Context: an optimization exercise on an open-source flow, tuned for small area and a short achievable clock period. The choices shown serve that exercise and are no tape-out recipe. RTL that was checked went through simulation tests only; none was proved equivalent to the original. Some runs may be left out. An edit can pass the tests and still lose a function that they never use. For runs 3 to 15, only the layout was checked, not whether the RTL still works. The clock cells of run 15 come from the design's own scripts or RTL, not from TritonCTS. No driver is modelled on the clock port, so clock power and skew are understated where the tree is cut down; a real chip needs a root buffer or a tree. Power and IR drop assume default switching activity.

==> design.v <==
module stopwatch_01(clk,rst,key_reset,key_start_pasue,key_display_stop,hex0,hex1,hex2,hex3,hex4,hex5,hex6,hex7,led0,led1,led2,led3);
	input		clk,rst,key_reset,key_start_pasue,key_display_stop;
	output [6:0]	hex0,hex1,hex2,hex3,hex4,hex5,hex6,hex7;
	output	led0,led1,led2,led3;
	assign	led3 = 1'b0;
	reg	[1:0]	pre;
	wire	tick = pre[1];
	reg	[5:0]	hold_s, hold_d, hold_r;
	reg	start, freeze, cleared;
	reg	[3:0]	t0, t1, t2, t4, t6, t7;
	reg	[2:0]	t3, t5;
	reg	[3:0]	s0, s1, s2, s4, s6, s7;
	reg	[2:0]	s3, s5;
	wire	at50_s = hold_s[5] & hold_s[4] & hold_s[1];
	wire	at50_d = hold_d[5] & hold_d[4] & hold_d[1];
	wire	at50_r = hold_r[5] & hold_r[4] & hold_r[1];
	wire	push_s = tick & ~key_start_pasue;
	wire	push_d = tick & ~key_display_stop;
	wire	push_r = tick & ~key_reset;
	wire	fire_s = push_s & at50_s;
	wire	fire_d = push_d & at50_d;
	wire	fire_r = push_r & at50_r;
	wire	start_n  = start ^ fire_s;
	wire	freeze_n = freeze ^ fire_d;
	wire	clr = rst | fire_r;
	function [3:0] step10;
		input [3:0] d;
		step10 = {(~d[0]), (~d[1] & ~d[0]) | (d[3] & d[2] & d[0]), (~d[2] & d[0]) | (d[3] & ~d[1]) | (d[3] & d[2]), ~((d[2] & ~d[0]) | (~d[3]))};
	endfunction
	function [2:0] step6;
		input [2:0] d;
		step6 = {(d[0]), (~d[2] & ~d[1]) | (d[2] & d[0]), (~d[1])};
	endfunction
	function [3:0] step16;
		input [3:0] d;
		step16 = {(d[3] & ~d[2] & ~d[0]) | (~d[3] & d[0]) | (~d[2] & d[1]), (~d[3] & d[2] & d[1]) | (d[3] & ~d[2]) | (d[3] & ~d[1]), (d[1] & d[0]) | (~d[3] & d[2] & d[1]) | (d[2] & d[0]) | (~d[3] & ~d[2] & ~d[1] & ~d[0]), (~d[3] & d[1]) | (d[2] & d[1] & d[0]) | (~d[3] & d[2] & ~d[0]) | (d[3] & ~d[2] & ~d[1])};
	endfunction
	wire	n0 = (~t0[3] & t0[2]);
	wire	n1 = (~t1[3] & t1[2]);
	wire	n2 = (~t2[3] & t2[2]);
	wire	n3 = (t3[1] & ~t3[0]);
	wire	n4 = (~t4[3] & t4[2]);
	wire	n5 = (t5[1] & ~t5[0]);
	wire	n6 = (~t6[3] & t6[2]);
	wire	c0 = tick & start_n;
	wire	c1 = c0 & n0;
	wire	c2 = c1 & n1;
	wire	c3 = c2 & n2;
	wire	c4 = c3 & n3;
	wire	c5 = c4 & n4;
	wire	c6 = c5 & n5;
	wire	c7 = c6 & n6;
	wire	[3:0]	t0_n = clr ? 4'd0 : c0 ? step10(t0) : t0;
	wire	[3:0]	t1_n = clr ? 4'd0 : c1 ? step10(t1) : t1;
	wire	[3:0]	t2_n = clr ? 4'd0 : c2 ? step10(t2) : t2;
	wire	[2:0]	t3_n = clr ? 3'd0 : c3 ? step6(t3) : t3;
	wire	[3:0]	t4_n = clr ? 4'd0 : c4 ? step10(t4) : t4;
	wire	[2:0]	t5_n = clr ? 3'd0 : c5 ? step6(t5) : t5;
	wire	[3:0]	t6_n = clr ? 4'd0 : c6 ? step10(t6) : t6;
	wire	[3:0]	t7_n = clr ? 4'd0 : c7 ? step16(t7) : t7;
	wire	load = clr | ~freeze_n;
	wire	[29:0]	s_n;
	hold_mux	#(30)	u_hold({t7_n, t6_n, t5_n, t4_n, t3_n, t2_n, t1_n, t0_n},
				{s7, s6, s5, s4, s3, s2, s1, s0}, load, s_n);
	always @(posedge clk) begin
		pre[0] <= ~rst & ~pre[0] & ~pre[1];
		pre[1] <= ~rst & pre[0];
		hold_s <= rst ? 6'd0 : push_s ? (at50_s ? 6'd0 : hold_s + 6'd1) : hold_s;
		hold_d <= rst ? 6'd0 : push_d ? (at50_d ? 6'd0 : hold_d + 6'd1) : hold_d;
		hold_r <= rst ? 6'd0 : push_r ? (at50_r ? 6'd0 : hold_r + 6'd1) : hold_r;
		start   <= ~rst & start_n;
		freeze  <= ~rst & freeze_n;
		cleared <= ~rst & (cleared | fire_r);
		t0 <= t0_n; t1 <= t1_n; t2 <= t2_n; t3 <= t3_n;
		t4 <= t4_n; t5 <= t5_n; t6 <= t6_n; t7 <= t7_n;
		{s7, s6, s5, s4, s3, s2, s1, s0} <= s_n;
	end
	assign	led0 = start;
	assign	led1 = cleared;
	assign	led2 = freeze;
	dec10	u0(s0, hex0);
	dec10	u1(s1, hex1);
	dec10	u2(s2, hex2);
	dec6	u3(s3, hex3);
	dec10	u4(s4, hex4);
	dec6	u5(s5, hex5);
	dec10	u6(s6, hex6);
	dec16	u7(s7, hex7);
endmodule
module hold_mux(a, b, sel, y);
	parameter	W = 1;
	input	[W-1:0]	a, b;
	input		sel;
	output	[W-1:0]	y;
	assign	y = sel ? a : b;
endmodule
module dec10(d, seg);
	input	[3:0]	d;
	output	[6:0]	seg;
	assign	seg[0] = ~((~d[2] & ~d[0]) | (d[1]));
	assign	seg[1] = (~d[3] & ~d[2] & d[1]);
	assign	seg[2] = (d[2] & d[1] & ~d[0]);
	assign	seg[3] = (d[3] & ~d[1]);
	assign	seg[4] = ~((d[3] & d[2] & d[1]) | (~d[3] & ~d[0]));
	assign	seg[5] = (d[3] & ~d[0]);
	assign	seg[6] = (~d[1] & ~d[0]);
endmodule
module dec6(d, seg);
	input	[2:0]	d;
	output	[6:0]	seg;
	assign	seg[0] = (d[1] & d[0]);
	assign	seg[1] = (d[1] & ~d[0]);
	assign	seg[2] = (d[2] & ~d[1]);
	assign	seg[3] = (d[1] & d[0]);
	assign	seg[4] = ~((~d[1] & ~d[0]));
	assign	seg[5] = (~d[2] & d[0]) | (d[2] & ~d[1]);
	assign	seg[6] = ~((~d[1] & d[0]) | (d[2]));
endmodule
module dec16(d, seg);
	input	[3:0]	d;
	output	[6:0]	seg;
	assign	seg[0] = (d[1]);
	assign	seg[1] = (d[1] & d[0]) | (d[2] & ~d[0]);
	assign	seg[2] = ~((d[2] & ~d[1]) | (~d[2] & ~d[0]) | (~d[3] & ~d[1]));
	assign	seg[3] = (~d[3] & ~d[2] & d[0]) | (d[1]);
	assign	seg[4] = (~d[3] & d[0]) | (d[1]) | (d[3] & d[2]);
	assign	seg[5] = ~((~d[1] & ~d[0]) | (d[3] & ~d[2] & ~d[0]) | (d[3] & d[2] & ~d[1]));
	assign	seg[6] = (d[1] & d[0]) | (~d[3] & ~d[2]) | (d[2] & d[1]);
endmodule
==> flow/run.sh <==
#!/bin/bash
# Standard ORFS layout, with the port buffers inserted as small buf_1 cells
# instead of the default pick. All tool output goes to flow_make.log.
set -euo pipefail
cat >> config.mk <<'MK'
export BUFFER_PORTS_ARGS = -buffer_cell sky130_fd_sc_hd__buf_1
MK
bash standard.sh > flow_make.log 2>&1
==> standard.sh <==
#!/bin/bash
# synth_recipe.tcl (not shown) runs the flow's synth.tcl, then flattens the netlist and writes it again
# the make line also repeats each setting of config.mk as NAME=value (left out here)
make -C /OpenROAD-flow-scripts/flow DESIGN_CONFIG=/design/flow/config.mk WORK_HOME=/design/flow/orfs CLKGATE_MAP_FILE= SYNTH_SCRIPT=/design/flow/synth_recipe.tcl "${@:-finish}"
==> config.mk <==
export PLATFORM = sky130hd
export DESIGN_NAME = stopwatch_01
export DESIGN_NICKNAME = stopwatch_01
export VERILOG_FILES = /design/flow/design.v
export SDC_FILE = /design/flow/constraint.sdc
export NUM_CORES = 4
export LEC_CHECK = 0
export ABC_AREA = 1
export CAP_MARGIN = 20
export CORE_MARGIN = 2
export CORE_UTILIZATION = 50
export SETUP_SLACK_MARGIN = 2.9
export SLEW_MARGIN = 20
export SYNTH_HIERARCHICAL = 1
export BUFFER_PORTS_ARGS = -buffer_cell sky130_fd_sc_hd__buf_1
==> constraint.sdc <==
create_clock -name core_clock -period 5.0 [get_ports {clk}]
set_input_delay 1.0000 -clock core_clock [delete_from_list [all_inputs] [get_ports {clk}]]
set_output_delay 1.0000 -clock core_clock [all_outputs]
set_load 0.01 [all_outputs]
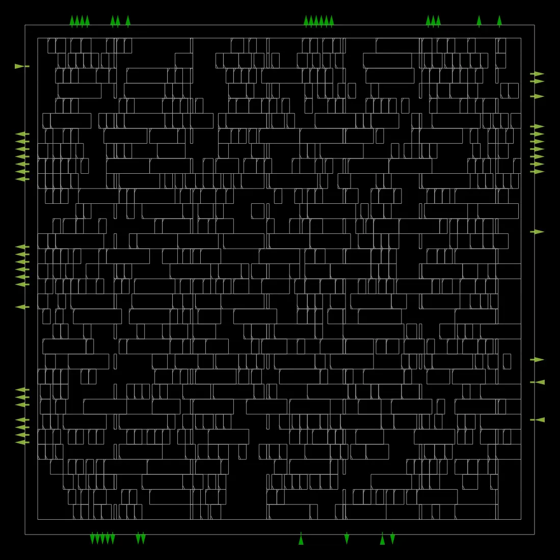
Fig. 1. Cell placement (run 1).
final std cells w/o fill: 767
Seq area share: 35.28%
final core occ: 64.01%
Core Box Area: 7607 um^2

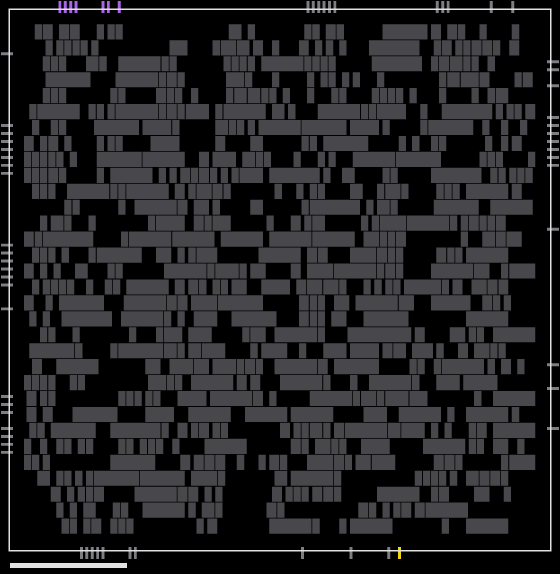
Fig. 2. Ports around the boundary (run 1).
Scale bar: 20 um. Pins as bars across the die edge, other pins in grey.
Key: led2 = yellow [pins 1, direction output, edge bottom]; hex5 = purple [pins 7, direction output, edge top]
Die X-Extent: 92.14 um
die height: 92.14 um

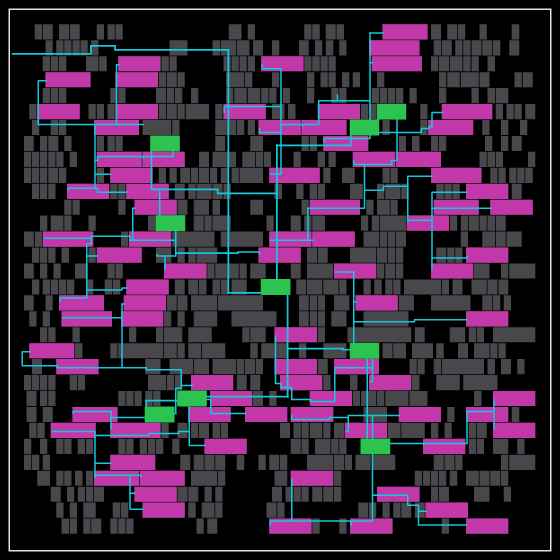
Fig. 3. Clock distribution (run 1).
Key: flip-flops = magenta [count 83]; clock-net drivers = green [count 9]; clock wires = cyan [length 981 um]
Position of the flops: widely spread. There are 10 routed clock nets.
Clock Power Share: 40.8%
worst-skew pair later-pin latency: 350 ps
power in the clock group: 0.478 mW
clk_skew: 9.841 ps

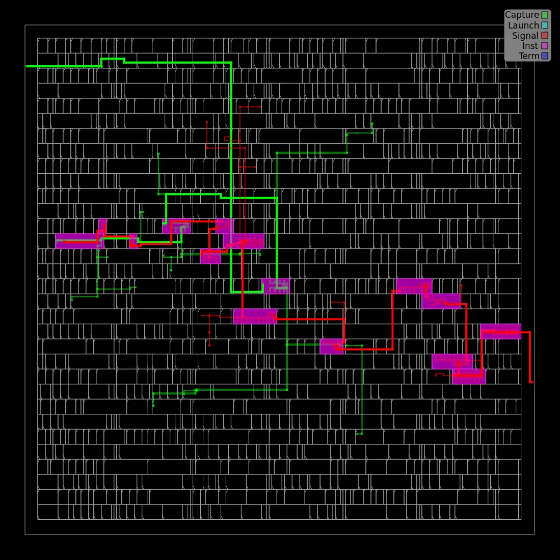
Fig. 4. Worst path highlighted (run 1).
fin worst setup slack: 2913 ps
setup_tns: 0 ps
crit path time final: 2087 ps

==> results.yml, run 1 <==
outcome:
  run_status: "timing/DRC/antenna clean"
logic_synthesis:
  synth_cell_types: 37
  yosysWarningCount: 7
  synth_compound_area_share_pct: 10.92
  synth_xor_area_share_pct: 0.4510
  synthesis.area_um2: 3884
  synth_edf_count: 0
  synth_ff_type: "dfxtp_1"
  syn-instance-count: 575
  synth_area_leaders: "dfxtp_1 43%, nand2_1 18%, nor2_1 8.0%, inv_1 7.5%, a21oi_1 4.0%"
  ys_ff_latch: 83
  syn_nets: 583
  synth_top_family_by_area: "simple AND/OR/NAND/NOR gates"
  yosys.area.top_type_share_pct: 42.78
  synthMuxAreaShare_pct: 0.2899
  async_flop_share_pct: 0
  synth.most_common_cell: "nand2_1"
worst_hold_path:
  holdCritStartpoint: "pre[0]"
  hold-path-endpoint: "pre[0]"
  hold_depth: 1
  hold_class: "reg2reg"
clocking:
  cts.sinks: 83
  htree_levels: 3
  cts_hold_buf: 0
  cts_root_buf: "clkbuf_8"
  tritoncts: "built"
  cts_made_buffers: 9
  cts_setup_buffers: 10
  cts_resized: 27
  path_clk_slew_ps: 80
critical_path:
  cpMostUsedCell: "nand2_1"
  critPathMaxStageDelay_ps: 210
  worst_path_max_delay_cell: "nand4_4"
  startpoint: "key_start_pasue"
  cp_cell_sequence: "buf_12 > clkinv_8 > nand2_8 > o21bai_4 > nand3_4 > nor2_4 > nand4_4 > nor2_8 > nand3_2 > a21oi_2 > nand2_1 > nand2_1"
  cp-end-kind: "flop"
  r2r_slack_ps: 3070
  crit_type: "in2reg"
  required_ps: 5290
  worstSetupEndpoint: "s6[1]"
  crit_path_max_fanout: 5
  reg2reg_from: "pre[1]"
  critPathBufInv: 2
  path_delay_family: "simple AND/OR/NAND/NOR gates"
finish:
  final_common_cell: "nand2_1"
  dominant_cells: "multi-input gates"
  drive_gt1_share_pct: 21.05
  layout.non_clock_buffers: 83
  n_antenna_cell: 0
  multiInputGateArea_um2: 2063
  final_cell_mix: "181 x nand2_1, 74 x nor2_1, 71 x inv_1"
  buffer_area_share_pct: 9.121
  reg_top3: "hold_d: 6 flops, hold_r: 6 flops, hold_s: 6 flops"
  inv_count: 79
  clock_buffers: 12
  clk_share_pct: 4.008
placed_design:
  gp_congestion: 0.7941
  dpl.hpwl_um: 5594
  port_buffers: 63
  place_ws_ps: 1802
  placed_area_um2: 4218
  dp.cells: 728
timing:
  clock.fmax_mhz: 479.1
  slew_violations: 0
  max_slew_margin_pct: 60.74
  hold_viol_final: 0
  period_share_pct: 41.75
route:
  wl_met1_um: 4152
  vias: 3714
  met2WireLength_um: 4157
  drc: 0
  wl_met3_um: 346
  drtIter0Drc: 115
  vias_per_cell: 4.842
  avgRoutedWirePerCell_um: 11.42
grt:
  grt_use_met2_pct: 34.62
  grtUsageMet3_pct: 4.191
  gr-usage-all-layers_pct: 20.57
  grt_max_degree: 32
  grt_antenna_before_repair: 0
  use_met1_pct: 26.19
  grt_pass1_vias: 3338
  grt-ovfl-total: 0
  top_usage_layer: "met2"
power_and_ir_drop:
  irDropWorstVdd_v: 0.0001529
  p_comb_share_pct: 2.6
  power.density_nw_per_um2: 240.6
  p_total_mw: 1.172
  power.switching_mw: 0.2580
  pg_comb_mw: 0.0301
floorplan:
  tap_cells: 102
  pin_count: 65
Fig. 5: run 1, wire density map
18 x 18 tiles, from white (low) to dark blue (high), scaled to the fullest tile. Values are wire area over tile area, all layers added.
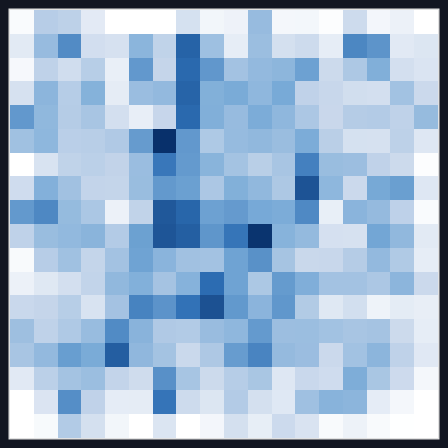

==> run 2: changes to the inputs <==
--- a/config.mk
+++ b/config.mk
@@ -9,7 +9,6 @@
 export CAP_MARGIN = 20
 export CORE_MARGIN = 2
 export CORE_UTILIZATION = 50
-export SETUP_SLACK_MARGIN = 2.9
 export SLEW_MARGIN = 20
 export SYNTH_HIERARCHICAL = 1
 export BUFFER_PORTS_ARGS = -buffer_cell sky130_fd_sc_hd__buf_1
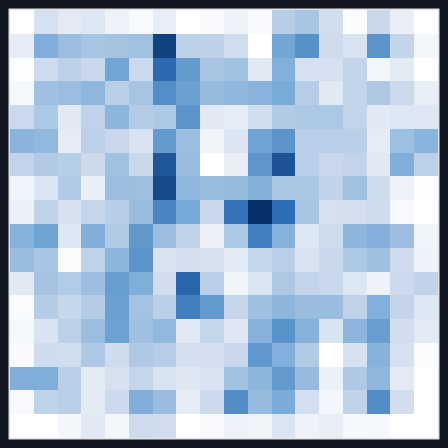
Fig. 6. Wire density map (run 2).
18 x 18 tiles, from white (low) to dark blue (high), scaled to the fullest tile. Values are wire area over tile area, all layers added.
The densest ninth of the die: centre. 12% of the tiles are over half the peak. 5.2% of the tiles are nearly empty.

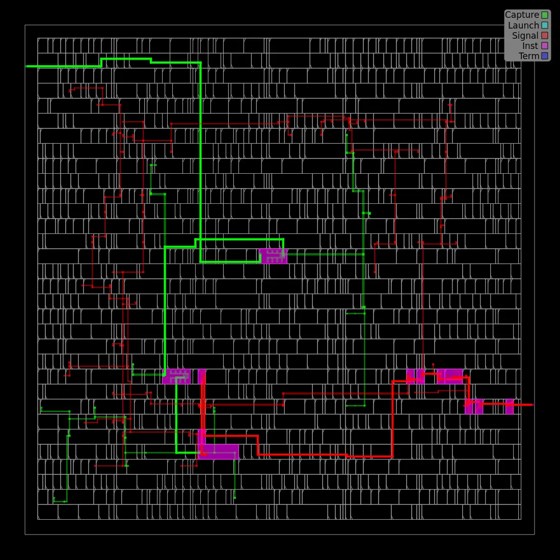
Fig. 7. Worst path highlighted (run 2).
final std cells w/o fill: 743
crit path time final: 2829 ps
fin worst setup slack: 2171 ps
final core occ: 58.08%

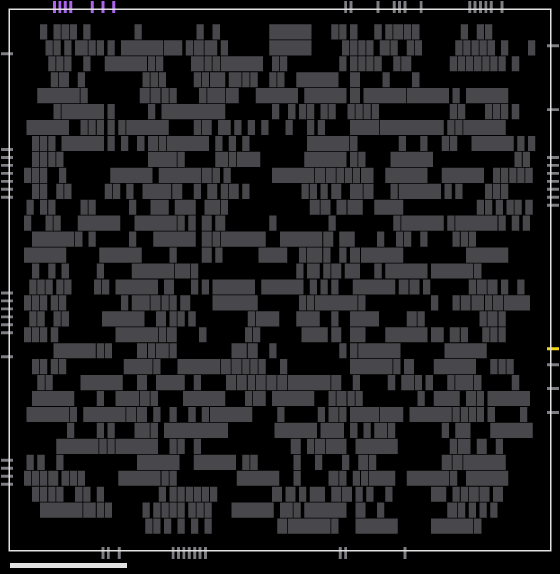
Fig. 8. Ports around the boundary (run 2).
Scale bar: 20 um. Pins as bars across the die edge, other pins in grey.
Key: led2 = yellow [pins 1, direction output, edge right]; hex5 = purple [pins 7, direction output, edge top]
All pins by edge: 20 top, 19 left, 13 right, 13 bottom.
Port Buf Inserts: 63

==> run 2 against run 1 <==
  * Fmax down 26%
  * Global-route usage down 1.4 points
  * Worst hold slack worse by 5.9 ps
  * Sequential cell count unchanged
  * Cell area down 9.3%
  * Power up 7.1%
  * Sequential power up 0.6%
  * Cell count down 3.1%
  * Via count down 4.8%
  * Critical endpoint is now s2[0]
==> results.yml, run 2 <==
timing:
  max_slew_margin_pct: 33.98
  finalSetupTns_ps: 0
  finClkSkew_ps: 13.54
  clock.fmax_mhz: 353.5
  hold_viol_final: 0
  worst_pin_slew_ps: 988.0
  slew_violations: 0
  period_share_pct: 56.58
critical_path:
  reg2reg_from: "pre[1]"
  cp_cell_sequence: "buf_1 > nor2_1 > nand2_1 > xor2_1 > nor2_1 > nand2_1 > inv_2 > nand2_1 > nand2_1"
  critPathBufInv: 2
  path_delay_family: "simple AND/OR/NAND/NOR gates"
  crit_path_max_fanout: 31
  cp-start-kind: "input pin"
  crit_type: "in2reg"
  required_ps: 5290
  worst_path_max_delay_cell: "inv_2"
  worstSetupEndpoint: "s2[0]"
  critPathMaxStageDelay_ps: 700
  cp-end-kind: "flop"
  r2r_slack_ps: 2280
  startpoint: "key_display_stop"
  cpMostUsedCell: "nand2_1"
  critical_path_cell_count: 9
grt:
  grt-ovfl-total: 0
  grt_antenna_before_repair: 0
  grt_use_met2_pct: 32.17
  gr-usage-all-layers_pct: 19.14
  grtUsageMet3_pct: 3.205
  top_usage_layer: "met2"
  use_met1_pct: 25.04
  grt_pass1_vias: 3137
  grt_max_degree: 32
route:
  avgRoutedWirePerCell_um: 10.26
  wl_um: 7622
  wl_met1_um: 3736
  drtIter0Drc: 141
  met2WireLength_um: 3494
  wl_met3_um: 292
  vias: 3537
  drc: 0
  vias_per_cell: 4.760
finish:
  multiInputGateArea_um2: 1857
  layout.non_clock_buffers: 63
  buffer_area_share_pct: 5.353
  dominant_cells: "multi-input gates"
  final_common_cell: "nand2_1"
  inv_count: 79
  n_antenna_cell: 0
  clock_buffers: 9
  drive_gt1_share_pct: 4.836
  clk_share_pct: 5.409
  seqCellArea_um2: 1662
  fillers: 752
  final_cell_mix: "188 x nand2_1, 83 x nor2_1, 83 x dfxtp_1"
  reg_top3: "hold_d: 6 flops, hold_r: 6 flops, hold_s: 6 flops"
  sh_seq_area_pct: 37.61
worst_hold_path:
  hold_depth: 1
  hold_class: "reg2reg"
  holdCritStartpoint: "pre[0]"
  hold-path-endpoint: "pre[0]"
power_and_ir_drop:
  p_clk_share_pct: 45.2
  irDropWorstVdd_v: 0.0001378
  pg_clk_mw: 0.567
  p_total_mw: 1.255
  pg_comb_mw: 0.0214
  power.switching_mw: 0.2550
  power.density_nw_per_um2: 284.1
  p_comb_share_pct: 1.7
logic_synthesis:
  synth_ff_type: "dfxtp_1"
  synth_top_family_by_area: "simple AND/OR/NAND/NOR gates"
  ys_ff_latch: 83
  syn-instance-count: 575
  syn_nets: 583
  async_flop_share_pct: 0
  synth_area_leader_cell: "dfxtp_1"
  synth_compound_area_share_pct: 10.92
  synth_edf_count: 0
  yosysWarningCount: 7
  synthMuxAreaShare_pct: 0.2899
  yosys.area.top_type_share_pct: 42.78
  synth_cell_types: 37
  synth_area_leaders: "dfxtp_1 43%, nand2_1 18%, nor2_1 8.0%, inv_1 7.5%, a21oi_1 4.0%"
  synthesis.area_um2: 3884
floorplan:
  pin_count: 65
  tap_cells: 102
  die_x_um: 92.14
  row_count: 32
  core_area_um2: 7607
  die_area_um2: 8489
  die_h_um: 92.14
clocking:
  cts_resized: 0
  worst_skew_pair.late_latency_ps: 350
  cts_setup_buffers: 0
  cts.sinks: 83
  cts_hold_buf: 0
  cts_made_buffers: 9
  path_clk_slew_ps: 80
  tritoncts: "built"
  htree_levels: 3
outcome:
  run_status: "timing/DRC/antenna clean"
placed_design:
  dp.cells: 728
  dpl.hpwl_um: 5541
  placed_area_um2: 4179
  gp_congestion: 0.7647
  place_ws_ps: 1820
## Run 3: files that changed since run 2, shown whole
removed: flow/run.sh
removed: standard.sh
==> design.v <==
module stopwatch_01(clk,rst,key_reset,key_start_pasue,key_display_stop,hex0,hex1,hex2,hex3,hex4,hex5,hex6,hex7,led0,led1,led2,led3);
	input		clk,rst,key_reset,key_start_pasue,key_display_stop;
	output [6:0]	hex0,hex1,hex2,hex3,hex4,hex5,hex6,hex7;
	output	led0,led1,led2,led3;
	assign	led3 = 1'b0;
	reg	[1:0]	pre;
	wire	tick = pre[1];
	reg	[5:0]	hold_s, hold_d, hold_r;
	reg	start, freeze, cleared;
	reg	[3:0]	t0, t1, t2, t4, t6, t7;
	reg	[2:0]	t3, t5;
	reg	[3:0]	s0, s1, s2, s4, s6, s7;
	reg	[2:0]	s3, s5;
	wire	at50_s = hold_s[5] & hold_s[4] & hold_s[1];
	wire	at50_d = hold_d[5] & hold_d[4] & hold_d[1];
	wire	at50_r = hold_r[5] & hold_r[4] & hold_r[1];
	wire	push_s = tick & ~key_start_pasue;
	wire	push_d = tick & ~key_display_stop;
	wire	push_r = tick & ~key_reset;
	wire	fire_s = push_s & at50_s;
	wire	fire_d = push_d & at50_d;
	wire	fire_r = push_r & at50_r;
	wire	start_n  = start ^ fire_s;
	wire	freeze_n = freeze ^ fire_d;
	wire	clr = rst | fire_r;
	wire	n0 = t0[3] & t0[0];
	wire	n1 = t1[3] & t1[0];
	wire	n2 = t2[3] & t2[0];
	wire	n3 = t3[2] & t3[0];
	wire	n4 = t4[3] & t4[0];
	wire	n5 = t5[2] & t5[0];
	wire	n6 = t6[3] & t6[0];
	wire	c0 = tick & start_n;
	wire	c1 = c0 & n0;
	wire	c2 = c1 & n1;
	wire	c3 = c2 & n2;
	wire	c4 = c3 & n3;
	wire	c5 = c4 & n4;
	wire	c6 = c5 & n5;
	wire	c7 = c6 & n6;
	function [3:0] inc10;
		input [3:0] d;
		inc10 = {(d[3] & ~d[0]) | (d[2] & d[1] & d[0]), d[2] ^ (d[1] & d[0]), (d[1] ^ d[0]) & ~d[3], ~d[0]};
	endfunction
	function [2:0] inc6;
		input [2:0] d;
		inc6 = {(d[2] & ~d[0]) | (d[1] & d[0]), (d[1] ^ d[0]) & ~d[2], ~d[0]};
	endfunction
	wire	[3:0]	t0_n = clr ? 4'd0 : c0 ? inc10(t0) : t0;
	wire	[3:0]	t1_n = clr ? 4'd0 : c1 ? inc10(t1) : t1;
	wire	[3:0]	t2_n = clr ? 4'd0 : c2 ? inc10(t2) : t2;
	wire	[2:0]	t3_n = clr ? 3'd0 : c3 ? inc6(t3)  : t3;
	wire	[3:0]	t4_n = clr ? 4'd0 : c4 ? inc10(t4) : t4;
	wire	[2:0]	t5_n = clr ? 3'd0 : c5 ? inc6(t5)  : t5;
	wire	[3:0]	t6_n = clr ? 4'd0 : c6 ? inc10(t6) : t6;
	wire	[3:0]	t7_n = clr ? 4'd0 : c7 ? t7 + 4'd1 : t7;
	wire	load = clr | ~freeze_n;
	always @(posedge clk) begin
		pre[0] <= ~rst & ~pre[0] & ~pre[1];
		pre[1] <= ~rst & pre[0];
		hold_s <= rst ? 6'd0 : push_s ? (at50_s ? 6'd0 : hold_s + 6'd1) : hold_s;
		hold_d <= rst ? 6'd0 : push_d ? (at50_d ? 6'd0 : hold_d + 6'd1) : hold_d;
		hold_r <= rst ? 6'd0 : push_r ? (at50_r ? 6'd0 : hold_r + 6'd1) : hold_r;
		start   <= ~rst & start_n;
		freeze  <= ~rst & freeze_n;
		cleared <= ~rst & (cleared | fire_r);
		t0 <= t0_n; t1 <= t1_n; t2 <= t2_n; t3 <= t3_n;
		t4 <= t4_n; t5 <= t5_n; t6 <= t6_n; t7 <= t7_n;
		if (load) begin
			s0 <= t0_n; s1 <= t1_n; s2 <= t2_n; s3 <= t3_n;
			s4 <= t4_n; s5 <= t5_n; s6 <= t6_n; s7 <= t7_n;
		end
	end
	assign	led0 = start;
	assign	led1 = cleared;
	assign	led2 = freeze;
	seg10	u0(s0, hex0);
	seg10	u1(s1, hex1);
	seg10	u2(s2, hex2);
	seg10	u3({1'b0, s3}, hex3);
	seg10	u4(s4, hex4);
	seg10	u5({1'b0, s5}, hex5);
	seg10	u6(s6, hex6);
	sevenseg	u7(s7, hex7);
endmodule
module seg10(data, ledsegments);
	input	[3:0]	data;
	output	[6:0]	ledsegments;
	wire	b3 = data[3], b2 = data[2], b1 = data[1], b0 = data[0];
	wire	a = b3 | b1 | (b2 & b0) | (~b2 & ~b0);
	wire	b = ~b2 | (b1 & b0) | (~b1 & ~b0);
	wire	c = b2 | ~b1 | b0;
	wire	d = b3 | (~b2 & ~b0) | (b1 & ~b0) | (~b2 & b1) | (b2 & ~b1 & b0);
	wire	e = (~b2 & ~b0) | (b1 & ~b0);
	wire	f = b3 | (~b1 & ~b0) | (b2 & ~b1) | (b2 & ~b0);
	wire	g = b3 | (~b2 & b1) | (b2 & ~b1) | (b1 & ~b0);
	assign	ledsegments = ~{g, f, e, d, c, b, a};
endmodule
module sevenseg(data,ledsegments);
	input [3:0] data;
	output [6:0]ledsegments;
	reg[6:0] ledsegments;
	always@(*)
		case(data)
			0:ledsegments=7'b100_0000;
			1:ledsegments=7'b111_1001;
			2:ledsegments=7'b010_0100;
			3:ledsegments=7'b011_0000;
			4:ledsegments=7'b001_1001;
			5:ledsegments=7'b001_0010;
			6:ledsegments=7'b000_0010;
			7:ledsegments=7'b111_1000;
			8:ledsegments=7'b000_0000;
			9:ledsegments=7'b001_0000;
		default:ledsegments=7'b111_1111;
		endcase
endmodule
==> run.sh <==
#!/bin/bash
# synth_recipe.tcl (not shown) runs the flow's synth.tcl, then flattens the netlist and writes it again
# the make line also repeats each setting of config.mk as NAME=value (left out here)
make -C /OpenROAD-flow-scripts/flow DESIGN_CONFIG=/design/flow/config.mk WORK_HOME=/design/flow/orfs CLKGATE_MAP_FILE= SYNTH_SCRIPT=/design/flow/synth_recipe.tcl finish
==> config.mk <==
export PLATFORM = sky130hd
export DESIGN_NAME = stopwatch_01
export DESIGN_NICKNAME = stopwatch_01
export VERILOG_FILES = /design/flow/design.v
export SDC_FILE = /design/flow/constraint.sdc
export NUM_CORES = 4
export LEC_CHECK = 0
export CAP_MARGIN = 20
export CORE_MARGIN = 2
export CORE_UTILIZATION = 40
export SLEW_MARGIN = 20
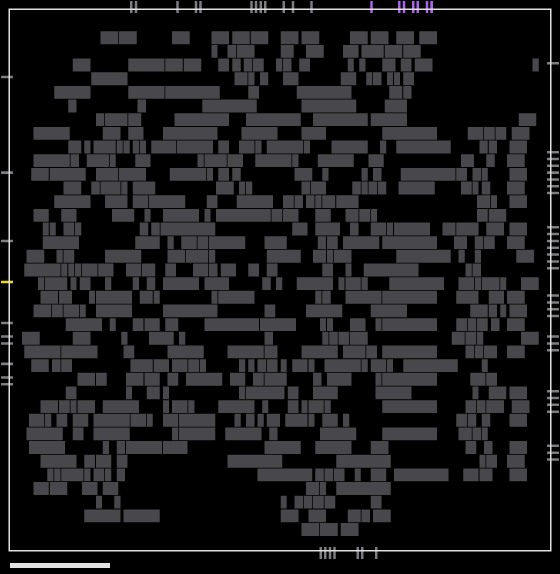
Fig. 9. Ports around the boundary (run 3).
Scale bar: 20 um. Pins as bars across the die edge, other pins in grey.
Key: hex5 = purple [pins 7, direction output, edge top]; led2 = yellow [pins 1, direction output, edge left]
All pins by edge: 29 right, 19 top, 10 left, 7 bottom.

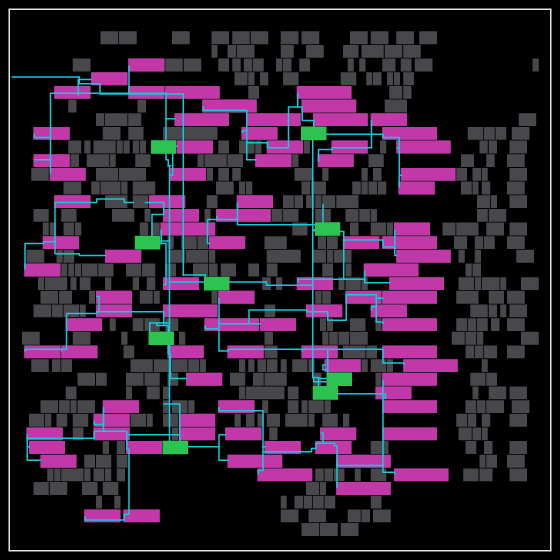
Fig. 10. Clock distribution (run 3).
Key: clock-net drivers = green [count 9]; clock wires = cyan [length 975 um]; flip-flops = magenta [count 90]
Position of the flops: widely spread. There are 10 routed clock nets.

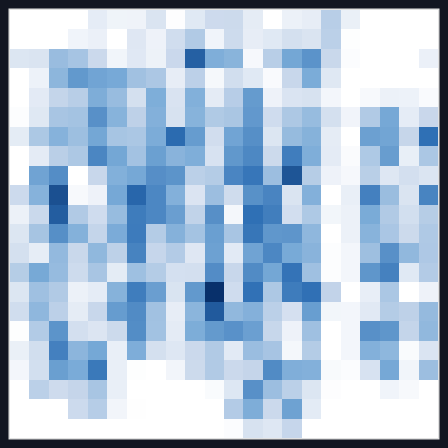
Fig. 11. Wire density map (run 3).
22 x 22 tiles, from white (low) to dark blue (high), scaled to the fullest tile. Values are wire area over tile area, all layers added.
19% of the tiles are nearly empty. The mean over all tiles is 0.099. The densest ninth of the die: centre. The fullest tile reaches 0.36.

==> run 3 against run 2 <==
  * Fmax is 12% lower
  * First-iteration DRC count is 23% lower
  * Sequential power is 14% higher
  * Synthesized cell count is 24% lower
  * Register-to-register slack better by 90 ps
  * Non-clock buffer count is 2 higher
  * Clock power is 15% lower
  * Utilization is 7.9 points lower
  * Critical path depth is 1 higher
  * Power is 2.7% higher
  * Critical path type unchanged
==> results.yml, run 3 <==
timing:
  hold_viol_final: 0
  worst_pin_slew_ps: 693.8
  period_share_pct: 64.33
  post-route-min-period_ps: 3217
  slew_violations: 0
  worst_slack_ps: 1783
  finClkSkew_ps: 11.67
critical_path:
  critPathMaxStageDelay_ps: 560
  critPathBufInv: 3
  r2r_slack_ps: 2370
  path_delay_family: "simple AND/OR/NAND/NOR gates"
  crit_type: "in2reg"
  worst_path_max_delay_cell: "or2_2"
  cpMostUsedCell: "inv_1"
  cp_cell_sequence: "clkdlybuf4s50_1 > nor2b_1 > and4_1 > or2_2 > a211oi_2 > inv_1 > ha_1 > inv_1 > o21a_1 > a21oi_1"
  cp-start-kind: "input pin"
  required_ps: 5280
  startpoint: "key_reset"
  critical_path_cell_count: 10
clocking:
  cts_made_buffers: 9
  cts_setup_buffers: 0
  cts_resized: 0
  worst_skew_pair.late_latency_ps: 360
  cts.sinks: 90
  htree_levels: 3
floorplan:
  tap_cells: 136
  die_h_um: 107.5
  pin_count: 65
  die_area_um2: 11560
  die_x_um: 107.5
placed_design:
  port_buffers: 63
  dpl.hpwl_um: 5357
  placed_area_um2: 5012
  place_ws_ps: 1399
  dp.cells: 623
  gp_congestion: 0.7600
finish:
  inv_count: 16
  drive_gt1_share_pct: 6.759
  stdcell_count: 639
  sh_seq_area_pct: 40.39
  final_common_cell: "clkdlybuf4s50_1"
  layout.non_clock_buffers: 65
  final_util_pct: 50.18
  seqCellArea_um2: 2102
  n_antenna_cell: 0
  clk_share_pct: 3.679
  clock_buffers: 9
  multiInputGateArea_um2: 2034
worst_hold_path:
  hold_depth: 1
  hold-path-endpoint: "pre[0]"
  holdCritStartpoint: "pre[0]"
  hold_class: "reg2reg"
outcome:
  run_status: "timing/DRC/antenna clean"
power_and_ir_drop:
  p_total_mw: 1.289
  p_clk_share_pct: 37.3
  pg_clk_mw: 0.481
route:
  avgRoutedWirePerCell_um: 11.32
  wl_um: 7233
  wl_met3_um: 281
  met2WireLength_um: 3327
  vias_per_cell: 4.862
  drc: 0
logic_synthesis:
  synth_cell_types: 46
  synth_area_leader_cell: "dfxtp_1"
  synth_compound_area_share_pct: 9.253
  synth_edf_count: 30
  ys_ff_latch: 90
  synth_area_leaders: "dfxtp_1 28%, edfxtp_1 21%, ha_1 5.3%, nor2_1 5.3%, a21oi_1 4.4%"
  async_flop_share_pct: 0
  yosys.area.top_type_share_pct: 28.02
  synthesis.area_um2: 4287
grt:
  grt_use_met2_pct: 22.19
  use_met1_pct: 17.20
  top_usage_layer: "met2"
  gr-usage-all-layers_pct: 13.48
  grt-ovfl-total: 0
  grtUsageMet3_pct: 2.300
  grt_antenna_before_repair: 0
==> run 4: changes to the inputs <==
--- a/design.v
+++ b/design.v
@@ -97,21 +97,10 @@
 	assign	ledsegments = ~{g, f, e, d, c, b, a};
 endmodule
 module sevenseg(data,ledsegments);
-	input [3:0] data;
-	output [6:0]ledsegments;
-	reg[6:0] ledsegments;
-	always@(*)
-		case(data)
-			0:ledsegments=7'b100_0000;
-			1:ledsegments=7'b111_1001;
-			2:ledsegments=7'b010_0100;
-			3:ledsegments=7'b011_0000;
-			4:ledsegments=7'b001_1001;
-			5:ledsegments=7'b001_0010;
-			6:ledsegments=7'b000_0010;
-			7:ledsegments=7'b111_1000;
-			8:ledsegments=7'b000_0000;
-			9:ledsegments=7'b001_0000;
-		default:ledsegments=7'b111_1111;
-		endcase
+	input	[3:0]	data;
+	output	[6:0]	ledsegments;
+	localparam	[111:0]	TABLE = {7'b111_1111, 7'b111_1111, 7'b111_1111, 7'b111_1111, 7'b111_1111, 7'b111_1111,
+				7'b001_0000, 7'b000_0000, 7'b111_1000, 7'b000_0010, 7'b001_0010,
+				7'b001_1001, 7'b011_0000, 7'b010_0100, 7'b111_1001, 7'b100_0000};
+	assign	ledsegments = TABLE[data*7 +: 7];
 endmodule
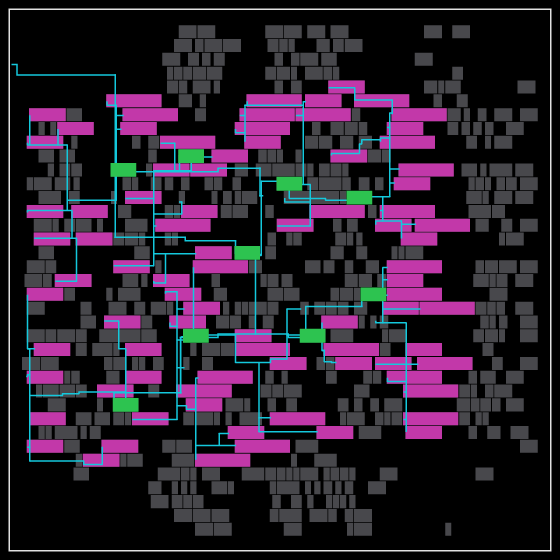
Fig. 12. Clock distribution (run 4).
Key: clock wires = cyan [length 898 um]; flip-flops = magenta [count 83]; clock-net drivers = green [count 9]
There are 10 routed clock nets.

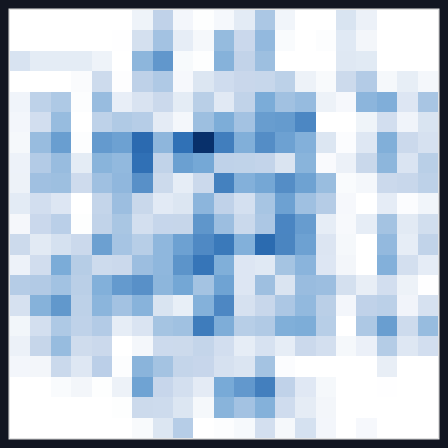
Fig. 13. Wire density map (run 4).
21 x 21 tiles, from white (low) to dark blue (high), scaled to the fullest tile. Values are wire area over tile area, all layers added.
Overall Global Routing Usage: 15.18%
final wirelength: 8138 um
vias: 3,268

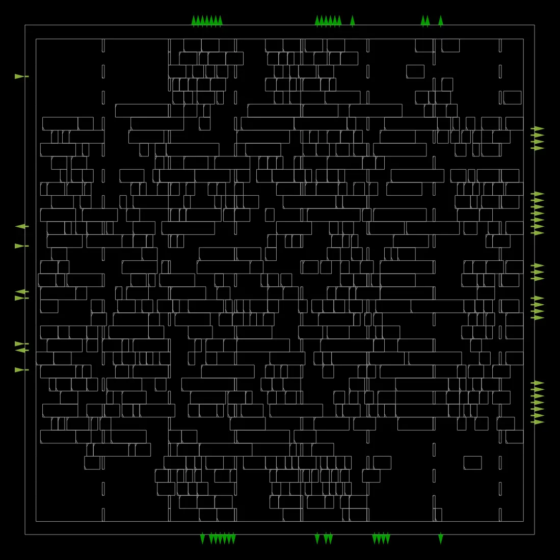
Fig. 14. Cell placement (run 4).
well tap count: 136
final core occ: 49.99%

==> run 4 against run 3 <==
  * Power fell by 7.2%
  * Sequential cell count fell by 7
  * Worst hold slack worse by 0.99 ps
  * Highest routed layer unchanged
  * Fmax is 3.4% higher
  * Largest power group unchanged
==> results.yml, run 4 <==
route:
  drc: 0
  avgRoutedWirePerCell_um: 12.52
  wl_met3_um: 296
  met2WireLength_um: 3801
  vias_per_cell: 5.028
placed_design:
  dp.cells: 634
  place_ws_ps: 1861
  port_buffers: 63
  dpl.hpwl_um: 5720
  gp_congestion: 0.7787
  placed_area_um2: 4937
critical_path:
  required_ps: 4000
  crit_type: "reg2out"
  worstSetupEndpoint: "hex7[3]"
  cp_cell_sequence: "inv_1 > ha_1 > or2_2 > a21oi_1 > a31oi_1 > clkdlybuf4s50_1"
  startpoint: "s7[1]"
  r2r_slack_ps: 2920
  worst_path_max_delay_cell: "clkdlybuf4s50_1"
  critical_path_cell_count: 6
  cp-start-kind: "flop"
  critPathMaxStageDelay_ps: 510
  path_delay_family: "buffers and inverters"
  critPathBufInv: 2
worst_hold_path:
  hold_class: "reg2reg"
  hold_depth: 1
  hold-path-endpoint: "pre[0]"
grt:
  grt-ovfl-total: 0
  grtUsageMet3_pct: 3.740
  grt_use_met2_pct: 25.46
  use_met1_pct: 19.43
clocking:
  worst_skew_pair.late_latency_ps: 340
  cts_setup_buffers: 0
  cts_made_buffers: 9
  cts.sinks: 83
  htree_levels: 3
  cts_resized: 0
power_and_ir_drop:
  p_clk_share_pct: 36.9
  maxPowerGroup: "registers"
  pg_clk_mw: 0.441
  power.switching_mw: 0.2439
  p_total_mw: 1.195
logic_synthesis:
  synth_compound_area_share_pct: 12.41
  ys_ff_latch: 83
  synth_edf_count: 30
  synth_cell_types: 39
  synth_area_leader_cell: "dfxtp_1"
  avgSynthCellArea_um2: 9.298
  synth_xor_area_share_pct: 4.815
  synthesis.area_um2: 4184
  yosys.area.top_type_share_pct: 25.36
  async_flop_share_pct: 0
timing:
  slew_violations: 0
  worst_pin_slew_ps: 964.4
  period_share_pct: 62.20
  worst_slack_ps: 1890
  finClkSkew_ps: 7.202
  post-route-min-period_ps: 3110
  hold_viol_final: 0
finish:
  sh_seq_area_pct: 38.36
  drive_gt1_share_pct: 4.475
  synthToLayoutAreaGrowth_pct: 22.25
  multiInputGateArea_um2: 2088
  final_common_cell: "clkdlybuf4s50_1"
  clock_buffers: 12
  n_antenna_cell: 0
  seqCellArea_um2: 1962
  inv_count: 17
  layout.non_clock_buffers: 66
  stdcell_count: 650
  clk_share_pct: 3.474
floorplan:
  die_x_um: 106.3
  die_area_um2: 11290
  die_h_um: 106.3
  pin_count: 65
job:
  drv_cap: 0
outcome:
  run_status: "timing/DRC/antenna clean"
==> run 5: changes to the inputs <==
==> flow/run.sh (new file) <==
#!/bin/bash
# Standard ORFS layout, with the port buffers inserted as small buf_1 cells
# instead of the default pick. All tool output goes to flow_make.log.
set -euo pipefail
cat >> config.mk <<'MK'
export BUFFER_PORTS_ARGS = -buffer_cell sky130_fd_sc_hd__buf_1
MK
bash standard.sh > flow_make.log 2>&1
==> standard.sh (new file) <==
#!/bin/bash
# synth_recipe.tcl (not shown) runs the flow's synth.tcl, then flattens the netlist and writes it again
# the make line also repeats each setting of config.mk as NAME=value (left out here)
make -C /OpenROAD-flow-scripts/flow DESIGN_CONFIG=/design/flow/config.mk WORK_HOME=/design/flow/orfs CLKGATE_MAP_FILE= SYNTH_SCRIPT=/design/flow/synth_recipe.tcl "${@:-finish}"
--- a/config.mk
+++ b/config.mk
@@ -9,3 +9,4 @@
 export CORE_MARGIN = 2
 export CORE_UTILIZATION = 40
 export SLEW_MARGIN = 20
+export BUFFER_PORTS_ARGS = -buffer_cell sky130_fd_sc_hd__buf_1
removed: run.sh
==> run 5 against run 4 <==
  * Cell count is the same
  * First-iteration DRC count grew 6.6%
  * Via count grew 2.2%
  * Die area is the same
  * Global-route usage shrank 1.1 points
  * Sequential cell count is the same
  * Register-to-register slack is essentially flat
  * Clock skew grew 3.3 ps
  * Clock-buffer cell count shrank 1
  * Critical path depth is the same
  * Largest cell class unchanged
  * Largest power group unchanged
==> results.yml, run 5 <==
outcome:
  run_status: "timing/DRC/antenna clean"
job:
  drv_cap: 0
timing:
  period_share_pct: 54.75
  setup_violations: 0
  finClkSkew_ps: 10.54
  slew_violations: 0
  hold_viol_final: 0
  worst_pin_slew_ps: 921.3
  clock.fmax_mhz: 365.3
  finalSetupTns_ps: 0
power_and_ir_drop:
  power.switching_mw: 0.2553
  p_total_mw: 1.199
  pg_clk_mw: 0.454
  pg_comb_mw: 0.0391
  p_comb_share_pct: 3.3
  p_leak_nw: 1.839
  maxPowerGroup: "registers"
  intPower_mw: 0.9438
  p_clk_share_pct: 37.9
clocking:
  worst_skew_pair.late_latency_ps: 350
  cts.sinks: 83
  cts_root_buf: "clkbuf_8"
  cts.path.max_buffers: 2
  cts_resized: 0
  cts_made_buffers: 9
  htree_levels: 3
  cts_setup_buffers: 0
logic_synthesis:
  synthTopCellsByCount: "53 x dfxtp_1, 42 x a21oi_1, 40 x nand2_1"
  synthMuxAreaShare_pct: 3.379
  synth_area_leader_cell: "dfxtp_1"
  synthesis.area_um2: 4184
  ys_ff_latch: 83
  synth_edf_count: 30
  async_flop_share_pct: 0
  synth_xor_area_share_pct: 4.815
  avgSynthCellArea_um2: 9.298
  yosys.area.top_type_share_pct: 25.36
  synth_top_family_by_area: "simple AND/OR/NAND/NOR gates"
  synth_cell_types: 39
  synth_compound_area_share_pct: 12.41
  synth_area_leaders: "dfxtp_1 25%, edfxtp_1 22%, ha_1 5.4%, a21oi_1 5.0%, nand2_1 3.6%"
placed_design:
  gp_congestion: 0.7941
  dp.cells: 634
  placed_area_um2: 4534
  dpl.hpwl_um: 5583
  place_ws_ps: 2349
  port_buffers: 63
grt:
  grt_use_met2_pct: 23.49
  top_usage_layer: "met2"
  grt_antenna_before_repair: 0
  grt-ovfl-total: 0
  use_met1_pct: 17.65
  gr-usage-all-layers_pct: 14.13
  grt_pass1_wl_um: 13050
  grtUsageMet3_pct: 4.108
route:
  drt-pass1-iter-count: 5
  met2WireLength_um: 3863
  avgRoutedWirePerCell_um: 12.41
  wl_met3_um: 330
  wl_um: 8064
  drtIter0Drc: 178
  vias: 3339
  vias_per_cell: 5.137
  antenna_left: 0
  drc: 0
finish:
  seqCellArea_um2: 1962
  clock_buffers: 11
  n_antenna_cell: 0
  fin_area_um2: 4720
  clk_share_pct: 3.924
  inv_count: 17
  nMultiInputCombCells: 332
  final_util_pct: 46.13
  synthToLayoutAreaGrowth_pct: 12.80
  multiInputGateArea_um2: 2079
  final_cell_mix: "63 x buf_1, 53 x dfxtp_1, 42 x a21oi_1"
  layout.non_clock_buffers: 66
  multi_input_area_share_pct: 44.06
  final_common_cell: "buf_1"
  drive_gt1_share_pct: 4.864
floorplan:
  die_area_um2: 11290
  die_h_um: 106.3
  pin_count: 65
  tap_cells: 136
  die_x_um: 106.3
critical_path:
  crit_type: "reg2out"
  cp-start-kind: "flop"
  path_delay_family: "flip-flops"
  r2r_slack_ps: 2920
  cp-end-kind: "output pin"
  required_ps: 4000
  worst_path_max_delay_cell: "edfxtp_1"
  cp_cell_sequence: "inv_1 > ha_1 > or2_2 > a21oi_1 > a31oi_1 > buf_1"
  worstSetupEndpoint: "hex7[3]"
  critical_path_cell_count: 6
  critPathBufInv: 2
  rr_endpoint: "s4[2]"
  critPathMaxStageDelay_ps: 420
  startpoint: "s7[1]"
worst_hold_path:
  hold-path-endpoint: "pre[0]"
  hold_depth: 1
  hold_class: "reg2reg"
  holdCritStartpoint: "pre[0]"
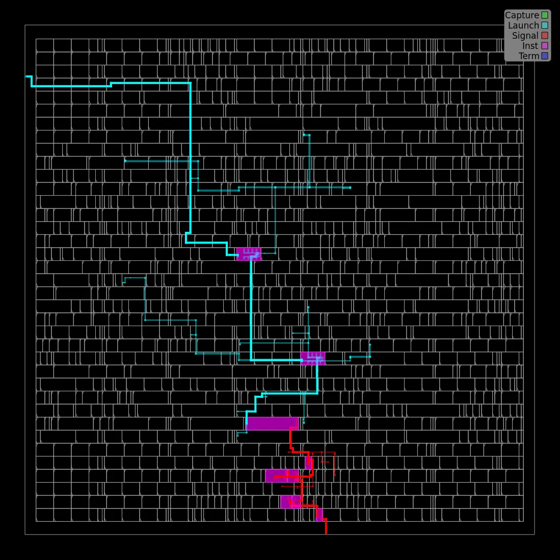
Fig. 15. Worst path highlighted (run 5).
crit path time final: 2737 ps
fin worst setup slack: 2263 ps
final std cells w/o fill: 650

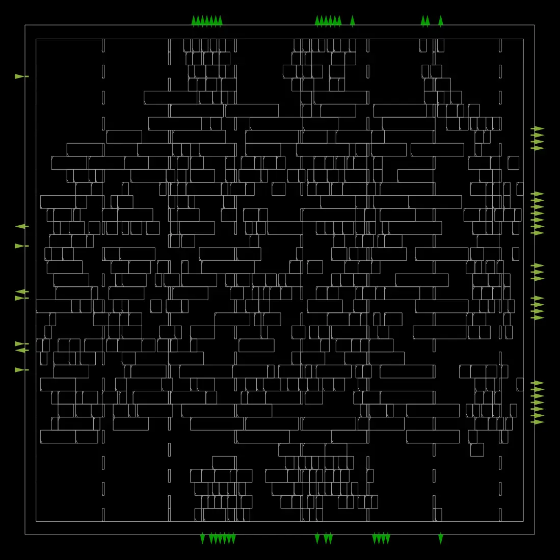
Fig. 16. Cell placement (run 5).
fillcell total: 978
site row count: 37
Seq cells: 83
Seq area share: 41.57%
Core Box Area: 10,230 um^2

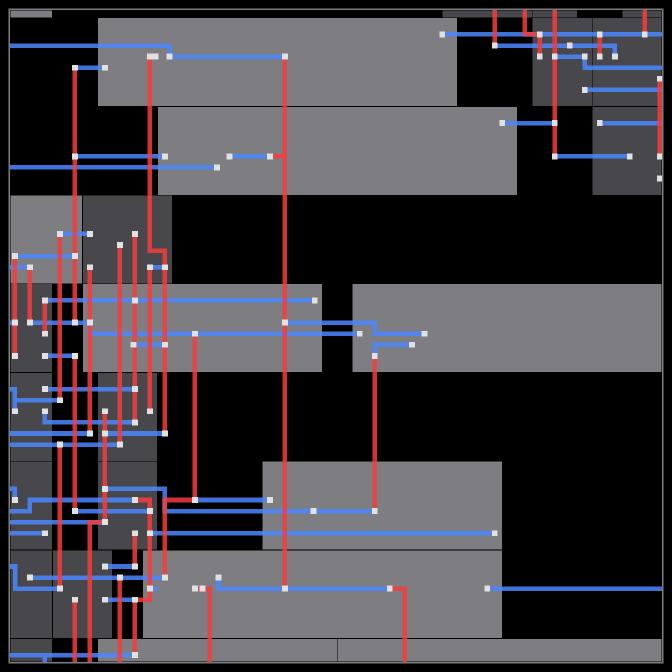
Fig. 17. A small window of the routed layout (run 5).
Region (70, 70) to (90, 90) um. Cells in grey, sequential cells in the stronger grey; small squares are vias.
Key: M2 = red; M1 = blue
Sequential cells in the window: 6. Most frequent: edfxtp_1 (4), a21oi_1 (2), dfxtp_1 (2). 14 logic cells have their middle in the window. Netlist names of flops here include s2 (3), t2 (2).

Fig. 18: run 5, clock distribution
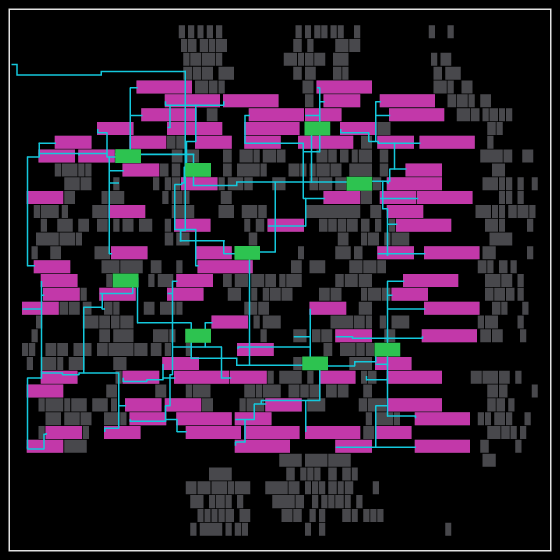

==> run 6: changes to the inputs <==
--- a/config.mk
+++ b/config.mk
@@ -5,8 +5,9 @@
 export SDC_FILE = /design/flow/constraint.sdc
 export NUM_CORES = 4
 export LEC_CHECK = 0
+export ABC_AREA = 1
 export CAP_MARGIN = 20
 export CORE_MARGIN = 2
-export CORE_UTILIZATION = 40
+export CORE_UTILIZATION = 70
 export SLEW_MARGIN = 20
 export BUFFER_PORTS_ARGS = -buffer_cell sky130_fd_sc_hd__buf_1
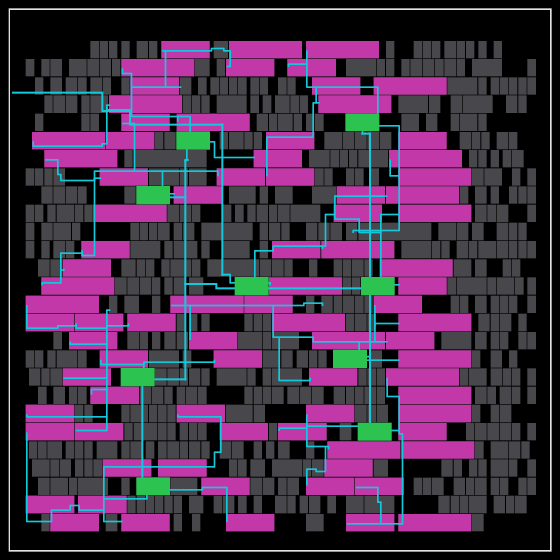
Fig. 19. Clock distribution (run 6).
clk_skew: 6.770 ps
Clock Power Share: 40.9%
power in the clock group: 0.500 mW
worst-skew pair later-pin latency: 340 ps

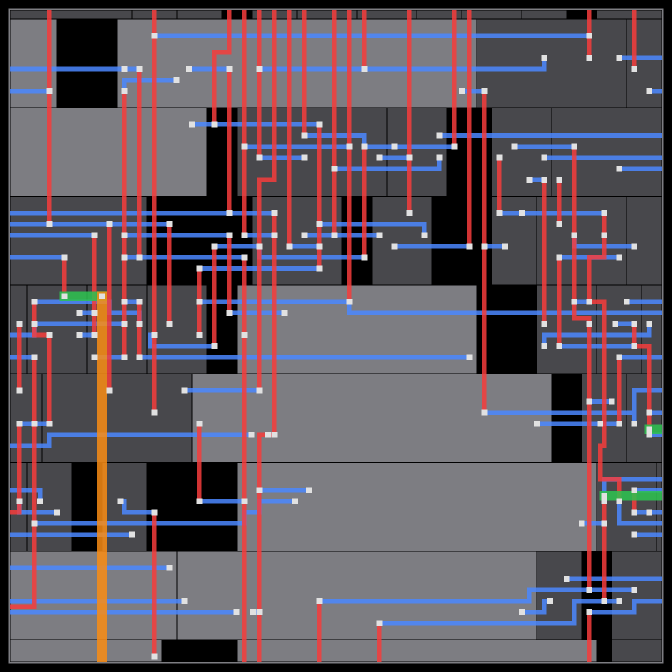
Fig. 20. A small window of the routed layout (run 6).
Region (51, 51) to (71, 71) um. Cells in grey, sequential cells in the stronger grey; small squares are vias.

==> run 6 against run 5 <==
  * Still clean on timing, DRC and antenna
  * Utilization grew 36 points
  * Worst hold slack improved by 13 ps
  * Synthesized cell count rose by 13%
  * Clock skew shrank 3.8 ps
  * Sequential share of layout area is 0.84 points higher
  * Global-route usage rose by 12 points
  * Wire length down 2.5%
  * Register-to-register slack lost 470 ps
  * Die area is 42% lower
  * Fmax rose by 0.10%
  * Critical endpoint is now hex7[0]
  * Largest cell class is now registers
  * Largest power group unchanged
==> results.yml, run 6 <==
outcome:
  run_status: "timing/DRC/antenna clean"
floorplan:
  die_h_um: 80.71
  pin_count: 65
  tap_cells: 72
  row_count: 27
finish:
  fillers: 352
  nMultiInputCombCells: 329
  drive_gt1_share_pct: 4.811
  layout.non_clock_buffers: 64
  seqCellArea_um2: 1962
  final_cell_mix: "90 x inv_1, 71 x nand2_1, 63 x buf_1"
  final_common_cell: "inv_1"
  fin_area_um2: 4626
  synthToLayoutAreaGrowth_pct: 12.30
  sh_seq_area_pct: 42.41
  clk_share_pct: 4.463
  inv_count: 90
  multi_input_area_share_pct: 38.60
  multiInputGateArea_um2: 1785
logic_synthesis:
  synth_area_leader_cell: "dfxtp_1"
  synth_xor_area_share_pct: 0.6379
  avgSynthCellArea_um2: 8.108
  synth_edf_count: 30
  synthTopCellsByCount: "90 x inv_1, 71 x nand2_1, 61 x nor2_1"
  synth_cell_types: 33
  ys_ff_latch: 83
  async_flop_share_pct: 0
  synthMuxAreaShare_pct: 0
clocking:
  cts_setup_buffers: 0
  htree_levels: 3
  cts_made_buffers: 9
  cts_root_buf: "clkbuf_8"
  cts.sinks: 83
  cts.path.max_buffers: 2
power_and_ir_drop:
  power.switching_mw: 0.2439
  p_total_mw: 1.222
  p_leak_nw: 1.933
  p_comb_share_pct: 1.7
  pg_comb_mw: 0.0213
  maxPowerGroup: "registers"
route:
  vias: 3525
  wl_met3_um: 315
  wl_um: 7859
  drt-pass1-iter-count: 4
  met2WireLength_um: 3643
  avgRoutedWirePerCell_um: 12.02
  drc: 0
grt:
  grt_antenna_before_repair: 0
  top_usage_layer: "met2"
  grt_pass1_wl_um: 13050
  grt-ovfl-total: 0
  grt_use_met2_pct: 43.92
  grtUsageMet3_pct: 3.708
critical_path:
  critical_path_cell_count: 3
  startpoint: "s7[2]"
  cp-end-kind: "output pin"
  r2r_slack_ps: 2450
  cp-start-kind: "flop"
  critPathMaxStageDelay_ps: 530
  required_ps: 4000
  worstSetupEndpoint: "hex7[0]"
  rr_endpoint: "s4[0]"
  path_delay_family: "compound AO/OA/AOI/OAI gates"
timing:
  worst_pin_slew_ps: 738.6
  hold_viol_final: 0
  worst_slack_ps: 2265
  slew_violations: 0
  setup_violations: 0
worst_hold_path:
  hold-path-endpoint: "pre[0]"
  hold_class: "reg2reg"
placed_design:
  place_ws_ps: 1965
  dp.cells: 638
  placed_area_um2: 4419
  gp_congestion: 0.7845
  dpl.hpwl_um: 5493
job:
  drv_cap: 0
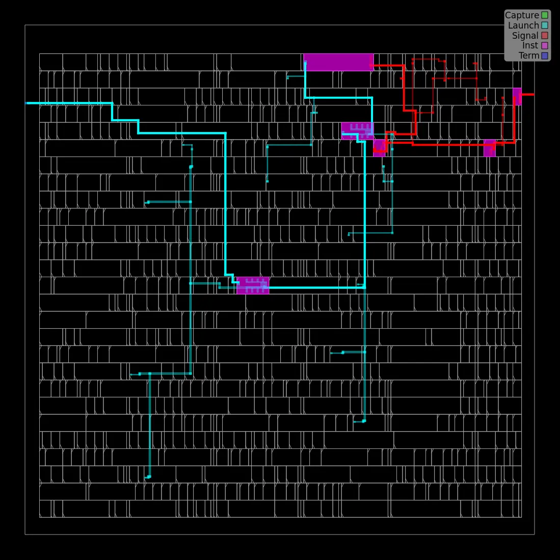
Fig. 21. Worst path highlighted (run 6).
crit path time final: 2735 ps
final std cells w/o fill: 654
final core occ: 82.49%

==> run 7: changes to the inputs <==
--- a/config.mk
+++ b/config.mk
@@ -9,5 +9,6 @@
 export CAP_MARGIN = 20
 export CORE_MARGIN = 2
 export CORE_UTILIZATION = 70
+export SETUP_SLACK_MARGIN = 3.0
 export SLEW_MARGIN = 20
 export BUFFER_PORTS_ARGS = -buffer_cell sky130_fd_sc_hd__buf_1
==> run 7 against run 6 <==
  * The run now fails in clock tree synthesis (4_1_cts)
  * Area after synthesis stayed put
  * Synthesized cell count stayed put
==> results.yml, run 7 <==
outcome:
  stop_error: "[ERROR DPL-0038] Utilization greater than 100%, impossible to legalize"
  haltStage: "clock tree synthesis (4_1_cts)"
  run_status: "stopped before the end"
logic_synthesis:
  synthTopCellsByCount: "90 x inv_1, 71 x nand2_1, 61 x nor2_1"
  syn-instance-count: 508
  synth_top_family_by_area: "simple AND/OR/NAND/NOR gates"
  synth_ff_type: "dfxtp_1"
  synth-seq-area-share_pct: 47.63
  yosysWarningCount: 1
  synthAdderAreaFrac_pct: 5.468
  synthesis.area_um2: 4119
  synth_area_leader_cell: "dfxtp_1"
  synth_compound_area_share_pct: 14.49
  avgSynthCellArea_um2: 8.108
  synth.most_common_cell: "inv_1"
  yosys.area.top_type_share_pct: 25.76
  syn_nets: 531
  synth_cell_types: 33
  synthMuxAreaShare_pct: 0
  async_flop_share_pct: 0
  synth_edf_count: 30
  synth-simple-area-share_pct: 22.66
  synth_area_leaders: "dfxtp_1 26%, edfxtp_1 22%, inv_1 8.2%, nand2_1 6.5%, a21oi_1 5.8%"
  synth_xor_area_share_pct: 0.6379
  ys_ff_latch: 83
placed_design:
  placed_area_um2: 4472
  dpl.hpwl_um: 5573
  port_buffers: 63
  place_ws_ps: 2127
  dp.cells: 637
  gp_congestion: 0.8325
clocking:
  cts.path.max_buffers: 2
  cts.sinks: 83
  cts_hold_buf: 0
  cts_setup_buffers: 55
  cts_root_buf: "clkbuf_8"
  cts_resized: 199
  htree_levels: 3
  cts_made_buffers: 9
floorplan:
  die_x_um: 80.71
  pin_count: 65
  die_h_um: 80.71
  row_count: 27
  initial_utilization_pct: 73.45
==> run 8: changes to the inputs <==
--- a/design.v
+++ b/design.v
@@ -99,8 +99,8 @@
 module sevenseg(data,ledsegments);
 	input	[3:0]	data;
 	output	[6:0]	ledsegments;
-	localparam	[111:0]	TABLE = {7'b111_1111, 7'b111_1111, 7'b111_1111, 7'b111_1111, 7'b111_1111, 7'b111_1111,
-				7'b001_0000, 7'b000_0000, 7'b111_1000, 7'b000_0010, 7'b001_0010,
-				7'b001_1001, 7'b011_0000, 7'b010_0100, 7'b111_1001, 7'b100_0000};
-	assign	ledsegments = TABLE[data*7 +: 7];
+	wire	[6:0]	lit;
+	seg10	u(data, lit);
+	wire	blank = data[3] & (data[2] | data[1]);
+	assign	ledsegments = lit | {7{blank}};
 endmodule
--- a/config.mk
+++ b/config.mk
@@ -8,7 +8,6 @@
 export ABC_AREA = 1
 export CAP_MARGIN = 20
 export CORE_MARGIN = 2
-export CORE_UTILIZATION = 70
-export SETUP_SLACK_MARGIN = 3.0
+export CORE_UTILIZATION = 50
 export SLEW_MARGIN = 20
 export BUFFER_PORTS_ARGS = -buffer_cell sky130_fd_sc_hd__buf_1
==> run 8 against run 7 <==
  * The run now finishes clean
  * Synthesized cell count fell by 2.4%
  * Area after synthesis shrank 2.3%
==> results.yml, run 8 <==
logic_synthesis:
  synthMuxAreaShare_pct: 0
  yosys.area.top_type_share_pct: 26.38
  synth_top_family_by_area: "simple AND/OR/NAND/NOR gates"
  synth_xor_area_share_pct: 1.306
  synthTopCellsByCount: "83 x inv_1, 72 x nand2_1, 63 x nor2_1"
  syn-instance-count: 496
  synthesis.area_um2: 4023
  synth_compound_area_share_pct: 14.59
  ys_ff_latch: 83
  synth.most_common_cell: "inv_1"
  synth_cell_types: 32
  synth_area_leader_cell: "dfxtp_1"
  synth_area_leaders: "dfxtp_1 26%, edfxtp_1 22%, inv_1 7.7%, nand2_1 6.7%, a21oi_1 6.3%"
  avgSynthCellArea_um2: 8.110
  synth_edf_count: 30
  async_flop_share_pct: 0
  synthAdderAreaFrac_pct: 4.044
  synth-seq-area-share_pct: 48.77
  synth-simple-area-share_pct: 22.71
  syn_nets: 514
  synth_ff_type: "dfxtp_1"
  yosysWarningCount: 1
placed_design:
  gp_congestion: 0.7996
  dpl.hpwl_um: 5448
  placed_area_um2: 4364
  place_ws_ps: 1939
  port_buffers: 63
  dp.cells: 657
critical_path:
  startpoint: "key_reset"
  worst_path_max_delay_cell: "nand2_1"
  rr_endpoint: "s4[0]"
  critical_path_cell_count: 7
  cp-end-kind: "flop"
  crit_type: "in2reg"
  cp_cell_sequence: "buf_1 > nor2_1 > nand4_1 > nand2_1 > inv_1 > o21ai_0 > a21oi_1"
  worstRegToRegCells: 7
  critPathMaxStageDelay_ps: 590
  worstSetupEndpoint: "s4[0]"
  critPathBufInv: 2
floorplan:
  pin_count: 65
  die_h_um: 93.70
  die_x_um: 93.70
  die_area_um2: 8779
  initial_utilization_pct: 51.79
  row_count: 32
clocking:
  cts.sinks: 83
  tritoncts: "built"
  cts_resized: 0
  cts_hold_buf: 0
  htree_levels: 3
  path_clk_slew_ps: 80
  cts_made_buffers: 9
  cts_root_buf: "clkbuf_8"
  cts_setup_buffers: 0
  cts.path.max_buffers: 2
worst_hold_path:
  hold-path-endpoint: "pre[0]"
  hold_depth: 1
  holdCritStartpoint: "pre[0]"
  hold_class: "reg2reg"
finish:
  buffer_area_share_pct: 5.334
  fin_area_um2: 4574
  synthToLayoutAreaGrowth_pct: 13.72
  clock_buffers: 12
  inv_count: 83
  final_cell_mix: "83 x inv_1, 72 x nand2_1, 63 x nor2_1, 63 x buf_1, 53 x dfxtp_1"
  multiInputGateArea_um2: 1719
  drive_gt1_share_pct: 3.853
  fillers: 740
  clk_share_pct: 4.595
  n_antenna_cell: 0
  dominant_cells: "registers"
  nMultiInputCombCells: 325
route:
  drt-pass1-iter-count: 4
  vias: 3338
  met2WireLength_um: 3725
  wl_um: 7503
  antenna_left: 0
  wl_met1_um: 3464
  top_layer: "met4"
timing:
  hold_viol_final: 0
  post-route-min-period_ps: 2679
  finClkSkew_ps: 8.860
  slew_violations: 0
  max_slew_margin_pct: 50.67
  whs_ps: 427.1
  period_share_pct: 53.58
  clock.fmax_mhz: 373.3
  setup_violations: 0
grt:
  grtUsageMet3_pct: 2.729
  gr-usage-all-layers_pct: 17.88
  grt_use_met2_pct: 31.25
  use_met1_pct: 22.37
  grt_pass1_vias: 2990
  grt_antenna_before_repair: 0
power_and_ir_drop:
  power.switching_mw: 0.2499
  p_clk_share_pct: 41.6
  p_comb_share_pct: 1.7
  intPower_mw: 0.9849
  pg_seq_mw: 0.700
  power.density_nw_per_um2: 269.9
  switching_share_pct: 20.24
job:
  drv_cap: 0
outcome:
  run_status: "timing/DRC/antenna clean"
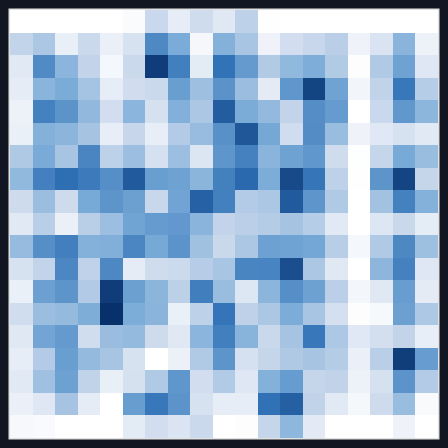
Fig. 22. Wire density map (run 8).
19 x 19 tiles, from white (low) to dark blue (high), scaled to the fullest tile. Values are wire area over tile area, all layers added.
The fullest tile reaches 0.39. 8.9% of the tiles are nearly empty. The mean over all tiles is 0.13.

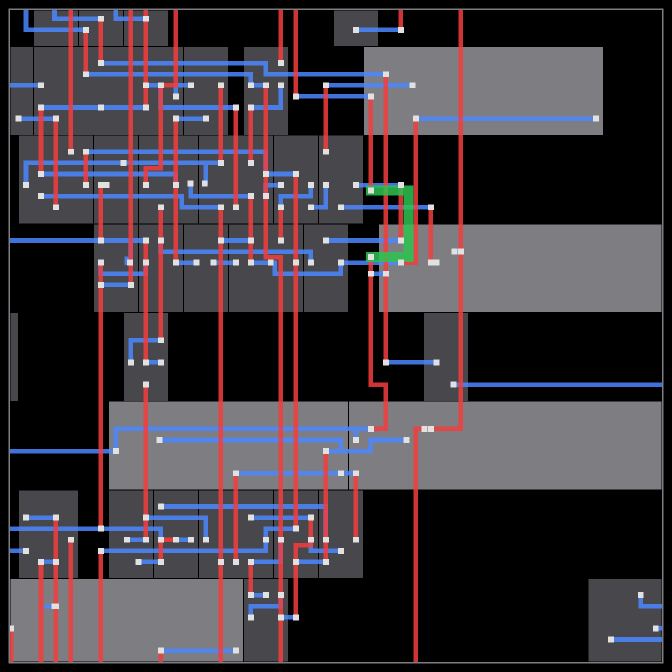
Fig. 23. A small window of the routed layout (run 8).
Region (60, 60) to (80, 80) um. Cells in grey, sequential cells in the stronger grey; small squares are vias.
Key: M3 = green; M2 = red; M1 = blue
30 logic cells have their middle in the window. Netlist names of flops here include s7 (2), t7 (2). Sequential cells in the window: 5. Most frequent: nor2_1 (8), inv_1 (5).

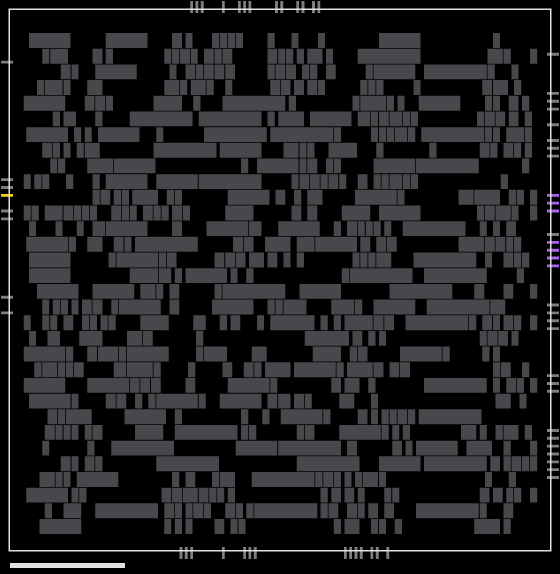
Fig. 24. Ports around the boundary (run 8).
Scale bar: 20 um. Pins as bars across the die edge, other pins in grey.
Key: hex5 = purple [pins 7, direction output, edge right]; led2 = yellow [pins 1, direction output, edge left]

==> run 9: changes to the inputs <==
--- a/config.mk
+++ b/config.mk
@@ -9,5 +9,8 @@
 export CAP_MARGIN = 20
 export CORE_MARGIN = 2
 export CORE_UTILIZATION = 50
+export CTS_BUF_LIST = sky130_fd_sc_hd__clkbuf_16
+export CTS_CLUSTER_DIAMETER = 500
+export CTS_CLUSTER_SIZE = 100
 export SLEW_MARGIN = 20
 export BUFFER_PORTS_ARGS = -buffer_cell sky130_fd_sc_hd__buf_1
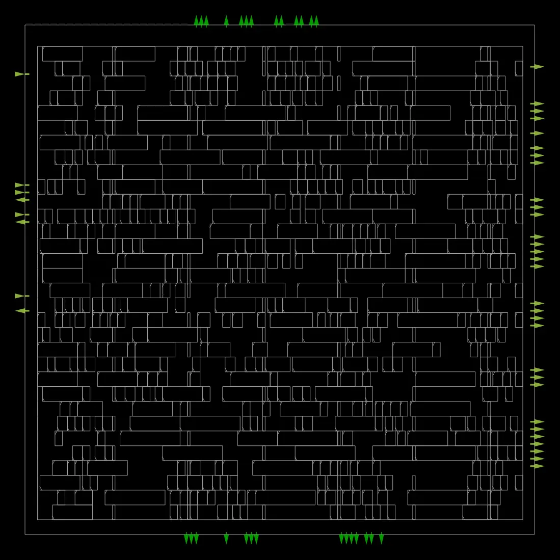
Fig. 25. Cell placement (run 9).
final core occ: 60.20%
well tap count: 102
Seq area share: 41.96%
site row count: 32

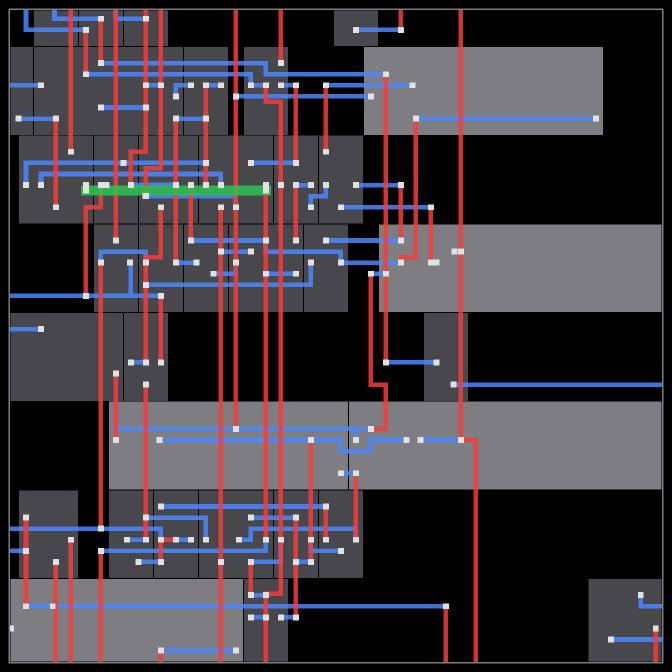
Fig. 26. A small window of the routed layout (run 9).
Region (60, 60) to (80, 80) um. Cells in grey, sequential cells in the stronger grey; small squares are vias.
Key: M2 = red; M3 = green; M1 = blue
Most frequent: nor2_1 (8), inv_1 (5). Sequential cells in the window: 5. 30 logic cells have their middle in the window. Netlist names of flops here include s7 (2), t7 (2).

==> run 9 against run 8 <==
  * Area after synthesis unchanged
  * Register-to-register slack better by 20 ps
  * Clock power up 33%
  * Largest power group unchanged
  * Highest routed layer unchanged
==> results.yml, run 9 <==
clocking:
  path_clk_slew_ps: 60
  cts_root_buf: "clkbuf_16"
  cts_resized: 0
  cts_setup_buffers: 0
  htree_levels: 3
route:
  antenna_left: 0
  wl_um: 7471
  met2WireLength_um: 3773
placed_design:
  port_buffers: 63
  gp_congestion: 0.7996
  place_ws_ps: 1939
  placed_area_um2: 4364
outcome:
  run_status: "timing/DRC/antenna clean"
critical_path:
  worstSetupEndpoint: "s5[0]"
  worstRegToRegCells: 7
  worst_path_max_delay_cell: "nand2_1"
  critPathMaxStageDelay_ps: 580
  critical_path_cell_count: 7
  cp-end-kind: "flop"
  critPathBufInv: 2
power_and_ir_drop:
  power.switching_mw: 0.2685
  intPower_mw: 1.136
  pg_seq_mw: 0.701
  switching_share_pct: 19.12
  p_comb_share_pct: 1.5
  p_clk_share_pct: 48.6
finish:
  clk_share_pct: 6.663
  n_antenna_cell: 0
  buffer_area_share_pct: 5.218
  synthToLayoutAreaGrowth_pct: 16.24
  fillers: 727
  inv_count: 83
grt:
  use_met1_pct: 22.27
  grt_pass1_vias: 2992
logic_synthesis:
  synth_edf_count: 30
  synthTopCellsByCount: "83 x inv_1, 72 x nand2_1, 63 x nor2_1"
  synth.most_common_cell: "inv_1"
  synth_compound_area_share_pct: 14.59
  synthesis.area_um2: 4023
timing:
  setup_violations: 0
  clock.fmax_mhz: 372.0
  post-route-min-period_ps: 2688
  max_slew_margin_pct: 51.16
floorplan:
  die_area_um2: 8779
  die_h_um: 93.70
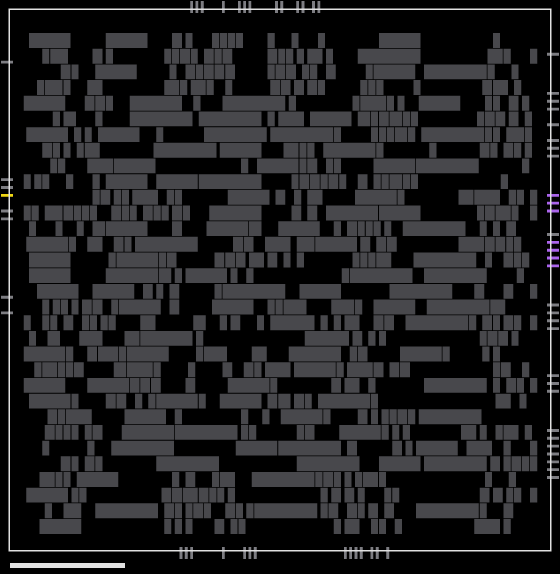
Fig. 27. Ports around the boundary (run 9).
Scale bar: 20 um. Pins as bars across the die edge, other pins in grey.
Key: led2 = yellow [pins 1, direction output, edge left]; hex5 = purple [pins 7, direction output, edge right]
All pins by edge: 30 right, 14 bottom, 13 top, 8 left.

Fig. 28: run 9, wire density map
19 x 19 tiles, from white (low) to dark blue (high), scaled to the fullest tile. Values are wire area over tile area, all layers added.
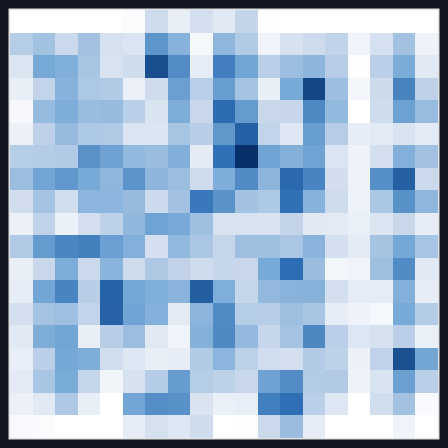

==> run 10: changes to the inputs <==
--- a/config.mk
+++ b/config.mk
@@ -8,9 +8,7 @@
 export ABC_AREA = 1
 export CAP_MARGIN = 20
 export CORE_MARGIN = 2
-export CORE_UTILIZATION = 50
-export CTS_BUF_LIST = sky130_fd_sc_hd__clkbuf_16
-export CTS_CLUSTER_DIAMETER = 500
-export CTS_CLUSTER_SIZE = 100
+export CORE_UTILIZATION = 45
+export SETUP_SLACK_MARGIN = 2.7
 export SLEW_MARGIN = 20
 export BUFFER_PORTS_ARGS = -buffer_cell sky130_fd_sc_hd__buf_1
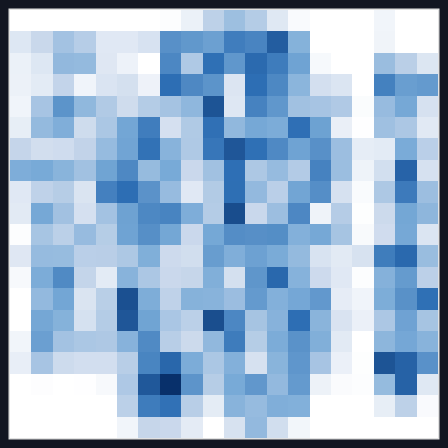
Fig. 29. Wire density map (run 10).
20 x 20 tiles, from white (low) to dark blue (high), scaled to the fullest tile. Values are wire area over tile area, all layers added.
final wirelength: 9222 um
vias: 3,715
Overall Global Routing Usage: 17.55%

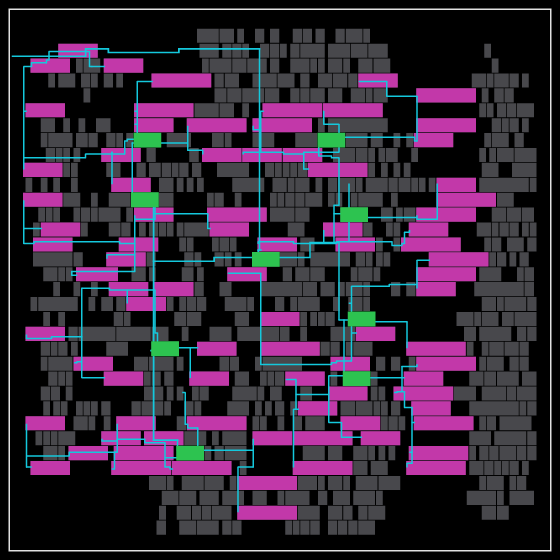
Fig. 30. Clock distribution (run 10).
Clock Power Share: 38.8%
clk_skew: 7.894 ps
power in the clock group: 0.463 mW

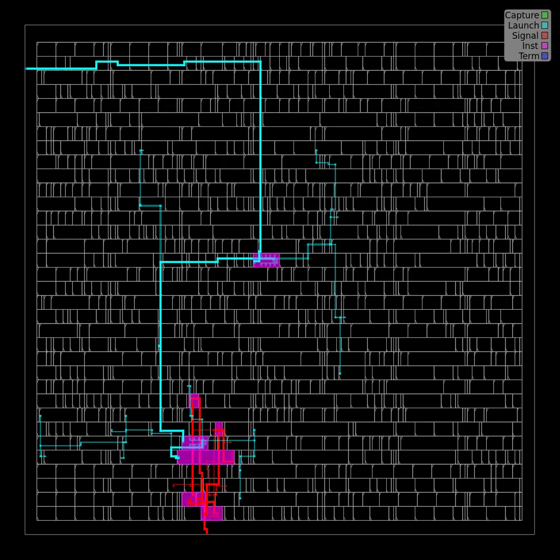
Fig. 31. Worst path highlighted (run 10).
fin worst setup slack: 2473 ps
final core occ: 64.40%

==> run 10 against run 9 <==
  * Still clean
  * First-iteration DRC count down 29%
  * Sequential cell count did not move
  * Die area rose by 11%
  * Via count grew 10%
  * Worst hold slack worse by 3.9 ps
  * Largest power group unchanged
==> results.yml, run 10 <==
power_and_ir_drop:
  p_total_mw: 1.193
  maxPowerGroup: "registers"
  pg_seq_mw: 0.701
  power.switching_mw: 0.2555
  power.density_nw_per_um2: 213.5
  p_seq_share_pct: 58.7
  intPower_mw: 0.9379
  p_comb_share_pct: 2.5
  pg_comb_mw: 0.0293
  switching_share_pct: 21.41
placed_design:
  place_ws_ps: 1836
  gp_congestion: 0.8358
  dpl.hpwl_um: 5323
  placed_area_um2: 4412
  port_buffers: 63
route:
  met2WireLength_um: 4745
  wl_met3_um: 272
  vias_per_cell: 5.054
  drt-pass1-iter-count: 4
  antenna_left: 0
  drtIter0Drc: 113
  avgRoutedWirePerCell_um: 12.55
  wl_met1_um: 4123
logic_synthesis:
  synthTopCellsByCount: "83 x inv_1, 72 x nand2_1, 63 x nor2_1"
  synth_area_leaders: "dfxtp_1 26%, edfxtp_1 22%, inv_1 7.7%, nand2_1 6.7%, a21oi_1 6.3%"
  yosys.area.top_type_share_pct: 26.38
  synth-seq-area-share_pct: 48.77
  synth_ff_type: "dfxtp_1"
  synth_top_family_by_area: "simple AND/OR/NAND/NOR gates"
  synth_xor_area_share_pct: 1.306
  synth_compound_area_share_pct: 14.59
  synthAdderAreaFrac_pct: 4.044
  syn_nets: 514
  synthesis.area_um2: 4023
  syn-instance-count: 496
  synth_edf_count: 30
  avgSynthCellArea_um2: 8.110
  synthMuxAreaShare_pct: 0
  synth.most_common_cell: "inv_1"
  synth_area_leader_cell: "dfxtp_1"
finish:
  sh_seq_area_pct: 35.12
  drive_gt1_share_pct: 36.68
  buffer_area_share_pct: 14.55
  n_antenna_cell: 0
  final_common_cell: "nand2_1"
  final_cell_mix: "67 x nand2_1, 57 x inv_1, 52 x dfxtp_1"
  clock_buffers: 10
  synthToLayoutAreaGrowth_pct: 38.94
  fillers: 729
  flops_and_latches: 83
  inv_count: 83
  nMultiInputCombCells: 326
  clk_share_pct: 3.470
  fin_area_um2: 5589
  multiInputGateArea_um2: 2147
outcome:
  run_status: "timing/DRC/antenna clean"
clocking:
  htree_levels: 3
  cts_resized: 130
  cts_setup_buffers: 38
  cts_root_buf: "clkbuf_8"
  path_clk_slew_ps: 80
  tritoncts: "built"
  cts_hold_buf: 0
timing:
  period_share_pct: 50.55
  setup_violations: 0
  slew_violations: 0
  clock.fmax_mhz: 395.7
  rsz0062_at_grt: "yes"
  whs_ps: 418.2
  post-route-min-period_ps: 2527
critical_path:
  arrival_ps: 1530
  r2r_slack_ps: 2960
  cp-end-kind: "output pin"
  startpoint: "s0[1]"
  worstSetupEndpoint: "hex0[0]"
  worstRegToRegCells: 8
  critical_path_cell_count: 5
  critPathBufInv: 3
  worst_path_max_delay_cell: "edfxtp_1"
  critPathMaxStageDelay_ps: 490
grt:
  grt-ovfl-total: 0
  grt_max_degree: 31
  grt_antenna_before_repair: 0
  use_met1_pct: 21.50
  grt_pass1_vias: 3370
  grtUsageMet3_pct: 2.624
  grt_use_met2_pct: 31.34
floorplan:
  tap_cells: 108
  pin_count: 65
  die_h_um: 98.55
  die_area_um2: 9711
  row_count: 34
  die_x_um: 98.55
worst_hold_path:
  hold_class: "reg2reg"
  hold_depth: 1
  hold-path-endpoint: "pre[0]"
job:
  drv_cap: 0
==> run 11: changes to the inputs <==
--- a/config.mk
+++ b/config.mk
@@ -9,6 +9,6 @@
 export CAP_MARGIN = 20
 export CORE_MARGIN = 2
 export CORE_UTILIZATION = 45
-export SETUP_SLACK_MARGIN = 2.7
+export SETUP_SLACK_MARGIN = 2.9
 export SLEW_MARGIN = 20
 export BUFFER_PORTS_ARGS = -buffer_cell sky130_fd_sc_hd__buf_1
==> run 11 against run 10 <==
  * Power increased by 8.0%
  * Sequential share of layout area fell by 2.8 points
  * Utilization rose by 5.6 points
  * Clock skew up 0.79 ps
  * Sequential power is essentially flat
  * Sequential cell count did not move
  * Non-clock buffer count is 24 higher
  * Combinational power rose by 11%
  * Fmax grew 0.18%
  * Critical endpoint is now hex4[3]
  * Highest routed layer unchanged
==> results.yml, run 11 <==
route:
  drtIter0Drc: 123
  wl_um: 10340
  vias_per_cell: 5.107
  wl_met1_um: 4327
  wl_met3_um: 414
  avgRoutedWirePerCell_um: 13.63
  vias: 3876
  met2WireLength_um: 5455
  antenna_left: 0
finish:
  n_antenna_cell: 0
  clk_share_pct: 3.852
  buffer_area_share_pct: 17.10
  fillers: 653
  clock_buffers: 11
  nMultiInputCombCells: 326
  fin_area_um2: 6073
  final_common_cell: "nand2_1"
  inv_count: 83
  synthToLayoutAreaGrowth_pct: 50.98
  flops_and_latches: 83
  sh_seq_area_pct: 32.32
  multiInputGateArea_um2: 2361
  final_cell_mix: "55 x nand2_1, 54 x inv_1, 54 x buf_4"
clocking:
  cts_root_buf: "clkbuf_8"
  htree_levels: 3
  tritoncts: "built"
  path_clk_slew_ps: 90
  cts_hold_buf: 0
  cts_setup_buffers: 52
  cts_resized: 163
logic_synthesis:
  syn-instance-count: 496
  syn_nets: 514
  synth.most_common_cell: "inv_1"
  synth_xor_area_share_pct: 1.306
  avgSynthCellArea_um2: 8.110
  synth-seq-area-share_pct: 48.77
  synth_compound_area_share_pct: 14.59
  synthAdderAreaFrac_pct: 4.044
  synth_edf_count: 30
  synthesis.area_um2: 4023
  synth_ff_type: "dfxtp_1"
  synthTopCellsByCount: "83 x inv_1, 72 x nand2_1, 63 x nor2_1"
  yosys.area.top_type_share_pct: 26.38
  synth_area_leaders: "dfxtp_1 26%, edfxtp_1 22%, inv_1 7.7%, nand2_1 6.7%, a21oi_1 6.3%"
  synthMuxAreaShare_pct: 0
grt:
  grt_antenna_before_repair: 0
  grt-ovfl-total: 0
  grt_pass1_vias: 3526
  grt_pass1_wl_um: 15810
  grt_use_met2_pct: 35.79
  grt_max_degree: 31
  gr-usage-all-layers_pct: 19.97
power_and_ir_drop:
  pg_comb_mw: 0.0324
  power.density_nw_per_um2: 212.3
  pg_clk_mw: 0.556
  intPower_mw: 1.004
  power.switching_mw: 0.2848
  maxPowerGroup: "registers"
  pg_seq_mw: 0.701
  p_comb_share_pct: 2.5
  p_seq_share_pct: 54.4
critical_path:
  critPathBufInv: 2
  r2r_slack_ps: 2920
  startpoint: "s4[2]"
  worst_path_max_delay_cell: "edfxtp_1"
  worstSetupEndpoint: "hex4[3]"
  cp-end-kind: "output pin"
  arrival_ps: 1520
  critPathMaxStageDelay_ps: 450
  critical_path_cell_count: 5
  worstRegToRegCells: 9
timing:
  period_share_pct: 50.46
  setup_violations: 0
  whs_ps: 416.3
  rsz0062_at_grt: "yes"
  slew_violations: 0
floorplan:
  pin_count: 65
  die_area_um2: 9711
  die_x_um: 98.55
  tap_cells: 108
  row_count: 34
  die_h_um: 98.55
placed_design:
  place_ws_ps: 1803
  placed_area_um2: 4419
  gp_congestion: 0.8269
worst_hold_path:
  hold-path-endpoint: "pre[0]"
  hold_class: "reg2reg"
  hold_depth: 1
job:
  drv_cap: 0
outcome:
  run_status: "timing/DRC/antenna clean"
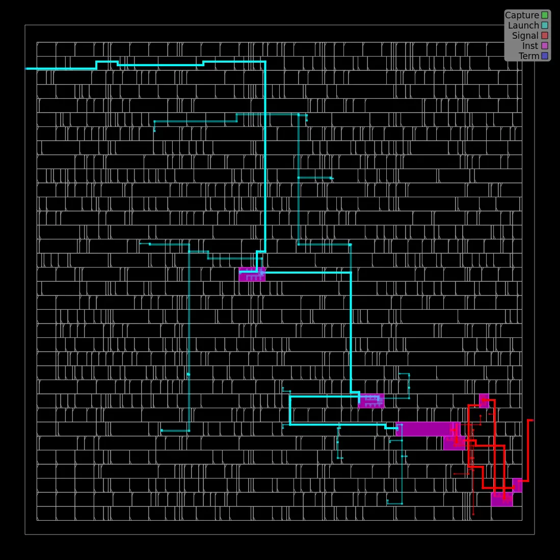
Fig. 32. Worst path highlighted (run 11).
final std cells w/o fill: 759
fin worst setup slack: 2477 ps
final core occ: 69.98%
crit path time final: 2523 ps

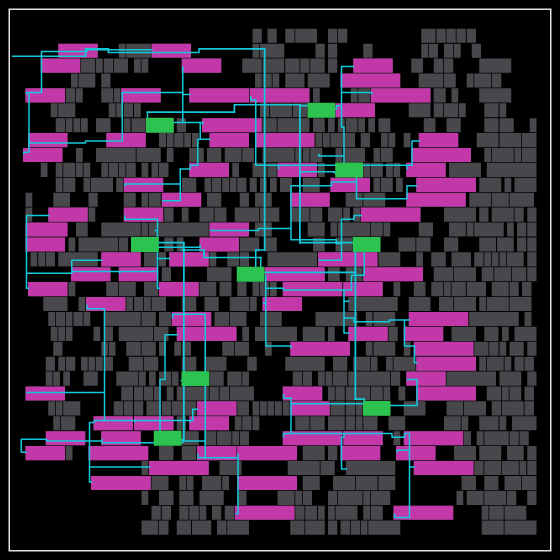
Fig. 33. Clock distribution (run 11).
clk_skew: 8.684 ps
worst-skew pair later-pin latency: 360 ps
Clock Power Share: 43.1%

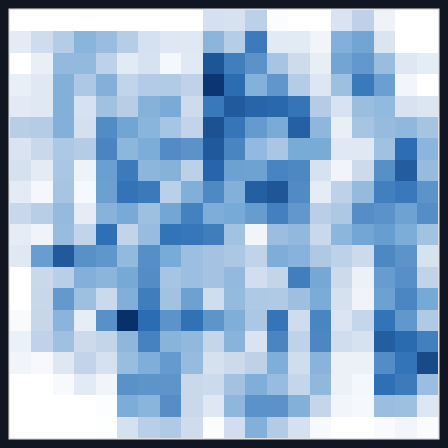
Fig. 34. Wire density map (run 11).
20 x 20 tiles, from white (low) to dark blue (high), scaled to the fullest tile. Values are wire area over tile area, all layers added.
The emptiest ninth of the die: lower left. The densest ninth of the die: centre. The mean over all tiles is 0.17. 8.5% of the tiles are nearly empty. 28% of the tiles are over half the peak.

==> run 12: changes to the inputs <==
--- a/design.v
+++ b/design.v
@@ -55,6 +55,9 @@
 	wire	[3:0]	t6_n = clr ? 4'd0 : c6 ? inc10(t6) : t6;
 	wire	[3:0]	t7_n = clr ? 4'd0 : c7 ? t7 + 4'd1 : t7;
 	wire	load = clr | ~freeze_n;
+	wire	[29:0]	s_n;
+	hold_mux	#(30)	u_hold({t7_n, t6_n, t5_n, t4_n, t3_n, t2_n, t1_n, t0_n},
+				{s7, s6, s5, s4, s3, s2, s1, s0}, load, s_n);
 	always @(posedge clk) begin
 		pre[0] <= ~rst & ~pre[0] & ~pre[1];
 		pre[1] <= ~rst & pre[0];
@@ -66,10 +69,7 @@
 		cleared <= ~rst & (cleared | fire_r);
 		t0 <= t0_n; t1 <= t1_n; t2 <= t2_n; t3 <= t3_n;
 		t4 <= t4_n; t5 <= t5_n; t6 <= t6_n; t7 <= t7_n;
-		if (load) begin
-			s0 <= t0_n; s1 <= t1_n; s2 <= t2_n; s3 <= t3_n;
-			s4 <= t4_n; s5 <= t5_n; s6 <= t6_n; s7 <= t7_n;
-		end
+		{s7, s6, s5, s4, s3, s2, s1, s0} <= s_n;
 	end
 	assign	led0 = start;
 	assign	led1 = cleared;
@@ -77,11 +77,18 @@
 	seg10	u0(s0, hex0);
 	seg10	u1(s1, hex1);
 	seg10	u2(s2, hex2);
-	seg10	u3({1'b0, s3}, hex3);
+	seg6	u3(s3, hex3);
 	seg10	u4(s4, hex4);
-	seg10	u5({1'b0, s5}, hex5);
+	seg6	u5(s5, hex5);
 	seg10	u6(s6, hex6);
 	sevenseg	u7(s7, hex7);
+endmodule
+module hold_mux(a, b, sel, y);
+	parameter	W = 1;
+	input	[W-1:0]	a, b;
+	input		sel;
+	output	[W-1:0]	y;
+	assign	y = sel ? a : b;
 endmodule
 module seg10(data, ledsegments);
 	input	[3:0]	data;
@@ -99,8 +106,26 @@
 module sevenseg(data,ledsegments);
 	input	[3:0]	data;
 	output	[6:0]	ledsegments;
-	wire	[6:0]	lit;
-	seg10	u(data, lit);
-	wire	blank = data[3] & (data[2] | data[1]);
-	assign	ledsegments = lit | {7{blank}};
+	wire	b3 = data[3], b2 = data[2], b1 = data[1], b0 = data[0];
+	wire	on = ~(b3 & (b2 | b1));
+	wire	a = b3 | b1 | (b2 & b0) | (~b2 & ~b0);
+	wire	b = ~b2 | (b1 & b0) | (~b1 & ~b0);
+	wire	c = b2 | ~b1 | b0;
+	wire	d = b3 | (~b2 & ~b0) | (b1 & ~b0) | (~b2 & b1) | (b2 & ~b1 & b0);
+	wire	e = (~b2 & ~b0) | (b1 & ~b0);
+	wire	f = b3 | (~b1 & ~b0) | (b2 & ~b1) | (b2 & ~b0);
+	wire	g = b3 | (~b2 & b1) | (b2 & ~b1) | (b1 & ~b0);
+	assign	ledsegments = ~({g, f, e, d, c, b, a} & {7{on}});
 endmodule
+module seg6(data, ledsegments);
+	input	[2:0]	data;
+	output	[6:0]	ledsegments;
+	wire	b2 = data[2], b1 = data[1], b0 = data[0];
+	wire	a = b1 | ~(b2 ^ b0);
+	wire	b = ~(b2 & b0);
+	wire	c = ~(b1 & ~b0);
+	wire	e = ~b2 & ~b0;
+	wire	f = b2 | (~b1 & ~b0);
+	wire	g = b2 | b1;
+	assign	ledsegments = ~{g, f, e, a, c, b, a};
+endmodule
--- a/config.mk
+++ b/config.mk
@@ -8,7 +8,8 @@
 export ABC_AREA = 1
 export CAP_MARGIN = 20
 export CORE_MARGIN = 2
-export CORE_UTILIZATION = 45
-export SETUP_SLACK_MARGIN = 2.9
+export CORE_UTILIZATION = 50
+export SETUP_SLACK_MARGIN = 2.8
 export SLEW_MARGIN = 20
+export SYNTH_HIERARCHICAL = 1
 export BUFFER_PORTS_ARGS = -buffer_cell sky130_fd_sc_hd__buf_1
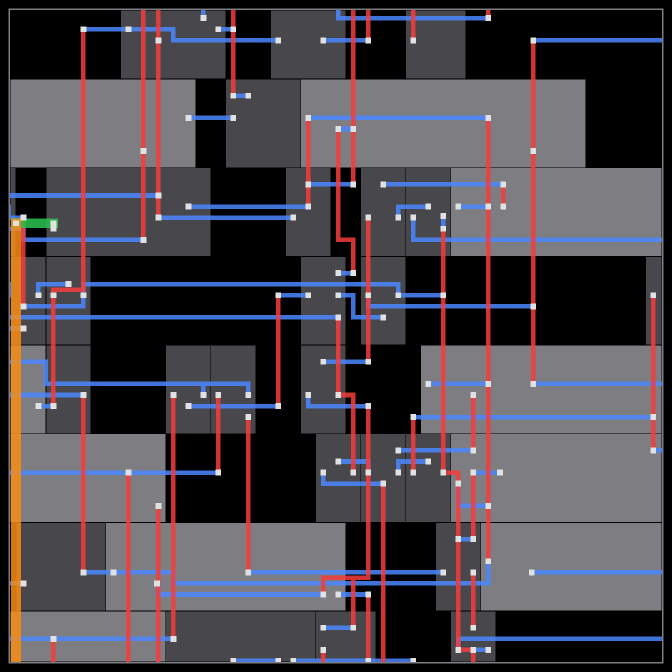
Fig. 35. A small window of the routed layout (run 12).
Region (61, 61) to (81, 81) um. Cells in grey, sequential cells in the stronger grey; small squares are vias.

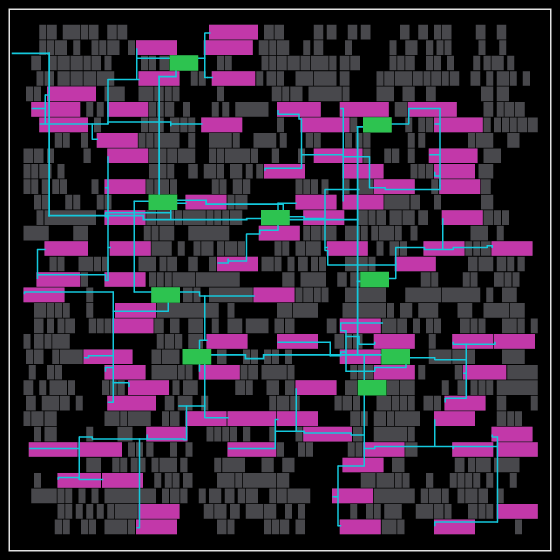
Fig. 36. Clock distribution (run 12).
Key: clock-net drivers = green [count 9]; flip-flops = magenta [count 83]; clock wires = cyan [length 981 um]
There are 10 routed clock nets.
clk_skew: 12.37 ps
power in the clock group: 0.476 mW
Clock Power Share: 40.8%

==> run 12 against run 11 <==
  * Global-route usage increased by 0.70 points
  * Register-to-register slack improved by 90 ps
  * Clock skew is 3.7 ps higher
  * Cell count up 6.5%
  * Worst hold slack gained 0.59 ps
  * Highest routed layer unchanged
  * Clock power shrank 14%
  * Fmax grew 12%
  * Sequential share of layout area grew 0.28 points
  * Sequential power decreased by 6.0%
  * Via count increased by 3.6%
==> results.yml, run 12 <==
critical_path:
  arrival_ps: 1250
  r2r_slack_ps: 3010
  worstRegToRegCells: 10
  startpoint: "s3[0]"
  cp-end-kind: "output pin"
worst_hold_path:
  hold_depth: 1
  hold-path-endpoint: "pre[0]"
  hold_class: "reg2reg"
route:
  met2WireLength_um: 4576
  wl_met1_um: 4300
finish:
  multiInputGateArea_um2: 2381
  n_antenna_cell: 0
  buffer_area_share_pct: 9.668
  fin_area_um2: 5319
  clk_share_pct: 3.646
  nMultiInputCombCells: 433
  final_cell_mix: "175 x nand2_1, 65 x nor2_1, 59 x dfxtp_1"
  fillers: 732
  sh_seq_area_pct: 32.60
  flops_and_latches: 83
logic_synthesis:
  synth.most_common_cell: "nand2_1"
  synthTopCellsByCount: "195 x nand2_1, 83 x dfxtp_1, 76 x inv_1"
  yosys.area.top_type_share_pct: 40.12
  syn_nets: 628
  synth_edf_count: 0
  synth_ff_type: "dfxtp_1"
timing:
  slew_violations: 0
  worst_slack_ps: 2753
  setup_violations: 0
  post-route-min-period_ps: 2247
  period_share_pct: 44.95
grt:
  grt_use_met2_pct: 35.17
  grt_pass1_vias: 3484
  grt_max_degree: 32
outcome:
  run_status: "timing/DRC/antenna clean"
floorplan:
  die_x_um: 95.01
  die_h_um: 95.01
  tap_cells: 105
  row_count: 33
power_and_ir_drop:
  intPower_mw: 0.8961
  maxPowerGroup: "registers"
  pg_seq_mw: 0.659
  pg_comb_mw: 0.0307
placed_design:
  placed_area_um2: 4462
  place_ws_ps: 1628
clocking:
  tritoncts: "built"
  path_clk_slew_ps: 80
  cts_resized: 77
  cts_root_buf: "clkbuf_8"
  cts_setup_buffers: 8
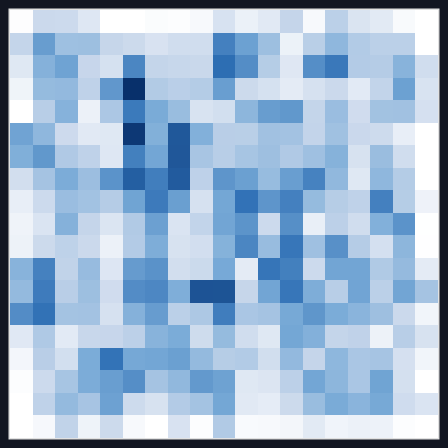
Fig. 37. Wire density map (run 12).
19 x 19 tiles, from white (low) to dark blue (high), scaled to the fullest tile. Values are wire area over tile area, all layers added.
The densest ninth of the die: centre. 5.5% of the tiles are nearly empty. The mean over all tiles is 0.16.
Overall Global Routing Usage: 20.67%
WL/cell: 11.46 um
final wirelength: 9262 um
vias: 4,017

==> run 13: changes to the inputs <==
--- a/config.mk
+++ b/config.mk
@@ -9,7 +9,6 @@
 export CAP_MARGIN = 20
 export CORE_MARGIN = 2
 export CORE_UTILIZATION = 50
-export SETUP_SLACK_MARGIN = 2.8
 export SLEW_MARGIN = 20
 export SYNTH_HIERARCHICAL = 1
 export BUFFER_PORTS_ARGS = -buffer_cell sky130_fd_sc_hd__buf_1
==> run 13 against run 12 <==
  * Still clean
  * Register-to-register slack got worse by 630 ps
  * Cell area shrank 12%
  * Global-route usage down 2.2 points
  * Combinational power down about 30%
  * Power is 5.3% higher
  * Worst setup slack got worse by 470 ps
  * Sequential share of layout area up 3.0 points
  * Utilization down 8.0 points
  * Clock skew down 1.1 ps
  * Clock-buffer cell count up 2
  * Die area did not move
  * Critical endpoint is now s2[0]
  * Largest power group unchanged
  * Highest routed layer unchanged
==> results.yml, run 13 <==
outcome:
  run_status: "timing/DRC/antenna clean"
finish:
  inv_count: 84
  final_cell_mix: "194 x nand2_1, 83 x dfxtp_1, 76 x inv_1"
  multiInputGateArea_um2: 2092
  clock_buffers: 12
  clk_share_pct: 4.882
  sh_seq_area_pct: 35.62
  nMultiInputCombCells: 430
  flops_and_latches: 83
  final_common_cell: "nand2_1"
  nNetsFinal: 689
  buffer_area_share_pct: 5.070
  n_antenna_cell: 0
  fillers: 825
  fin_area_um2: 4664
critical_path:
  path_delay_family: "simple AND/OR/NAND/NOR gates"
  crit_path_max_fanout: 21
  cp-end-kind: "flop"
  worstRegToRegCells: 9
  cp-start-kind: "input pin"
  arrival_ps: 2960
  rr_endpoint: "s2[0]"
  startpoint: "key_reset"
  r2r_slack_ps: 2380
  critical_path_cell_count: 9
  cp_cell_sequence: "buf_1 > nor2_1 > nand4_1 > nand2_1 > inv_1 > o21ai_0 > a21oi_1 > nand2_1 > nand2_1"
logic_synthesis:
  synth_top_family_by_area: "simple AND/OR/NAND/NOR gates"
  synth_ff_type: "dfxtp_1"
  ys_ff_latch: 83
  avgSynthCellArea_um2: 6.789
  syn_nets: 628
  synth.most_common_cell: "nand2_1"
  synth_area_leaders: "dfxtp_1 40%, nand2_1 18%, inv_1 6.9%, nor2_1 6.4%, a21oi_1 4.2%"
  synthTopCellsByCount: "195 x nand2_1, 83 x dfxtp_1, 76 x inv_1"
  yosys.area.top_type_share_pct: 40.12
  synth_edf_count: 0
clocking:
  path_clk_slew_ps: 80
  tritoncts: "built"
  cts_root_buf: "clkbuf_8"
  cts_resized: 0
  cts_setup_buffers: 0
grt:
  grt_pass1_vias: 3187
  grt_max_degree: 32
  grt_pass1_wl_um: 13430
  top_usage_layer: "met2"
  grt_use_met2_pct: 30.20
power_and_ir_drop:
  switching_share_pct: 20.34
  pg_seq_mw: 0.667
  pg_clk_mw: 0.539
  pg_comb_mw: 0.0215
  p_total_mw: 1.227
  p_leak_nw: 2.133
  maxPowerGroup: "registers"
  intPower_mw: 0.9776
  p_clk_share_pct: 43.9
floorplan:
  die_area_um2: 9027
  tap_cells: 105
  row_count: 33
  die_x_um: 95.01
  die_h_um: 95.01
route:
  wl_um: 7843
  wl_met1_um: 4065
  drt-pass1-iter-count: 5
  met2WireLength_um: 3419
  antenna_left: 0
  vias: 3678
  wl_met3_um: 256
  drtIter0Drc: 109
timing:
  slew_violations: 0
  max_slew_margin_pct: 49.57
  period_share_pct: 54.34
  finClkSkew_ps: 11.31
  clock.fmax_mhz: 368.1
  setup_violations: 0
  hold_viol_final: 0
placed_design:
  dpl.hpwl_um: 5682
  place_ws_ps: 1625
  placed_area_um2: 4434
  gp_congestion: 0.7871
worst_hold_path:
  hold_class: "reg2reg"
  hold_depth: 1
  hold-path-endpoint: "pre[0]"
job:
  drv_cap: 0
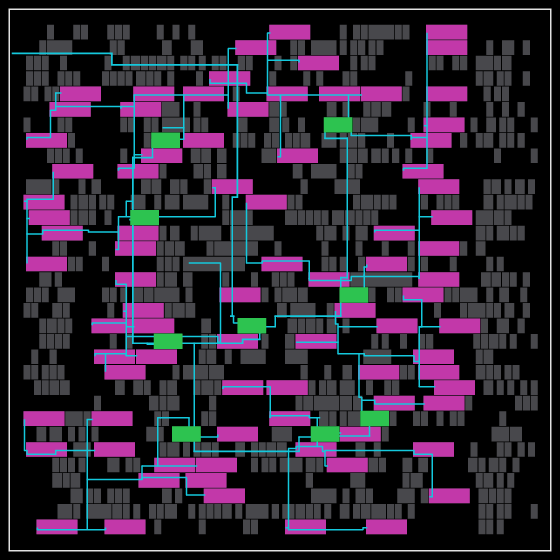
Fig. 38. Clock distribution (run 13).
Key: clock-net drivers = green [count 9]; clock wires = cyan [length 989 um]; flip-flops = magenta [count 83]
There are 10 routed clock nets.

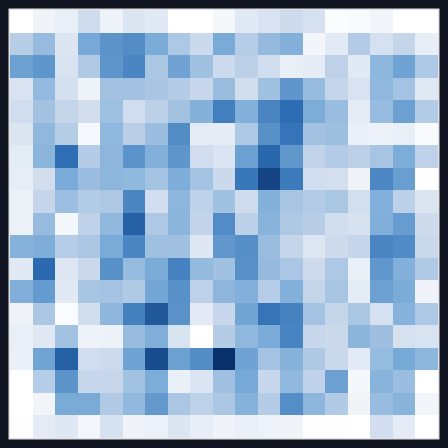
Fig. 39. Wire density map (run 13).
19 x 19 tiles, from white (low) to dark blue (high), scaled to the fullest tile. Values are wire area over tile area, all layers added.
The densest ninth of the die: centre. The mean over all tiles is 0.14. The fullest tile reaches 0.41.
WL/cell: 10.04 um
Overall Global Routing Usage: 18.47%

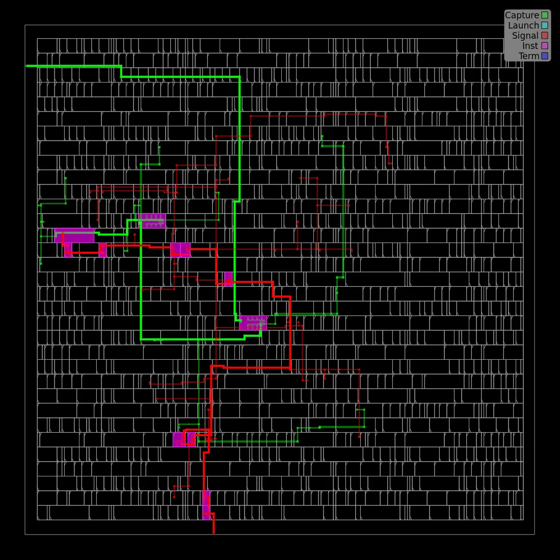
Fig. 40. Worst path highlighted (run 13).
final core occ: 57.35%
final std cells w/o fill: 781
crit path time final: 2717 ps
fin worst setup slack: 2283 ps

==> run 14: a larger rewrite; changed files in full <==
removed: flow/run.sh
removed: standard.sh
==> design.v <==
module stopwatch_01(clk,rst,key_reset,key_start_pasue,key_display_stop,hex0,hex1,hex2,hex3,hex4,hex5,hex6,hex7,led0,led1,led2,led3);
	input		clk,rst,key_reset,key_start_pasue,key_display_stop;
	output [6:0]	hex0,hex1,hex2,hex3,hex4,hex5,hex6,hex7;
	output	led0,led1,led2,led3;
	reg	led0,led1,led2;
	assign	led3=1'b0;
	reg	display_work;
	reg	counter_work;
	parameter	DELAY_TIME=10000000;
	localparam	TICK_COUNT=2;
	reg	[3:0]	hour_display_high;
	reg	[3:0]	hour_display_low;
	reg	[3:0]	minute_display_high;
	reg	[3:0]	minute_display_low;
	reg	[3:0]	second_display_high;
	reg	[3:0]	second_display_low;
	reg	[3:0]	msecond_display_high;
	reg	[3:0]	msecond_display_low;
	reg	[3:0]	hour_counter_high;
	reg	[3:0]	hour_counter_low;
	reg	[3:0]	minute_counter_high;
	reg	[3:0]	minute_counter_low;
	reg	[3:0]	second_counter_high;
	reg	[3:0]	second_counter_low;
	reg	[3:0]	msecond_counter_high;
	reg	[3:0]	msecond_counter_low;
	reg	start;
	reg	display;
	reg	[31:0]counter;
	reg	cnt;
	reg	reset;
	reg	cnt1;
	reg	cnt2;
	reg	cnt3;
	reg	[31:0]counter1;
	reg	[31:0]counter2;
	reg	[31:0]counter3;
	sevenseg	led_hour_display_high(hour_display_high,hex7);
	sevenseg	led_hour_display_low(hour_display_low,hex6);
	sevenseg	led_minute_display_high(minute_display_high,hex5);
	sevenseg	led_minute_display_low(minute_display_low,hex4);
	sevenseg	led_second_display_high(second_display_high,hex3);
	sevenseg	led_second_display_low(second_display_low,hex2);
	sevenseg	led_msecond_display_high(msecond_display_high,hex1);
	sevenseg	led_msecond_display_low(msecond_display_low,hex0);
	always@(posedge clk)
		if(rst)
			begin
				counter<=0;
				counter1<=0;
				counter2<=0;
				counter3<=0;
				cnt=0;
				start=0;
				display=0;
				reset=0;
				led0=0;
				led1=0;
				led2=0;
				hour_display_high=0;
				hour_display_low=0;
				minute_display_high=0;
				minute_display_low=0;
				second_display_high=0;
				second_display_low=0;
				msecond_display_high=0;
				msecond_display_low=0;
				hour_counter_high=0;
				hour_counter_low=0;
				minute_counter_high=0;
				minute_counter_low=0;
				second_counter_high=0;
				second_counter_low=0;
				msecond_counter_high=0;
				msecond_counter_low=0;
			end
		else
		begin
			if(counter==TICK_COUNT)
				begin
				counter<=0;
				cnt=1;
			if(key_start_pasue==0)
				begin
					if(counter1==50)
						begin
							start=~start;
							counter1<=0;
							led0=start;
						end
					else
						counter1<=counter1+1;
				end
			if(key_display_stop==0)
				begin
					if(counter3==50)
						begin
							display=~display;
							counter3<=0;
							led2=display;
						end
					else
						counter3<=counter3+1;
				end
			if(key_reset==0)
				begin
					if(counter2==50)
						begin
							reset=~reset;
							counter2<=0;
							led1=reset;
						end
					else
						counter2<=counter2+1;
				end
			if(start==1)
				begin
					msecond_counter_low=msecond_counter_low+1;
					cnt=0;
				end
			if(msecond_counter_low==10)
				begin
					msecond_counter_high=msecond_counter_high+1;
					msecond_counter_low=0;
				end
			if(msecond_counter_high==10)
				begin
					second_counter_low=second_counter_low+1;
					msecond_counter_high=0;
				end
			if(second_counter_low==10)
				begin
					second_counter_high=second_counter_high+1;
					second_counter_low=0;
				end
			if(second_counter_high==6)
				begin
					minute_counter_low=minute_counter_low+1;
					second_counter_high=0;
				end
			if(minute_counter_low==10)
				begin
					minute_counter_high=minute_counter_high+1;
					minute_counter_low=0;
				end
			if(minute_counter_high==6)
				begin
					hour_counter_low=hour_counter_low+1;
					minute_counter_high=0;
				end
			if(hour_counter_low==10)
				begin
					hour_counter_high=hour_counter_high+1;
					hour_counter_low=0;
				end
			if(reset==1)
				begin
				msecond_display_low=0;
				msecond_display_high=0;
				second_display_low=0;
				second_display_high=0;
				minute_display_low=0;
				minute_display_high=0;
				hour_display_low=0;
				hour_display_high=0;
				msecond_counter_low=0;
				msecond_counter_high=0;
				second_counter_low=0;
				second_counter_high=0;
				minute_counter_low=0;
				minute_counter_high=0;
				hour_counter_low=0;
				hour_counter_high=0;
				reset=0;
				end
			if(display==0)
				begin
				msecond_display_low=msecond_counter_low;
				msecond_display_high=msecond_counter_high;
				second_display_low=second_counter_low;
				second_display_high=second_counter_high;
				minute_display_low=minute_counter_low;
				minute_display_high=minute_counter_high;
				hour_display_low=hour_counter_low;
				hour_display_high=hour_counter_high;
				end
			end
			else
				counter<=counter+1;
		end
endmodule
module sevenseg(data,ledsegments);
	input [3:0] data;
	output [6:0]ledsegments;
	reg[6:0] ledsegments;
	always@(*)
		case(data)
			0:ledsegments=7'b100_0000;
			1:ledsegments=7'b111_1001;
			2:ledsegments=7'b010_0100;
			3:ledsegments=7'b011_0000;
			4:ledsegments=7'b001_1001;
			5:ledsegments=7'b001_0010;
			6:ledsegments=7'b000_0010;
			7:ledsegments=7'b111_1000;
			8:ledsegments=7'b000_0000;
			9:ledsegments=7'b001_0000;
		default:ledsegments=7'b111_1111;
		endcase
endmodule
==> run.sh <==
#!/bin/bash
# synth_recipe.tcl (not shown) runs the flow's synth.tcl, then flattens the netlist and writes it again
# the make line also repeats each setting of config.mk as NAME=value (left out here)
make -C /OpenROAD-flow-scripts/flow DESIGN_CONFIG=/design/flow/config.mk WORK_HOME=/design/flow/orfs CLKGATE_MAP_FILE= SYNTH_SCRIPT=/design/flow/synth_recipe.tcl finish
==> config.mk <==
export PLATFORM = sky130hd
export DESIGN_NAME = stopwatch_01
export DESIGN_NICKNAME = stopwatch_01
export VERILOG_FILES = /design/flow/design.v
export SDC_FILE = /design/flow/constraint.sdc
export NUM_CORES = 4
export LEC_CHECK = 0
export CAP_MARGIN = 20
export CORE_MARGIN = 2
export CORE_UTILIZATION = 40
export SLEW_MARGIN = 20
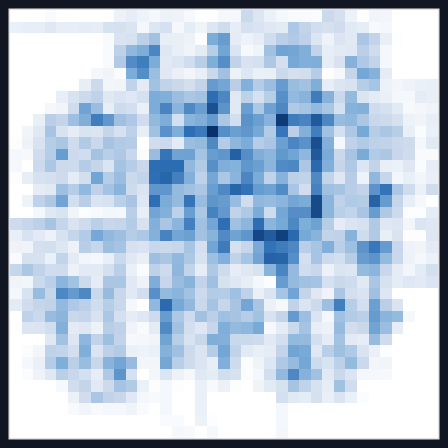
Fig. 41. Wire density map (run 14).
37 x 37 tiles, from white (low) to dark blue (high), scaled to the fullest tile. Values are wire area over tile area, all layers added.
The mean over all tiles is 0.14. The fullest tile reaches 0.59. 12% of the tiles are over half the peak. The densest ninth of the die: centre.

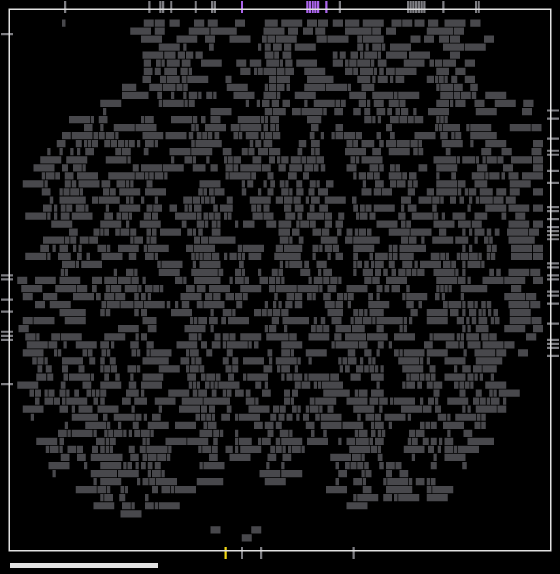
Fig. 42. Ports around the boundary (run 14).
Scale bar: 50 um. Pins as bars across the die edge, other pins in grey.
die height: 182.6 um
Die X-Extent: 182.6 um

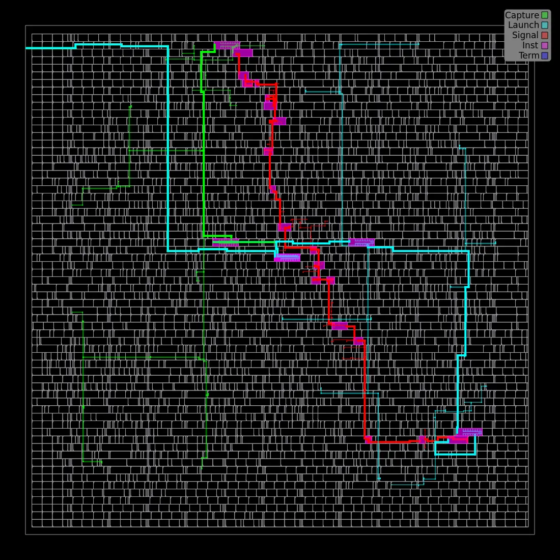
Fig. 43. Worst path highlighted (run 14).
final std cells w/o fill: 2,011
final core occ: 47.53%
fin worst setup slack: 412.3 ps
crit path time final: 4588 ps

==> run 14 against run 13 <==
  * First-iteration DRC count rose to 5.3 times the previous value
  * Register-to-register slack worse by 2000 ps
  * Clock-buffer cell count up 33
  * Worst hold slack better by 20 ps
  * Sequential share of layout area down 1.8 points
  * Utilization down 9.8 points
  * Largest cell class unchanged
==> results.yml, run 14 <==
outcome:
  run_status: "timing/DRC/antenna clean"
finish:
  sh_seq_area_pct: 33.86
  nNetsFinal: 1648
  fillers: 3039
  flops_and_latches: 253
  dominant_cells: "multi-input gates"
  fin_area_um2: 14960
  inv_count: 62
  final_common_cell: "dfxtp_1"
  final_cell_mix: "253 x dfxtp_1, 192 x nor2_1, 159 x nand2_1"
  clock_buffers: 45
  multiInputGateArea_um2: 7243
  nMultiInputCombCells: 1132
  buffer_area_share_pct: 6.541
floorplan:
  die_area_um2: 33330
  row_count: 65
  tap_cells: 402
worst_hold_path:
  hold_class: "reg2reg"
  hold_depth: 2
timing:
  period_share_pct: 91.75
  finClkSkew_ps: 18.11
  setup_violations: 0
  max_slew_margin_pct: 25.88
  hold_viol_final: 0
  slew_violations: 0
job:
  drv_cap: 0
logic_synthesis:
  synth_top_family_by_area: "simple AND/OR/NAND/NOR gates"
  yosys.area.top_type_share_pct: 39.71
  synth_edf_count: 0
  synth.most_common_cell: "dfxtp_1"
  synth_area_leaders: "dfxtp_1 40%, nor2_1 5.7%, xor2_1 5.6%, ha_1 5.5%, nand2_1 4.7%"
  synth_ff_type: "dfxtp_1"
  avgSynthCellArea_um2: 8.485
  ys_ff_latch: 253
critical_path:
  startpoint: "counter1[15]"
  worstRegToRegCells: 17
  rr_endpoint: "hex5[4]"
  arrival_ps: 5010
  r2r_slack_ps: 410
  cp-start-kind: "flop"
  cp_cell_sequence: "nor4_1 > nand4_1 > o31a_1 > o2111ai_2 > buf_4 > xnor2_1 > nand3_2 > and2_1 > o211ai_2 > a21oi_1 > o2111ai_1 > o211ai_2 > inv_1 > ha_1 > inv_1 > or4b_1 > o211a_1"
  path_delay_family: "simple AND/OR/NAND/NOR gates"
  critical_path_cell_count: 17
route:
  avgRoutedWirePerCell_um: 14.43
  drt-pass1-iter-count: 4
  wl_met3_um: 1221
  wl_um: 29020
  antenna_left: 0
  wl_met1_um: 14380
  met2WireLength_um: 12530
grt:
  grt_use_met2_pct: 27.62
  top_usage_layer: "met2"
  grt_pass1_wl_um: 49060
  gr-usage-all-layers_pct: 17.40
power_and_ir_drop:
  pg_comb_mw: 0.221
  pg_clk_mw: 2.06
  p_total_mw: 4.314
  power.density_nw_per_um2: 288.4
  maxPowerGroup: "the clock network"
  p_leak_nw: 5.854
  power.switching_mw: 0.9944
placed_design:
  placed_area_um2: 14020
  gp_congestion: 0.8872
  place_ws_ps: 59.32
  dpl.hpwl_um: 20080
clocking:
  cts_setup_buffers: 0
  cts_hold_buf: 0
  path_clk_slew_ps: 60
  tritoncts: "built"
  cts_resized: 0
  cts.sinks: 253
  cts_root_buf: "clkbuf_16"
Fig. 44: run 14, clock distribution
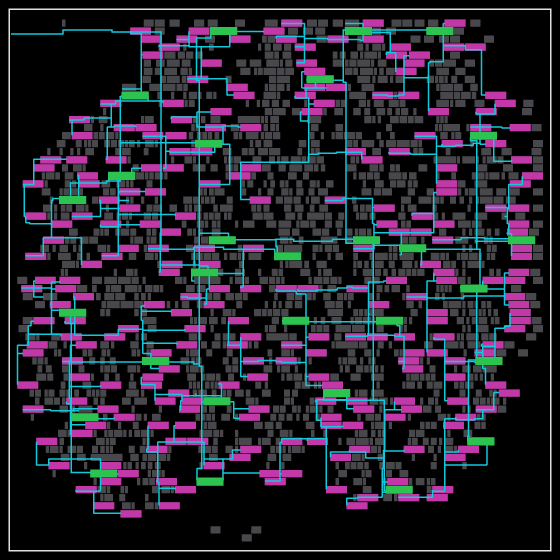

==> run 15: too many edits to list; what changed since run 14 <==
design.v: 210 -> 137 lines; modules unchanged: 0
  stopwatch_01: edited, 191 -> 97 lines
  hold_mux: new, 7 lines
  dec10: new, 11 lines
  dec6: new, 11 lines
  dec16: new, 11 lines
  removed: sevenseg
==> module dec16 as of run 15 <==
module dec16(d, seg);
	input	[3:0]	d;
	output	[6:0]	seg;
	assign	seg[0] = (d[1]);
	assign	seg[1] = (d[1] & d[0]) | (d[2] & ~d[0]);
	assign	seg[2] = ~((d[2] & ~d[1]) | (~d[2] & ~d[0]) | (~d[3] & ~d[1]));
	assign	seg[3] = (~d[3] & ~d[2] & d[0]) | (d[1]);
	assign	seg[4] = (~d[3] & d[0]) | (d[1]) | (d[3] & d[2]);
	assign	seg[5] = ~((~d[1] & ~d[0]) | (d[3] & ~d[2] & ~d[0]) | (d[3] & d[2] & ~d[1]));
	assign	seg[6] = (d[1] & d[0]) | (~d[3] & ~d[2]) | (d[2] & d[1]);
endmodule
==> module dec10 as of run 15 <==
module dec10(d, seg);
	input	[3:0]	d;
	output	[6:0]	seg;
	assign	seg[0] = ~((~d[2] & ~d[0]) | (d[1]));
	assign	seg[1] = (~d[3] & ~d[2] & d[1]);
	assign	seg[2] = (d[2] & d[1] & ~d[0]);
	assign	seg[3] = (d[3] & ~d[1]);
	assign	seg[4] = ~((d[3] & d[2] & d[1]) | (~d[3] & ~d[0]));
	assign	seg[5] = (d[3] & ~d[0]);
	assign	seg[6] = (~d[1] & ~d[0]);
endmodule
==> module dec6 as of run 15 <==
module dec6(d, seg);
	input	[2:0]	d;
	output	[6:0]	seg;
	assign	seg[0] = (d[1] & d[0]);
	assign	seg[1] = (d[1] & ~d[0]);
	assign	seg[2] = (d[2] & ~d[1]);
	assign	seg[3] = (d[1] & d[0]);
	assign	seg[4] = ~((~d[1] & ~d[0]));
	assign	seg[5] = (~d[2] & d[0]) | (d[2] & ~d[1]);
	assign	seg[6] = ~((~d[1] & d[0]) | (d[2]));
endmodule
==> module hold_mux as of run 15 <==
module hold_mux(a, b, sel, y);
	parameter	W = 1;
	input	[W-1:0]	a, b;
	input		sel;
	output	[W-1:0]	y;
	assign	y = sel ? a : b;
endmodule
==> flow/run.sh (new file) <==
#!/bin/bash
# The standard ORFS layout with two changes:
#  - port buffers are buf_1 cells (BUFFER_PORTS_ARGS),
#  - the clock is buffered by flow/cts_pre.tcl (four clkbuf_16 from the clock
#    port) in place of TritonCTS.
# The make output of the whole flow goes to flow_make.log here; ORFS keeps each
# step's own log under orfs/logs.
set -euo pipefail
here=$(pwd)
cat >> config.mk <<MK
export BUFFER_PORTS_ARGS = -buffer_cell sky130_fd_sc_hd__buf_1
export PRE_CTS_TCL = $here/flow/cts_pre.tcl
MK
bash standard.sh > flow_make.log 2>&1
==> flow/clkbuf.tcl (new file) <==
# Clock buffering used in place of TritonCTS: the clock port drives a few
# clock buffers, each driving the flip-flops of one region of the die; the
# regions split the sinks into equal groups, first by x and then by y.
proc clk_split {keyed parts axis} {
  if {$parts <= 1} { return [list $keyed] }
  set keyed [lsort -integer -index $axis $keyed]
  set half [expr {[llength $keyed] / 2}]
  set sub [expr {$parts / 2}]
  set other [expr {1 - $axis}]
  return [concat [clk_split [lrange $keyed 0 [expr {$half - 1}]] $sub $other] \
                 [clk_split [lrange $keyed $half end] $sub $other]]
}

proc insert_clock_buffers {nbuf master_name} {
  set block [ord::get_db_block]
  set db [ord::get_db]
  set clknet [$block findNet clk]
  set master [$db findMaster $master_name]
  set keyed {}
  foreach it [$clknet getITerms] {
    set loc [[$it getInst] getLocation]
    lappend keyed [list [lindex $loc 0] [lindex $loc 1] $it]
  }
  set b 0
  foreach slice [clk_split $keyed $nbuf 0] {
    if {[llength $slice] == 0} continue
    set sx 0; set sy 0
    foreach k $slice { set sx [expr {$sx + [lindex $k 0]}]; set sy [expr {$sy + [lindex $k 1]}] }
    set cx [expr {int($sx / [llength $slice])}]
    set cy [expr {int($sy / [llength $slice])}]
    set inst [odb::dbInst_create $block $master "clkroot_buf_$b"]
    set net [odb::dbNet_create $block "clkroot_net_$b"]
    $net setSigType CLOCK
    foreach k $slice {
      set it [lindex $k 2]
      $it disconnect
      $it connect $net
    }
    [$inst findITerm A] connect $clknet
    [$inst findITerm X] connect $net
    $inst setLocation $cx $cy
    $inst setPlacementStatus PLACED
    incr b
  }
}
==> flow/cts_pre.tcl (new file) <==
# Runs at the start of ORFS's CTS step (PRE_CTS_TCL). Instead of TritonCTS's
# two-level tree, the clock port drives four clkbuf_16 cells, each driving the
# flip-flops of one quarter of the die (sinks split by x), so every register's
# clock arrives through one buffer with no deliberate skew.
source [file join [file dirname [info script]] clkbuf.tcl]
insert_clock_buffers 4 sky130_fd_sc_hd__clkbuf_16
rename clock_tree_synthesis tritoncts_unused
proc clock_tree_synthesis {args} {
  set_propagated_clock [all_clocks]
}
==> standard.sh (new file) <==
#!/bin/bash
# synth_recipe.tcl (not shown) runs the flow's synth.tcl, then flattens the netlist and writes it again
# the make line also repeats each setting of config.mk as NAME=value (left out here)
make -C /OpenROAD-flow-scripts/flow DESIGN_CONFIG=/design/flow/config.mk WORK_HOME=/design/flow/orfs CLKGATE_MAP_FILE= SYNTH_SCRIPT=/design/flow/synth_recipe.tcl "${@:-finish}"
--- a/config.mk
+++ b/config.mk
@@ -6,6 +6,11 @@
 export NUM_CORES = 4
 export LEC_CHECK = 0
+export ABC_AREA = 1
 export CAP_MARGIN = 20
 export CORE_MARGIN = 2
-export CORE_UTILIZATION = 40
+export CORE_UTILIZATION = 50
+export SETUP_SLACK_MARGIN = 3.0
 export SLEW_MARGIN = 20
+export SYNTH_HIERARCHICAL = 1
+export BUFFER_PORTS_ARGS = -buffer_cell sky130_fd_sc_hd__buf_1
+export PRE_CTS_TCL = /design/flow/flow/cts_pre.tcl
removed: run.sh
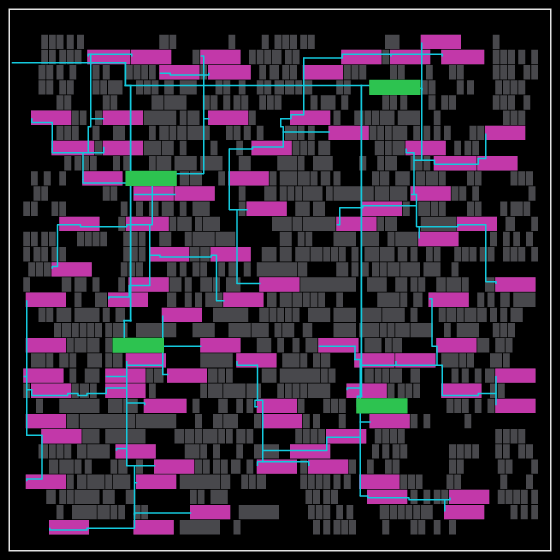
Fig. 45. Clock distribution (run 15).
Key: clock wires = cyan [length 891 um]; flip-flops = magenta [count 83]; clock-net drivers = green [count 4]
Position of the flops: widely spread.

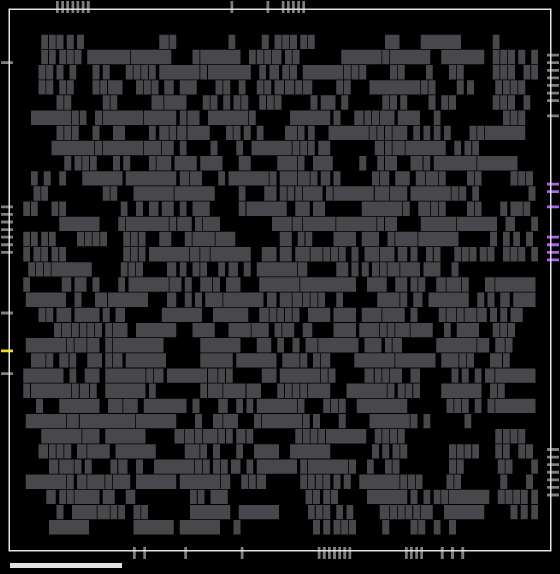
Fig. 46. Ports around the boundary (run 15).
Scale bar: 20 um. Pins as bars across the die edge, other pins in grey.
Key: hex5 = purple [pins 7, direction output, edge right]; led2 = yellow [pins 1, direction output, edge left]
All pins by edge: 22 right, 18 bottom, 14 top, 11 left.

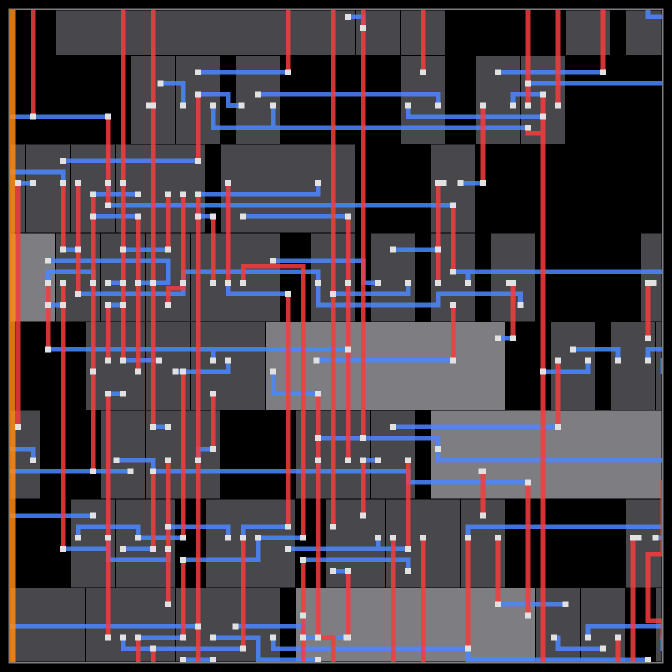
Fig. 47. A small window of the routed layout (run 15).
Region (63, 63) to (83, 83) um. Cells in grey, sequential cells in the stronger grey; small squares are vias.
Key: M4 = orange; M1 = blue; M2 = red
Netlist names of flops here include t6 (2), s5 (1). 48 logic cells have their middle in the window. Most frequent: nand2_1 (20), inv_1 (8), nand2_2 (4). Sequential cells in the window: 3.

==> run 15 against run 14 <==
  * Sequential power down 67%
  * Sequential share of layout area down 3.1 points
  * Clock power down 85%
  * Wire length down 67%
  * First-iteration DRC count down 77%
  * Clock skew down 8.8 ps
  * Via count down 60%
  * Die area down 72%
  * Worst setup slack better by 2300 ps
  * Critical path depth down 3
  * Register-to-register slack better by 2600 ps
  * Worst hold slack worse by 29 ps
  * Critical path type is now in2reg
  * Critical endpoint is now s2[0]
==> results.yml, run 15 <==
outcome:
  run_status: "timing/DRC/antenna clean"
clocking:
  cts_hold_buf: 0
  cts_resized: 71
  cts_setup_buffers: 22
  path_clk_slew_ps: 80
placed_design:
  place_ws_ps: 2237
  port_buffers: 63
  gp_congestion: 0.7781
  placed_area_um2: 4679
  dpl.hpwl_um: 6065
timing:
  rsz0062_at_grt: "yes"
  slew_violations: 0
  finalSetupTns_ps: 0
  worst_slack_ps: 2744
  setup_violations: 0
  period_share_pct: 45.13
  finClkSkew_ps: 9.279
  post-route-min-period_ps: 2256
  hold_viol_final: 0
critical_path:
  cp-start-kind: "input pin"
  r2r_slack_ps: 3000
  crit_path_max_fanout: 5
  critPathMaxStageDelay_ps: 190
  cp_cell_sequence: "buf_12 > inv_16 > nand2_8 > o21ai_4 > nand3_4 > buf_4 > nor2_4 > inv_2 > nand2_2 > nand2_1 > nand2_1 > nand2_1 > inv_1 > nor2_1"
  worstRegToRegCells: 11
  critical_path_cell_count: 14
  reg2reg_from: "t0[2]"
  arrival_ps: 2300
  path_delay_family: "simple AND/OR/NAND/NOR gates"
  cp-end-kind: "flop"
  worstSetupEndpoint: "s2[0]"
  startpoint: "key_start_pasue"
  rr_endpoint: "s5[0]"
worst_hold_path:
  hold-path-endpoint: "pre[0]"
  hold_class: "reg2reg"
  hold_depth: 1
finish:
  flops_and_latches: 83
  final_util_pct: 65.49
  fillers: 777
  n_antenna_cell: 0
  stdcell_count: 888
  dominant_cells: "multi-input gates"
  nNetsFinal: 793
  drive_gt1_share_pct: 16.73
  multiInputGateArea_um2: 2455
  sh_seq_area_pct: 30.73
  multi_input_area_share_pct: 45.17
  fin_area_um2: 5435
  inv_count: 111
  final_common_cell: "nand2_1"
  seqCellArea_um2: 1670
  nMultiInputCombCells: 489
  final_cell_mix: "211 x nand2_1, 106 x nor2_1, 101 x inv_1"
grt:
  grt-ovfl-total: 0
  gr-usage-all-layers_pct: 20.40
  grt_pass1_wl_um: 16990
  top_usage_layer: "met2"
  grt_use_met2_pct: 39.53
  use_met1_pct: 25.52
floorplan:
  die_area_um2: 9377
  die_x_um: 96.84
  row_count: 33
  die_h_um: 96.84
  tap_cells: 105
route:
  vias: 4315
  wl_met3_um: 255
  met2WireLength_um: 4819
  vias_per_cell: 4.859
  wl_met1_um: 4481
  avgRoutedWirePerCell_um: 10.92
  wl_um: 9696
  drt-pass1-iter-count: 6
  antenna_left: 0
logic_synthesis:
  syn-instance-count: 699
  avgSynthCellArea_um2: 6.165
  synth_cell_types: 35
  ys_ff_latch: 83
  yosysWarningCount: 7
  synth.most_common_cell: "nand2_1"
  synth_edf_count: 0
  synth_ff_type: "dfxtp_1"
  synth_xor_area_share_pct: 0.6098
  yosys.area.top_type_share_pct: 38.56
  synth_area_leaders: "dfxtp_1 39%, nand2_1 21%, nor2_1 9.8%, inv_1 9.4%, a21oi_1 4.2%"
  async_flop_share_pct: 0
  synth_top_family_by_area: "simple AND/OR/NAND/NOR gates"
power_and_ir_drop:
  power.switching_mw: 0.1972
  p_leak_nw: 2.440
  intPower_mw: 0.8225
  maxPowerGroup: "registers"
  pg_comb_mw: 0.0363
  pg_clk_mw: 0.314
  p_total_mw: 1.020
  p_clk_share_pct: 30.8
  power.density_nw_per_um2: 187.6
  p_comb_share_pct: 3.6
  p_seq_share_pct: 65.6
job:
  drv_cap: 0

Setup slack of run 15, layout unchanged: 2.744 ns with ideal ports, 2.777 ns with driving cells assumed (clock clkbuf_16, inputs buf_2), 2.550 ns with port delays also shifted by the 0.228 ns mid clock arrival.
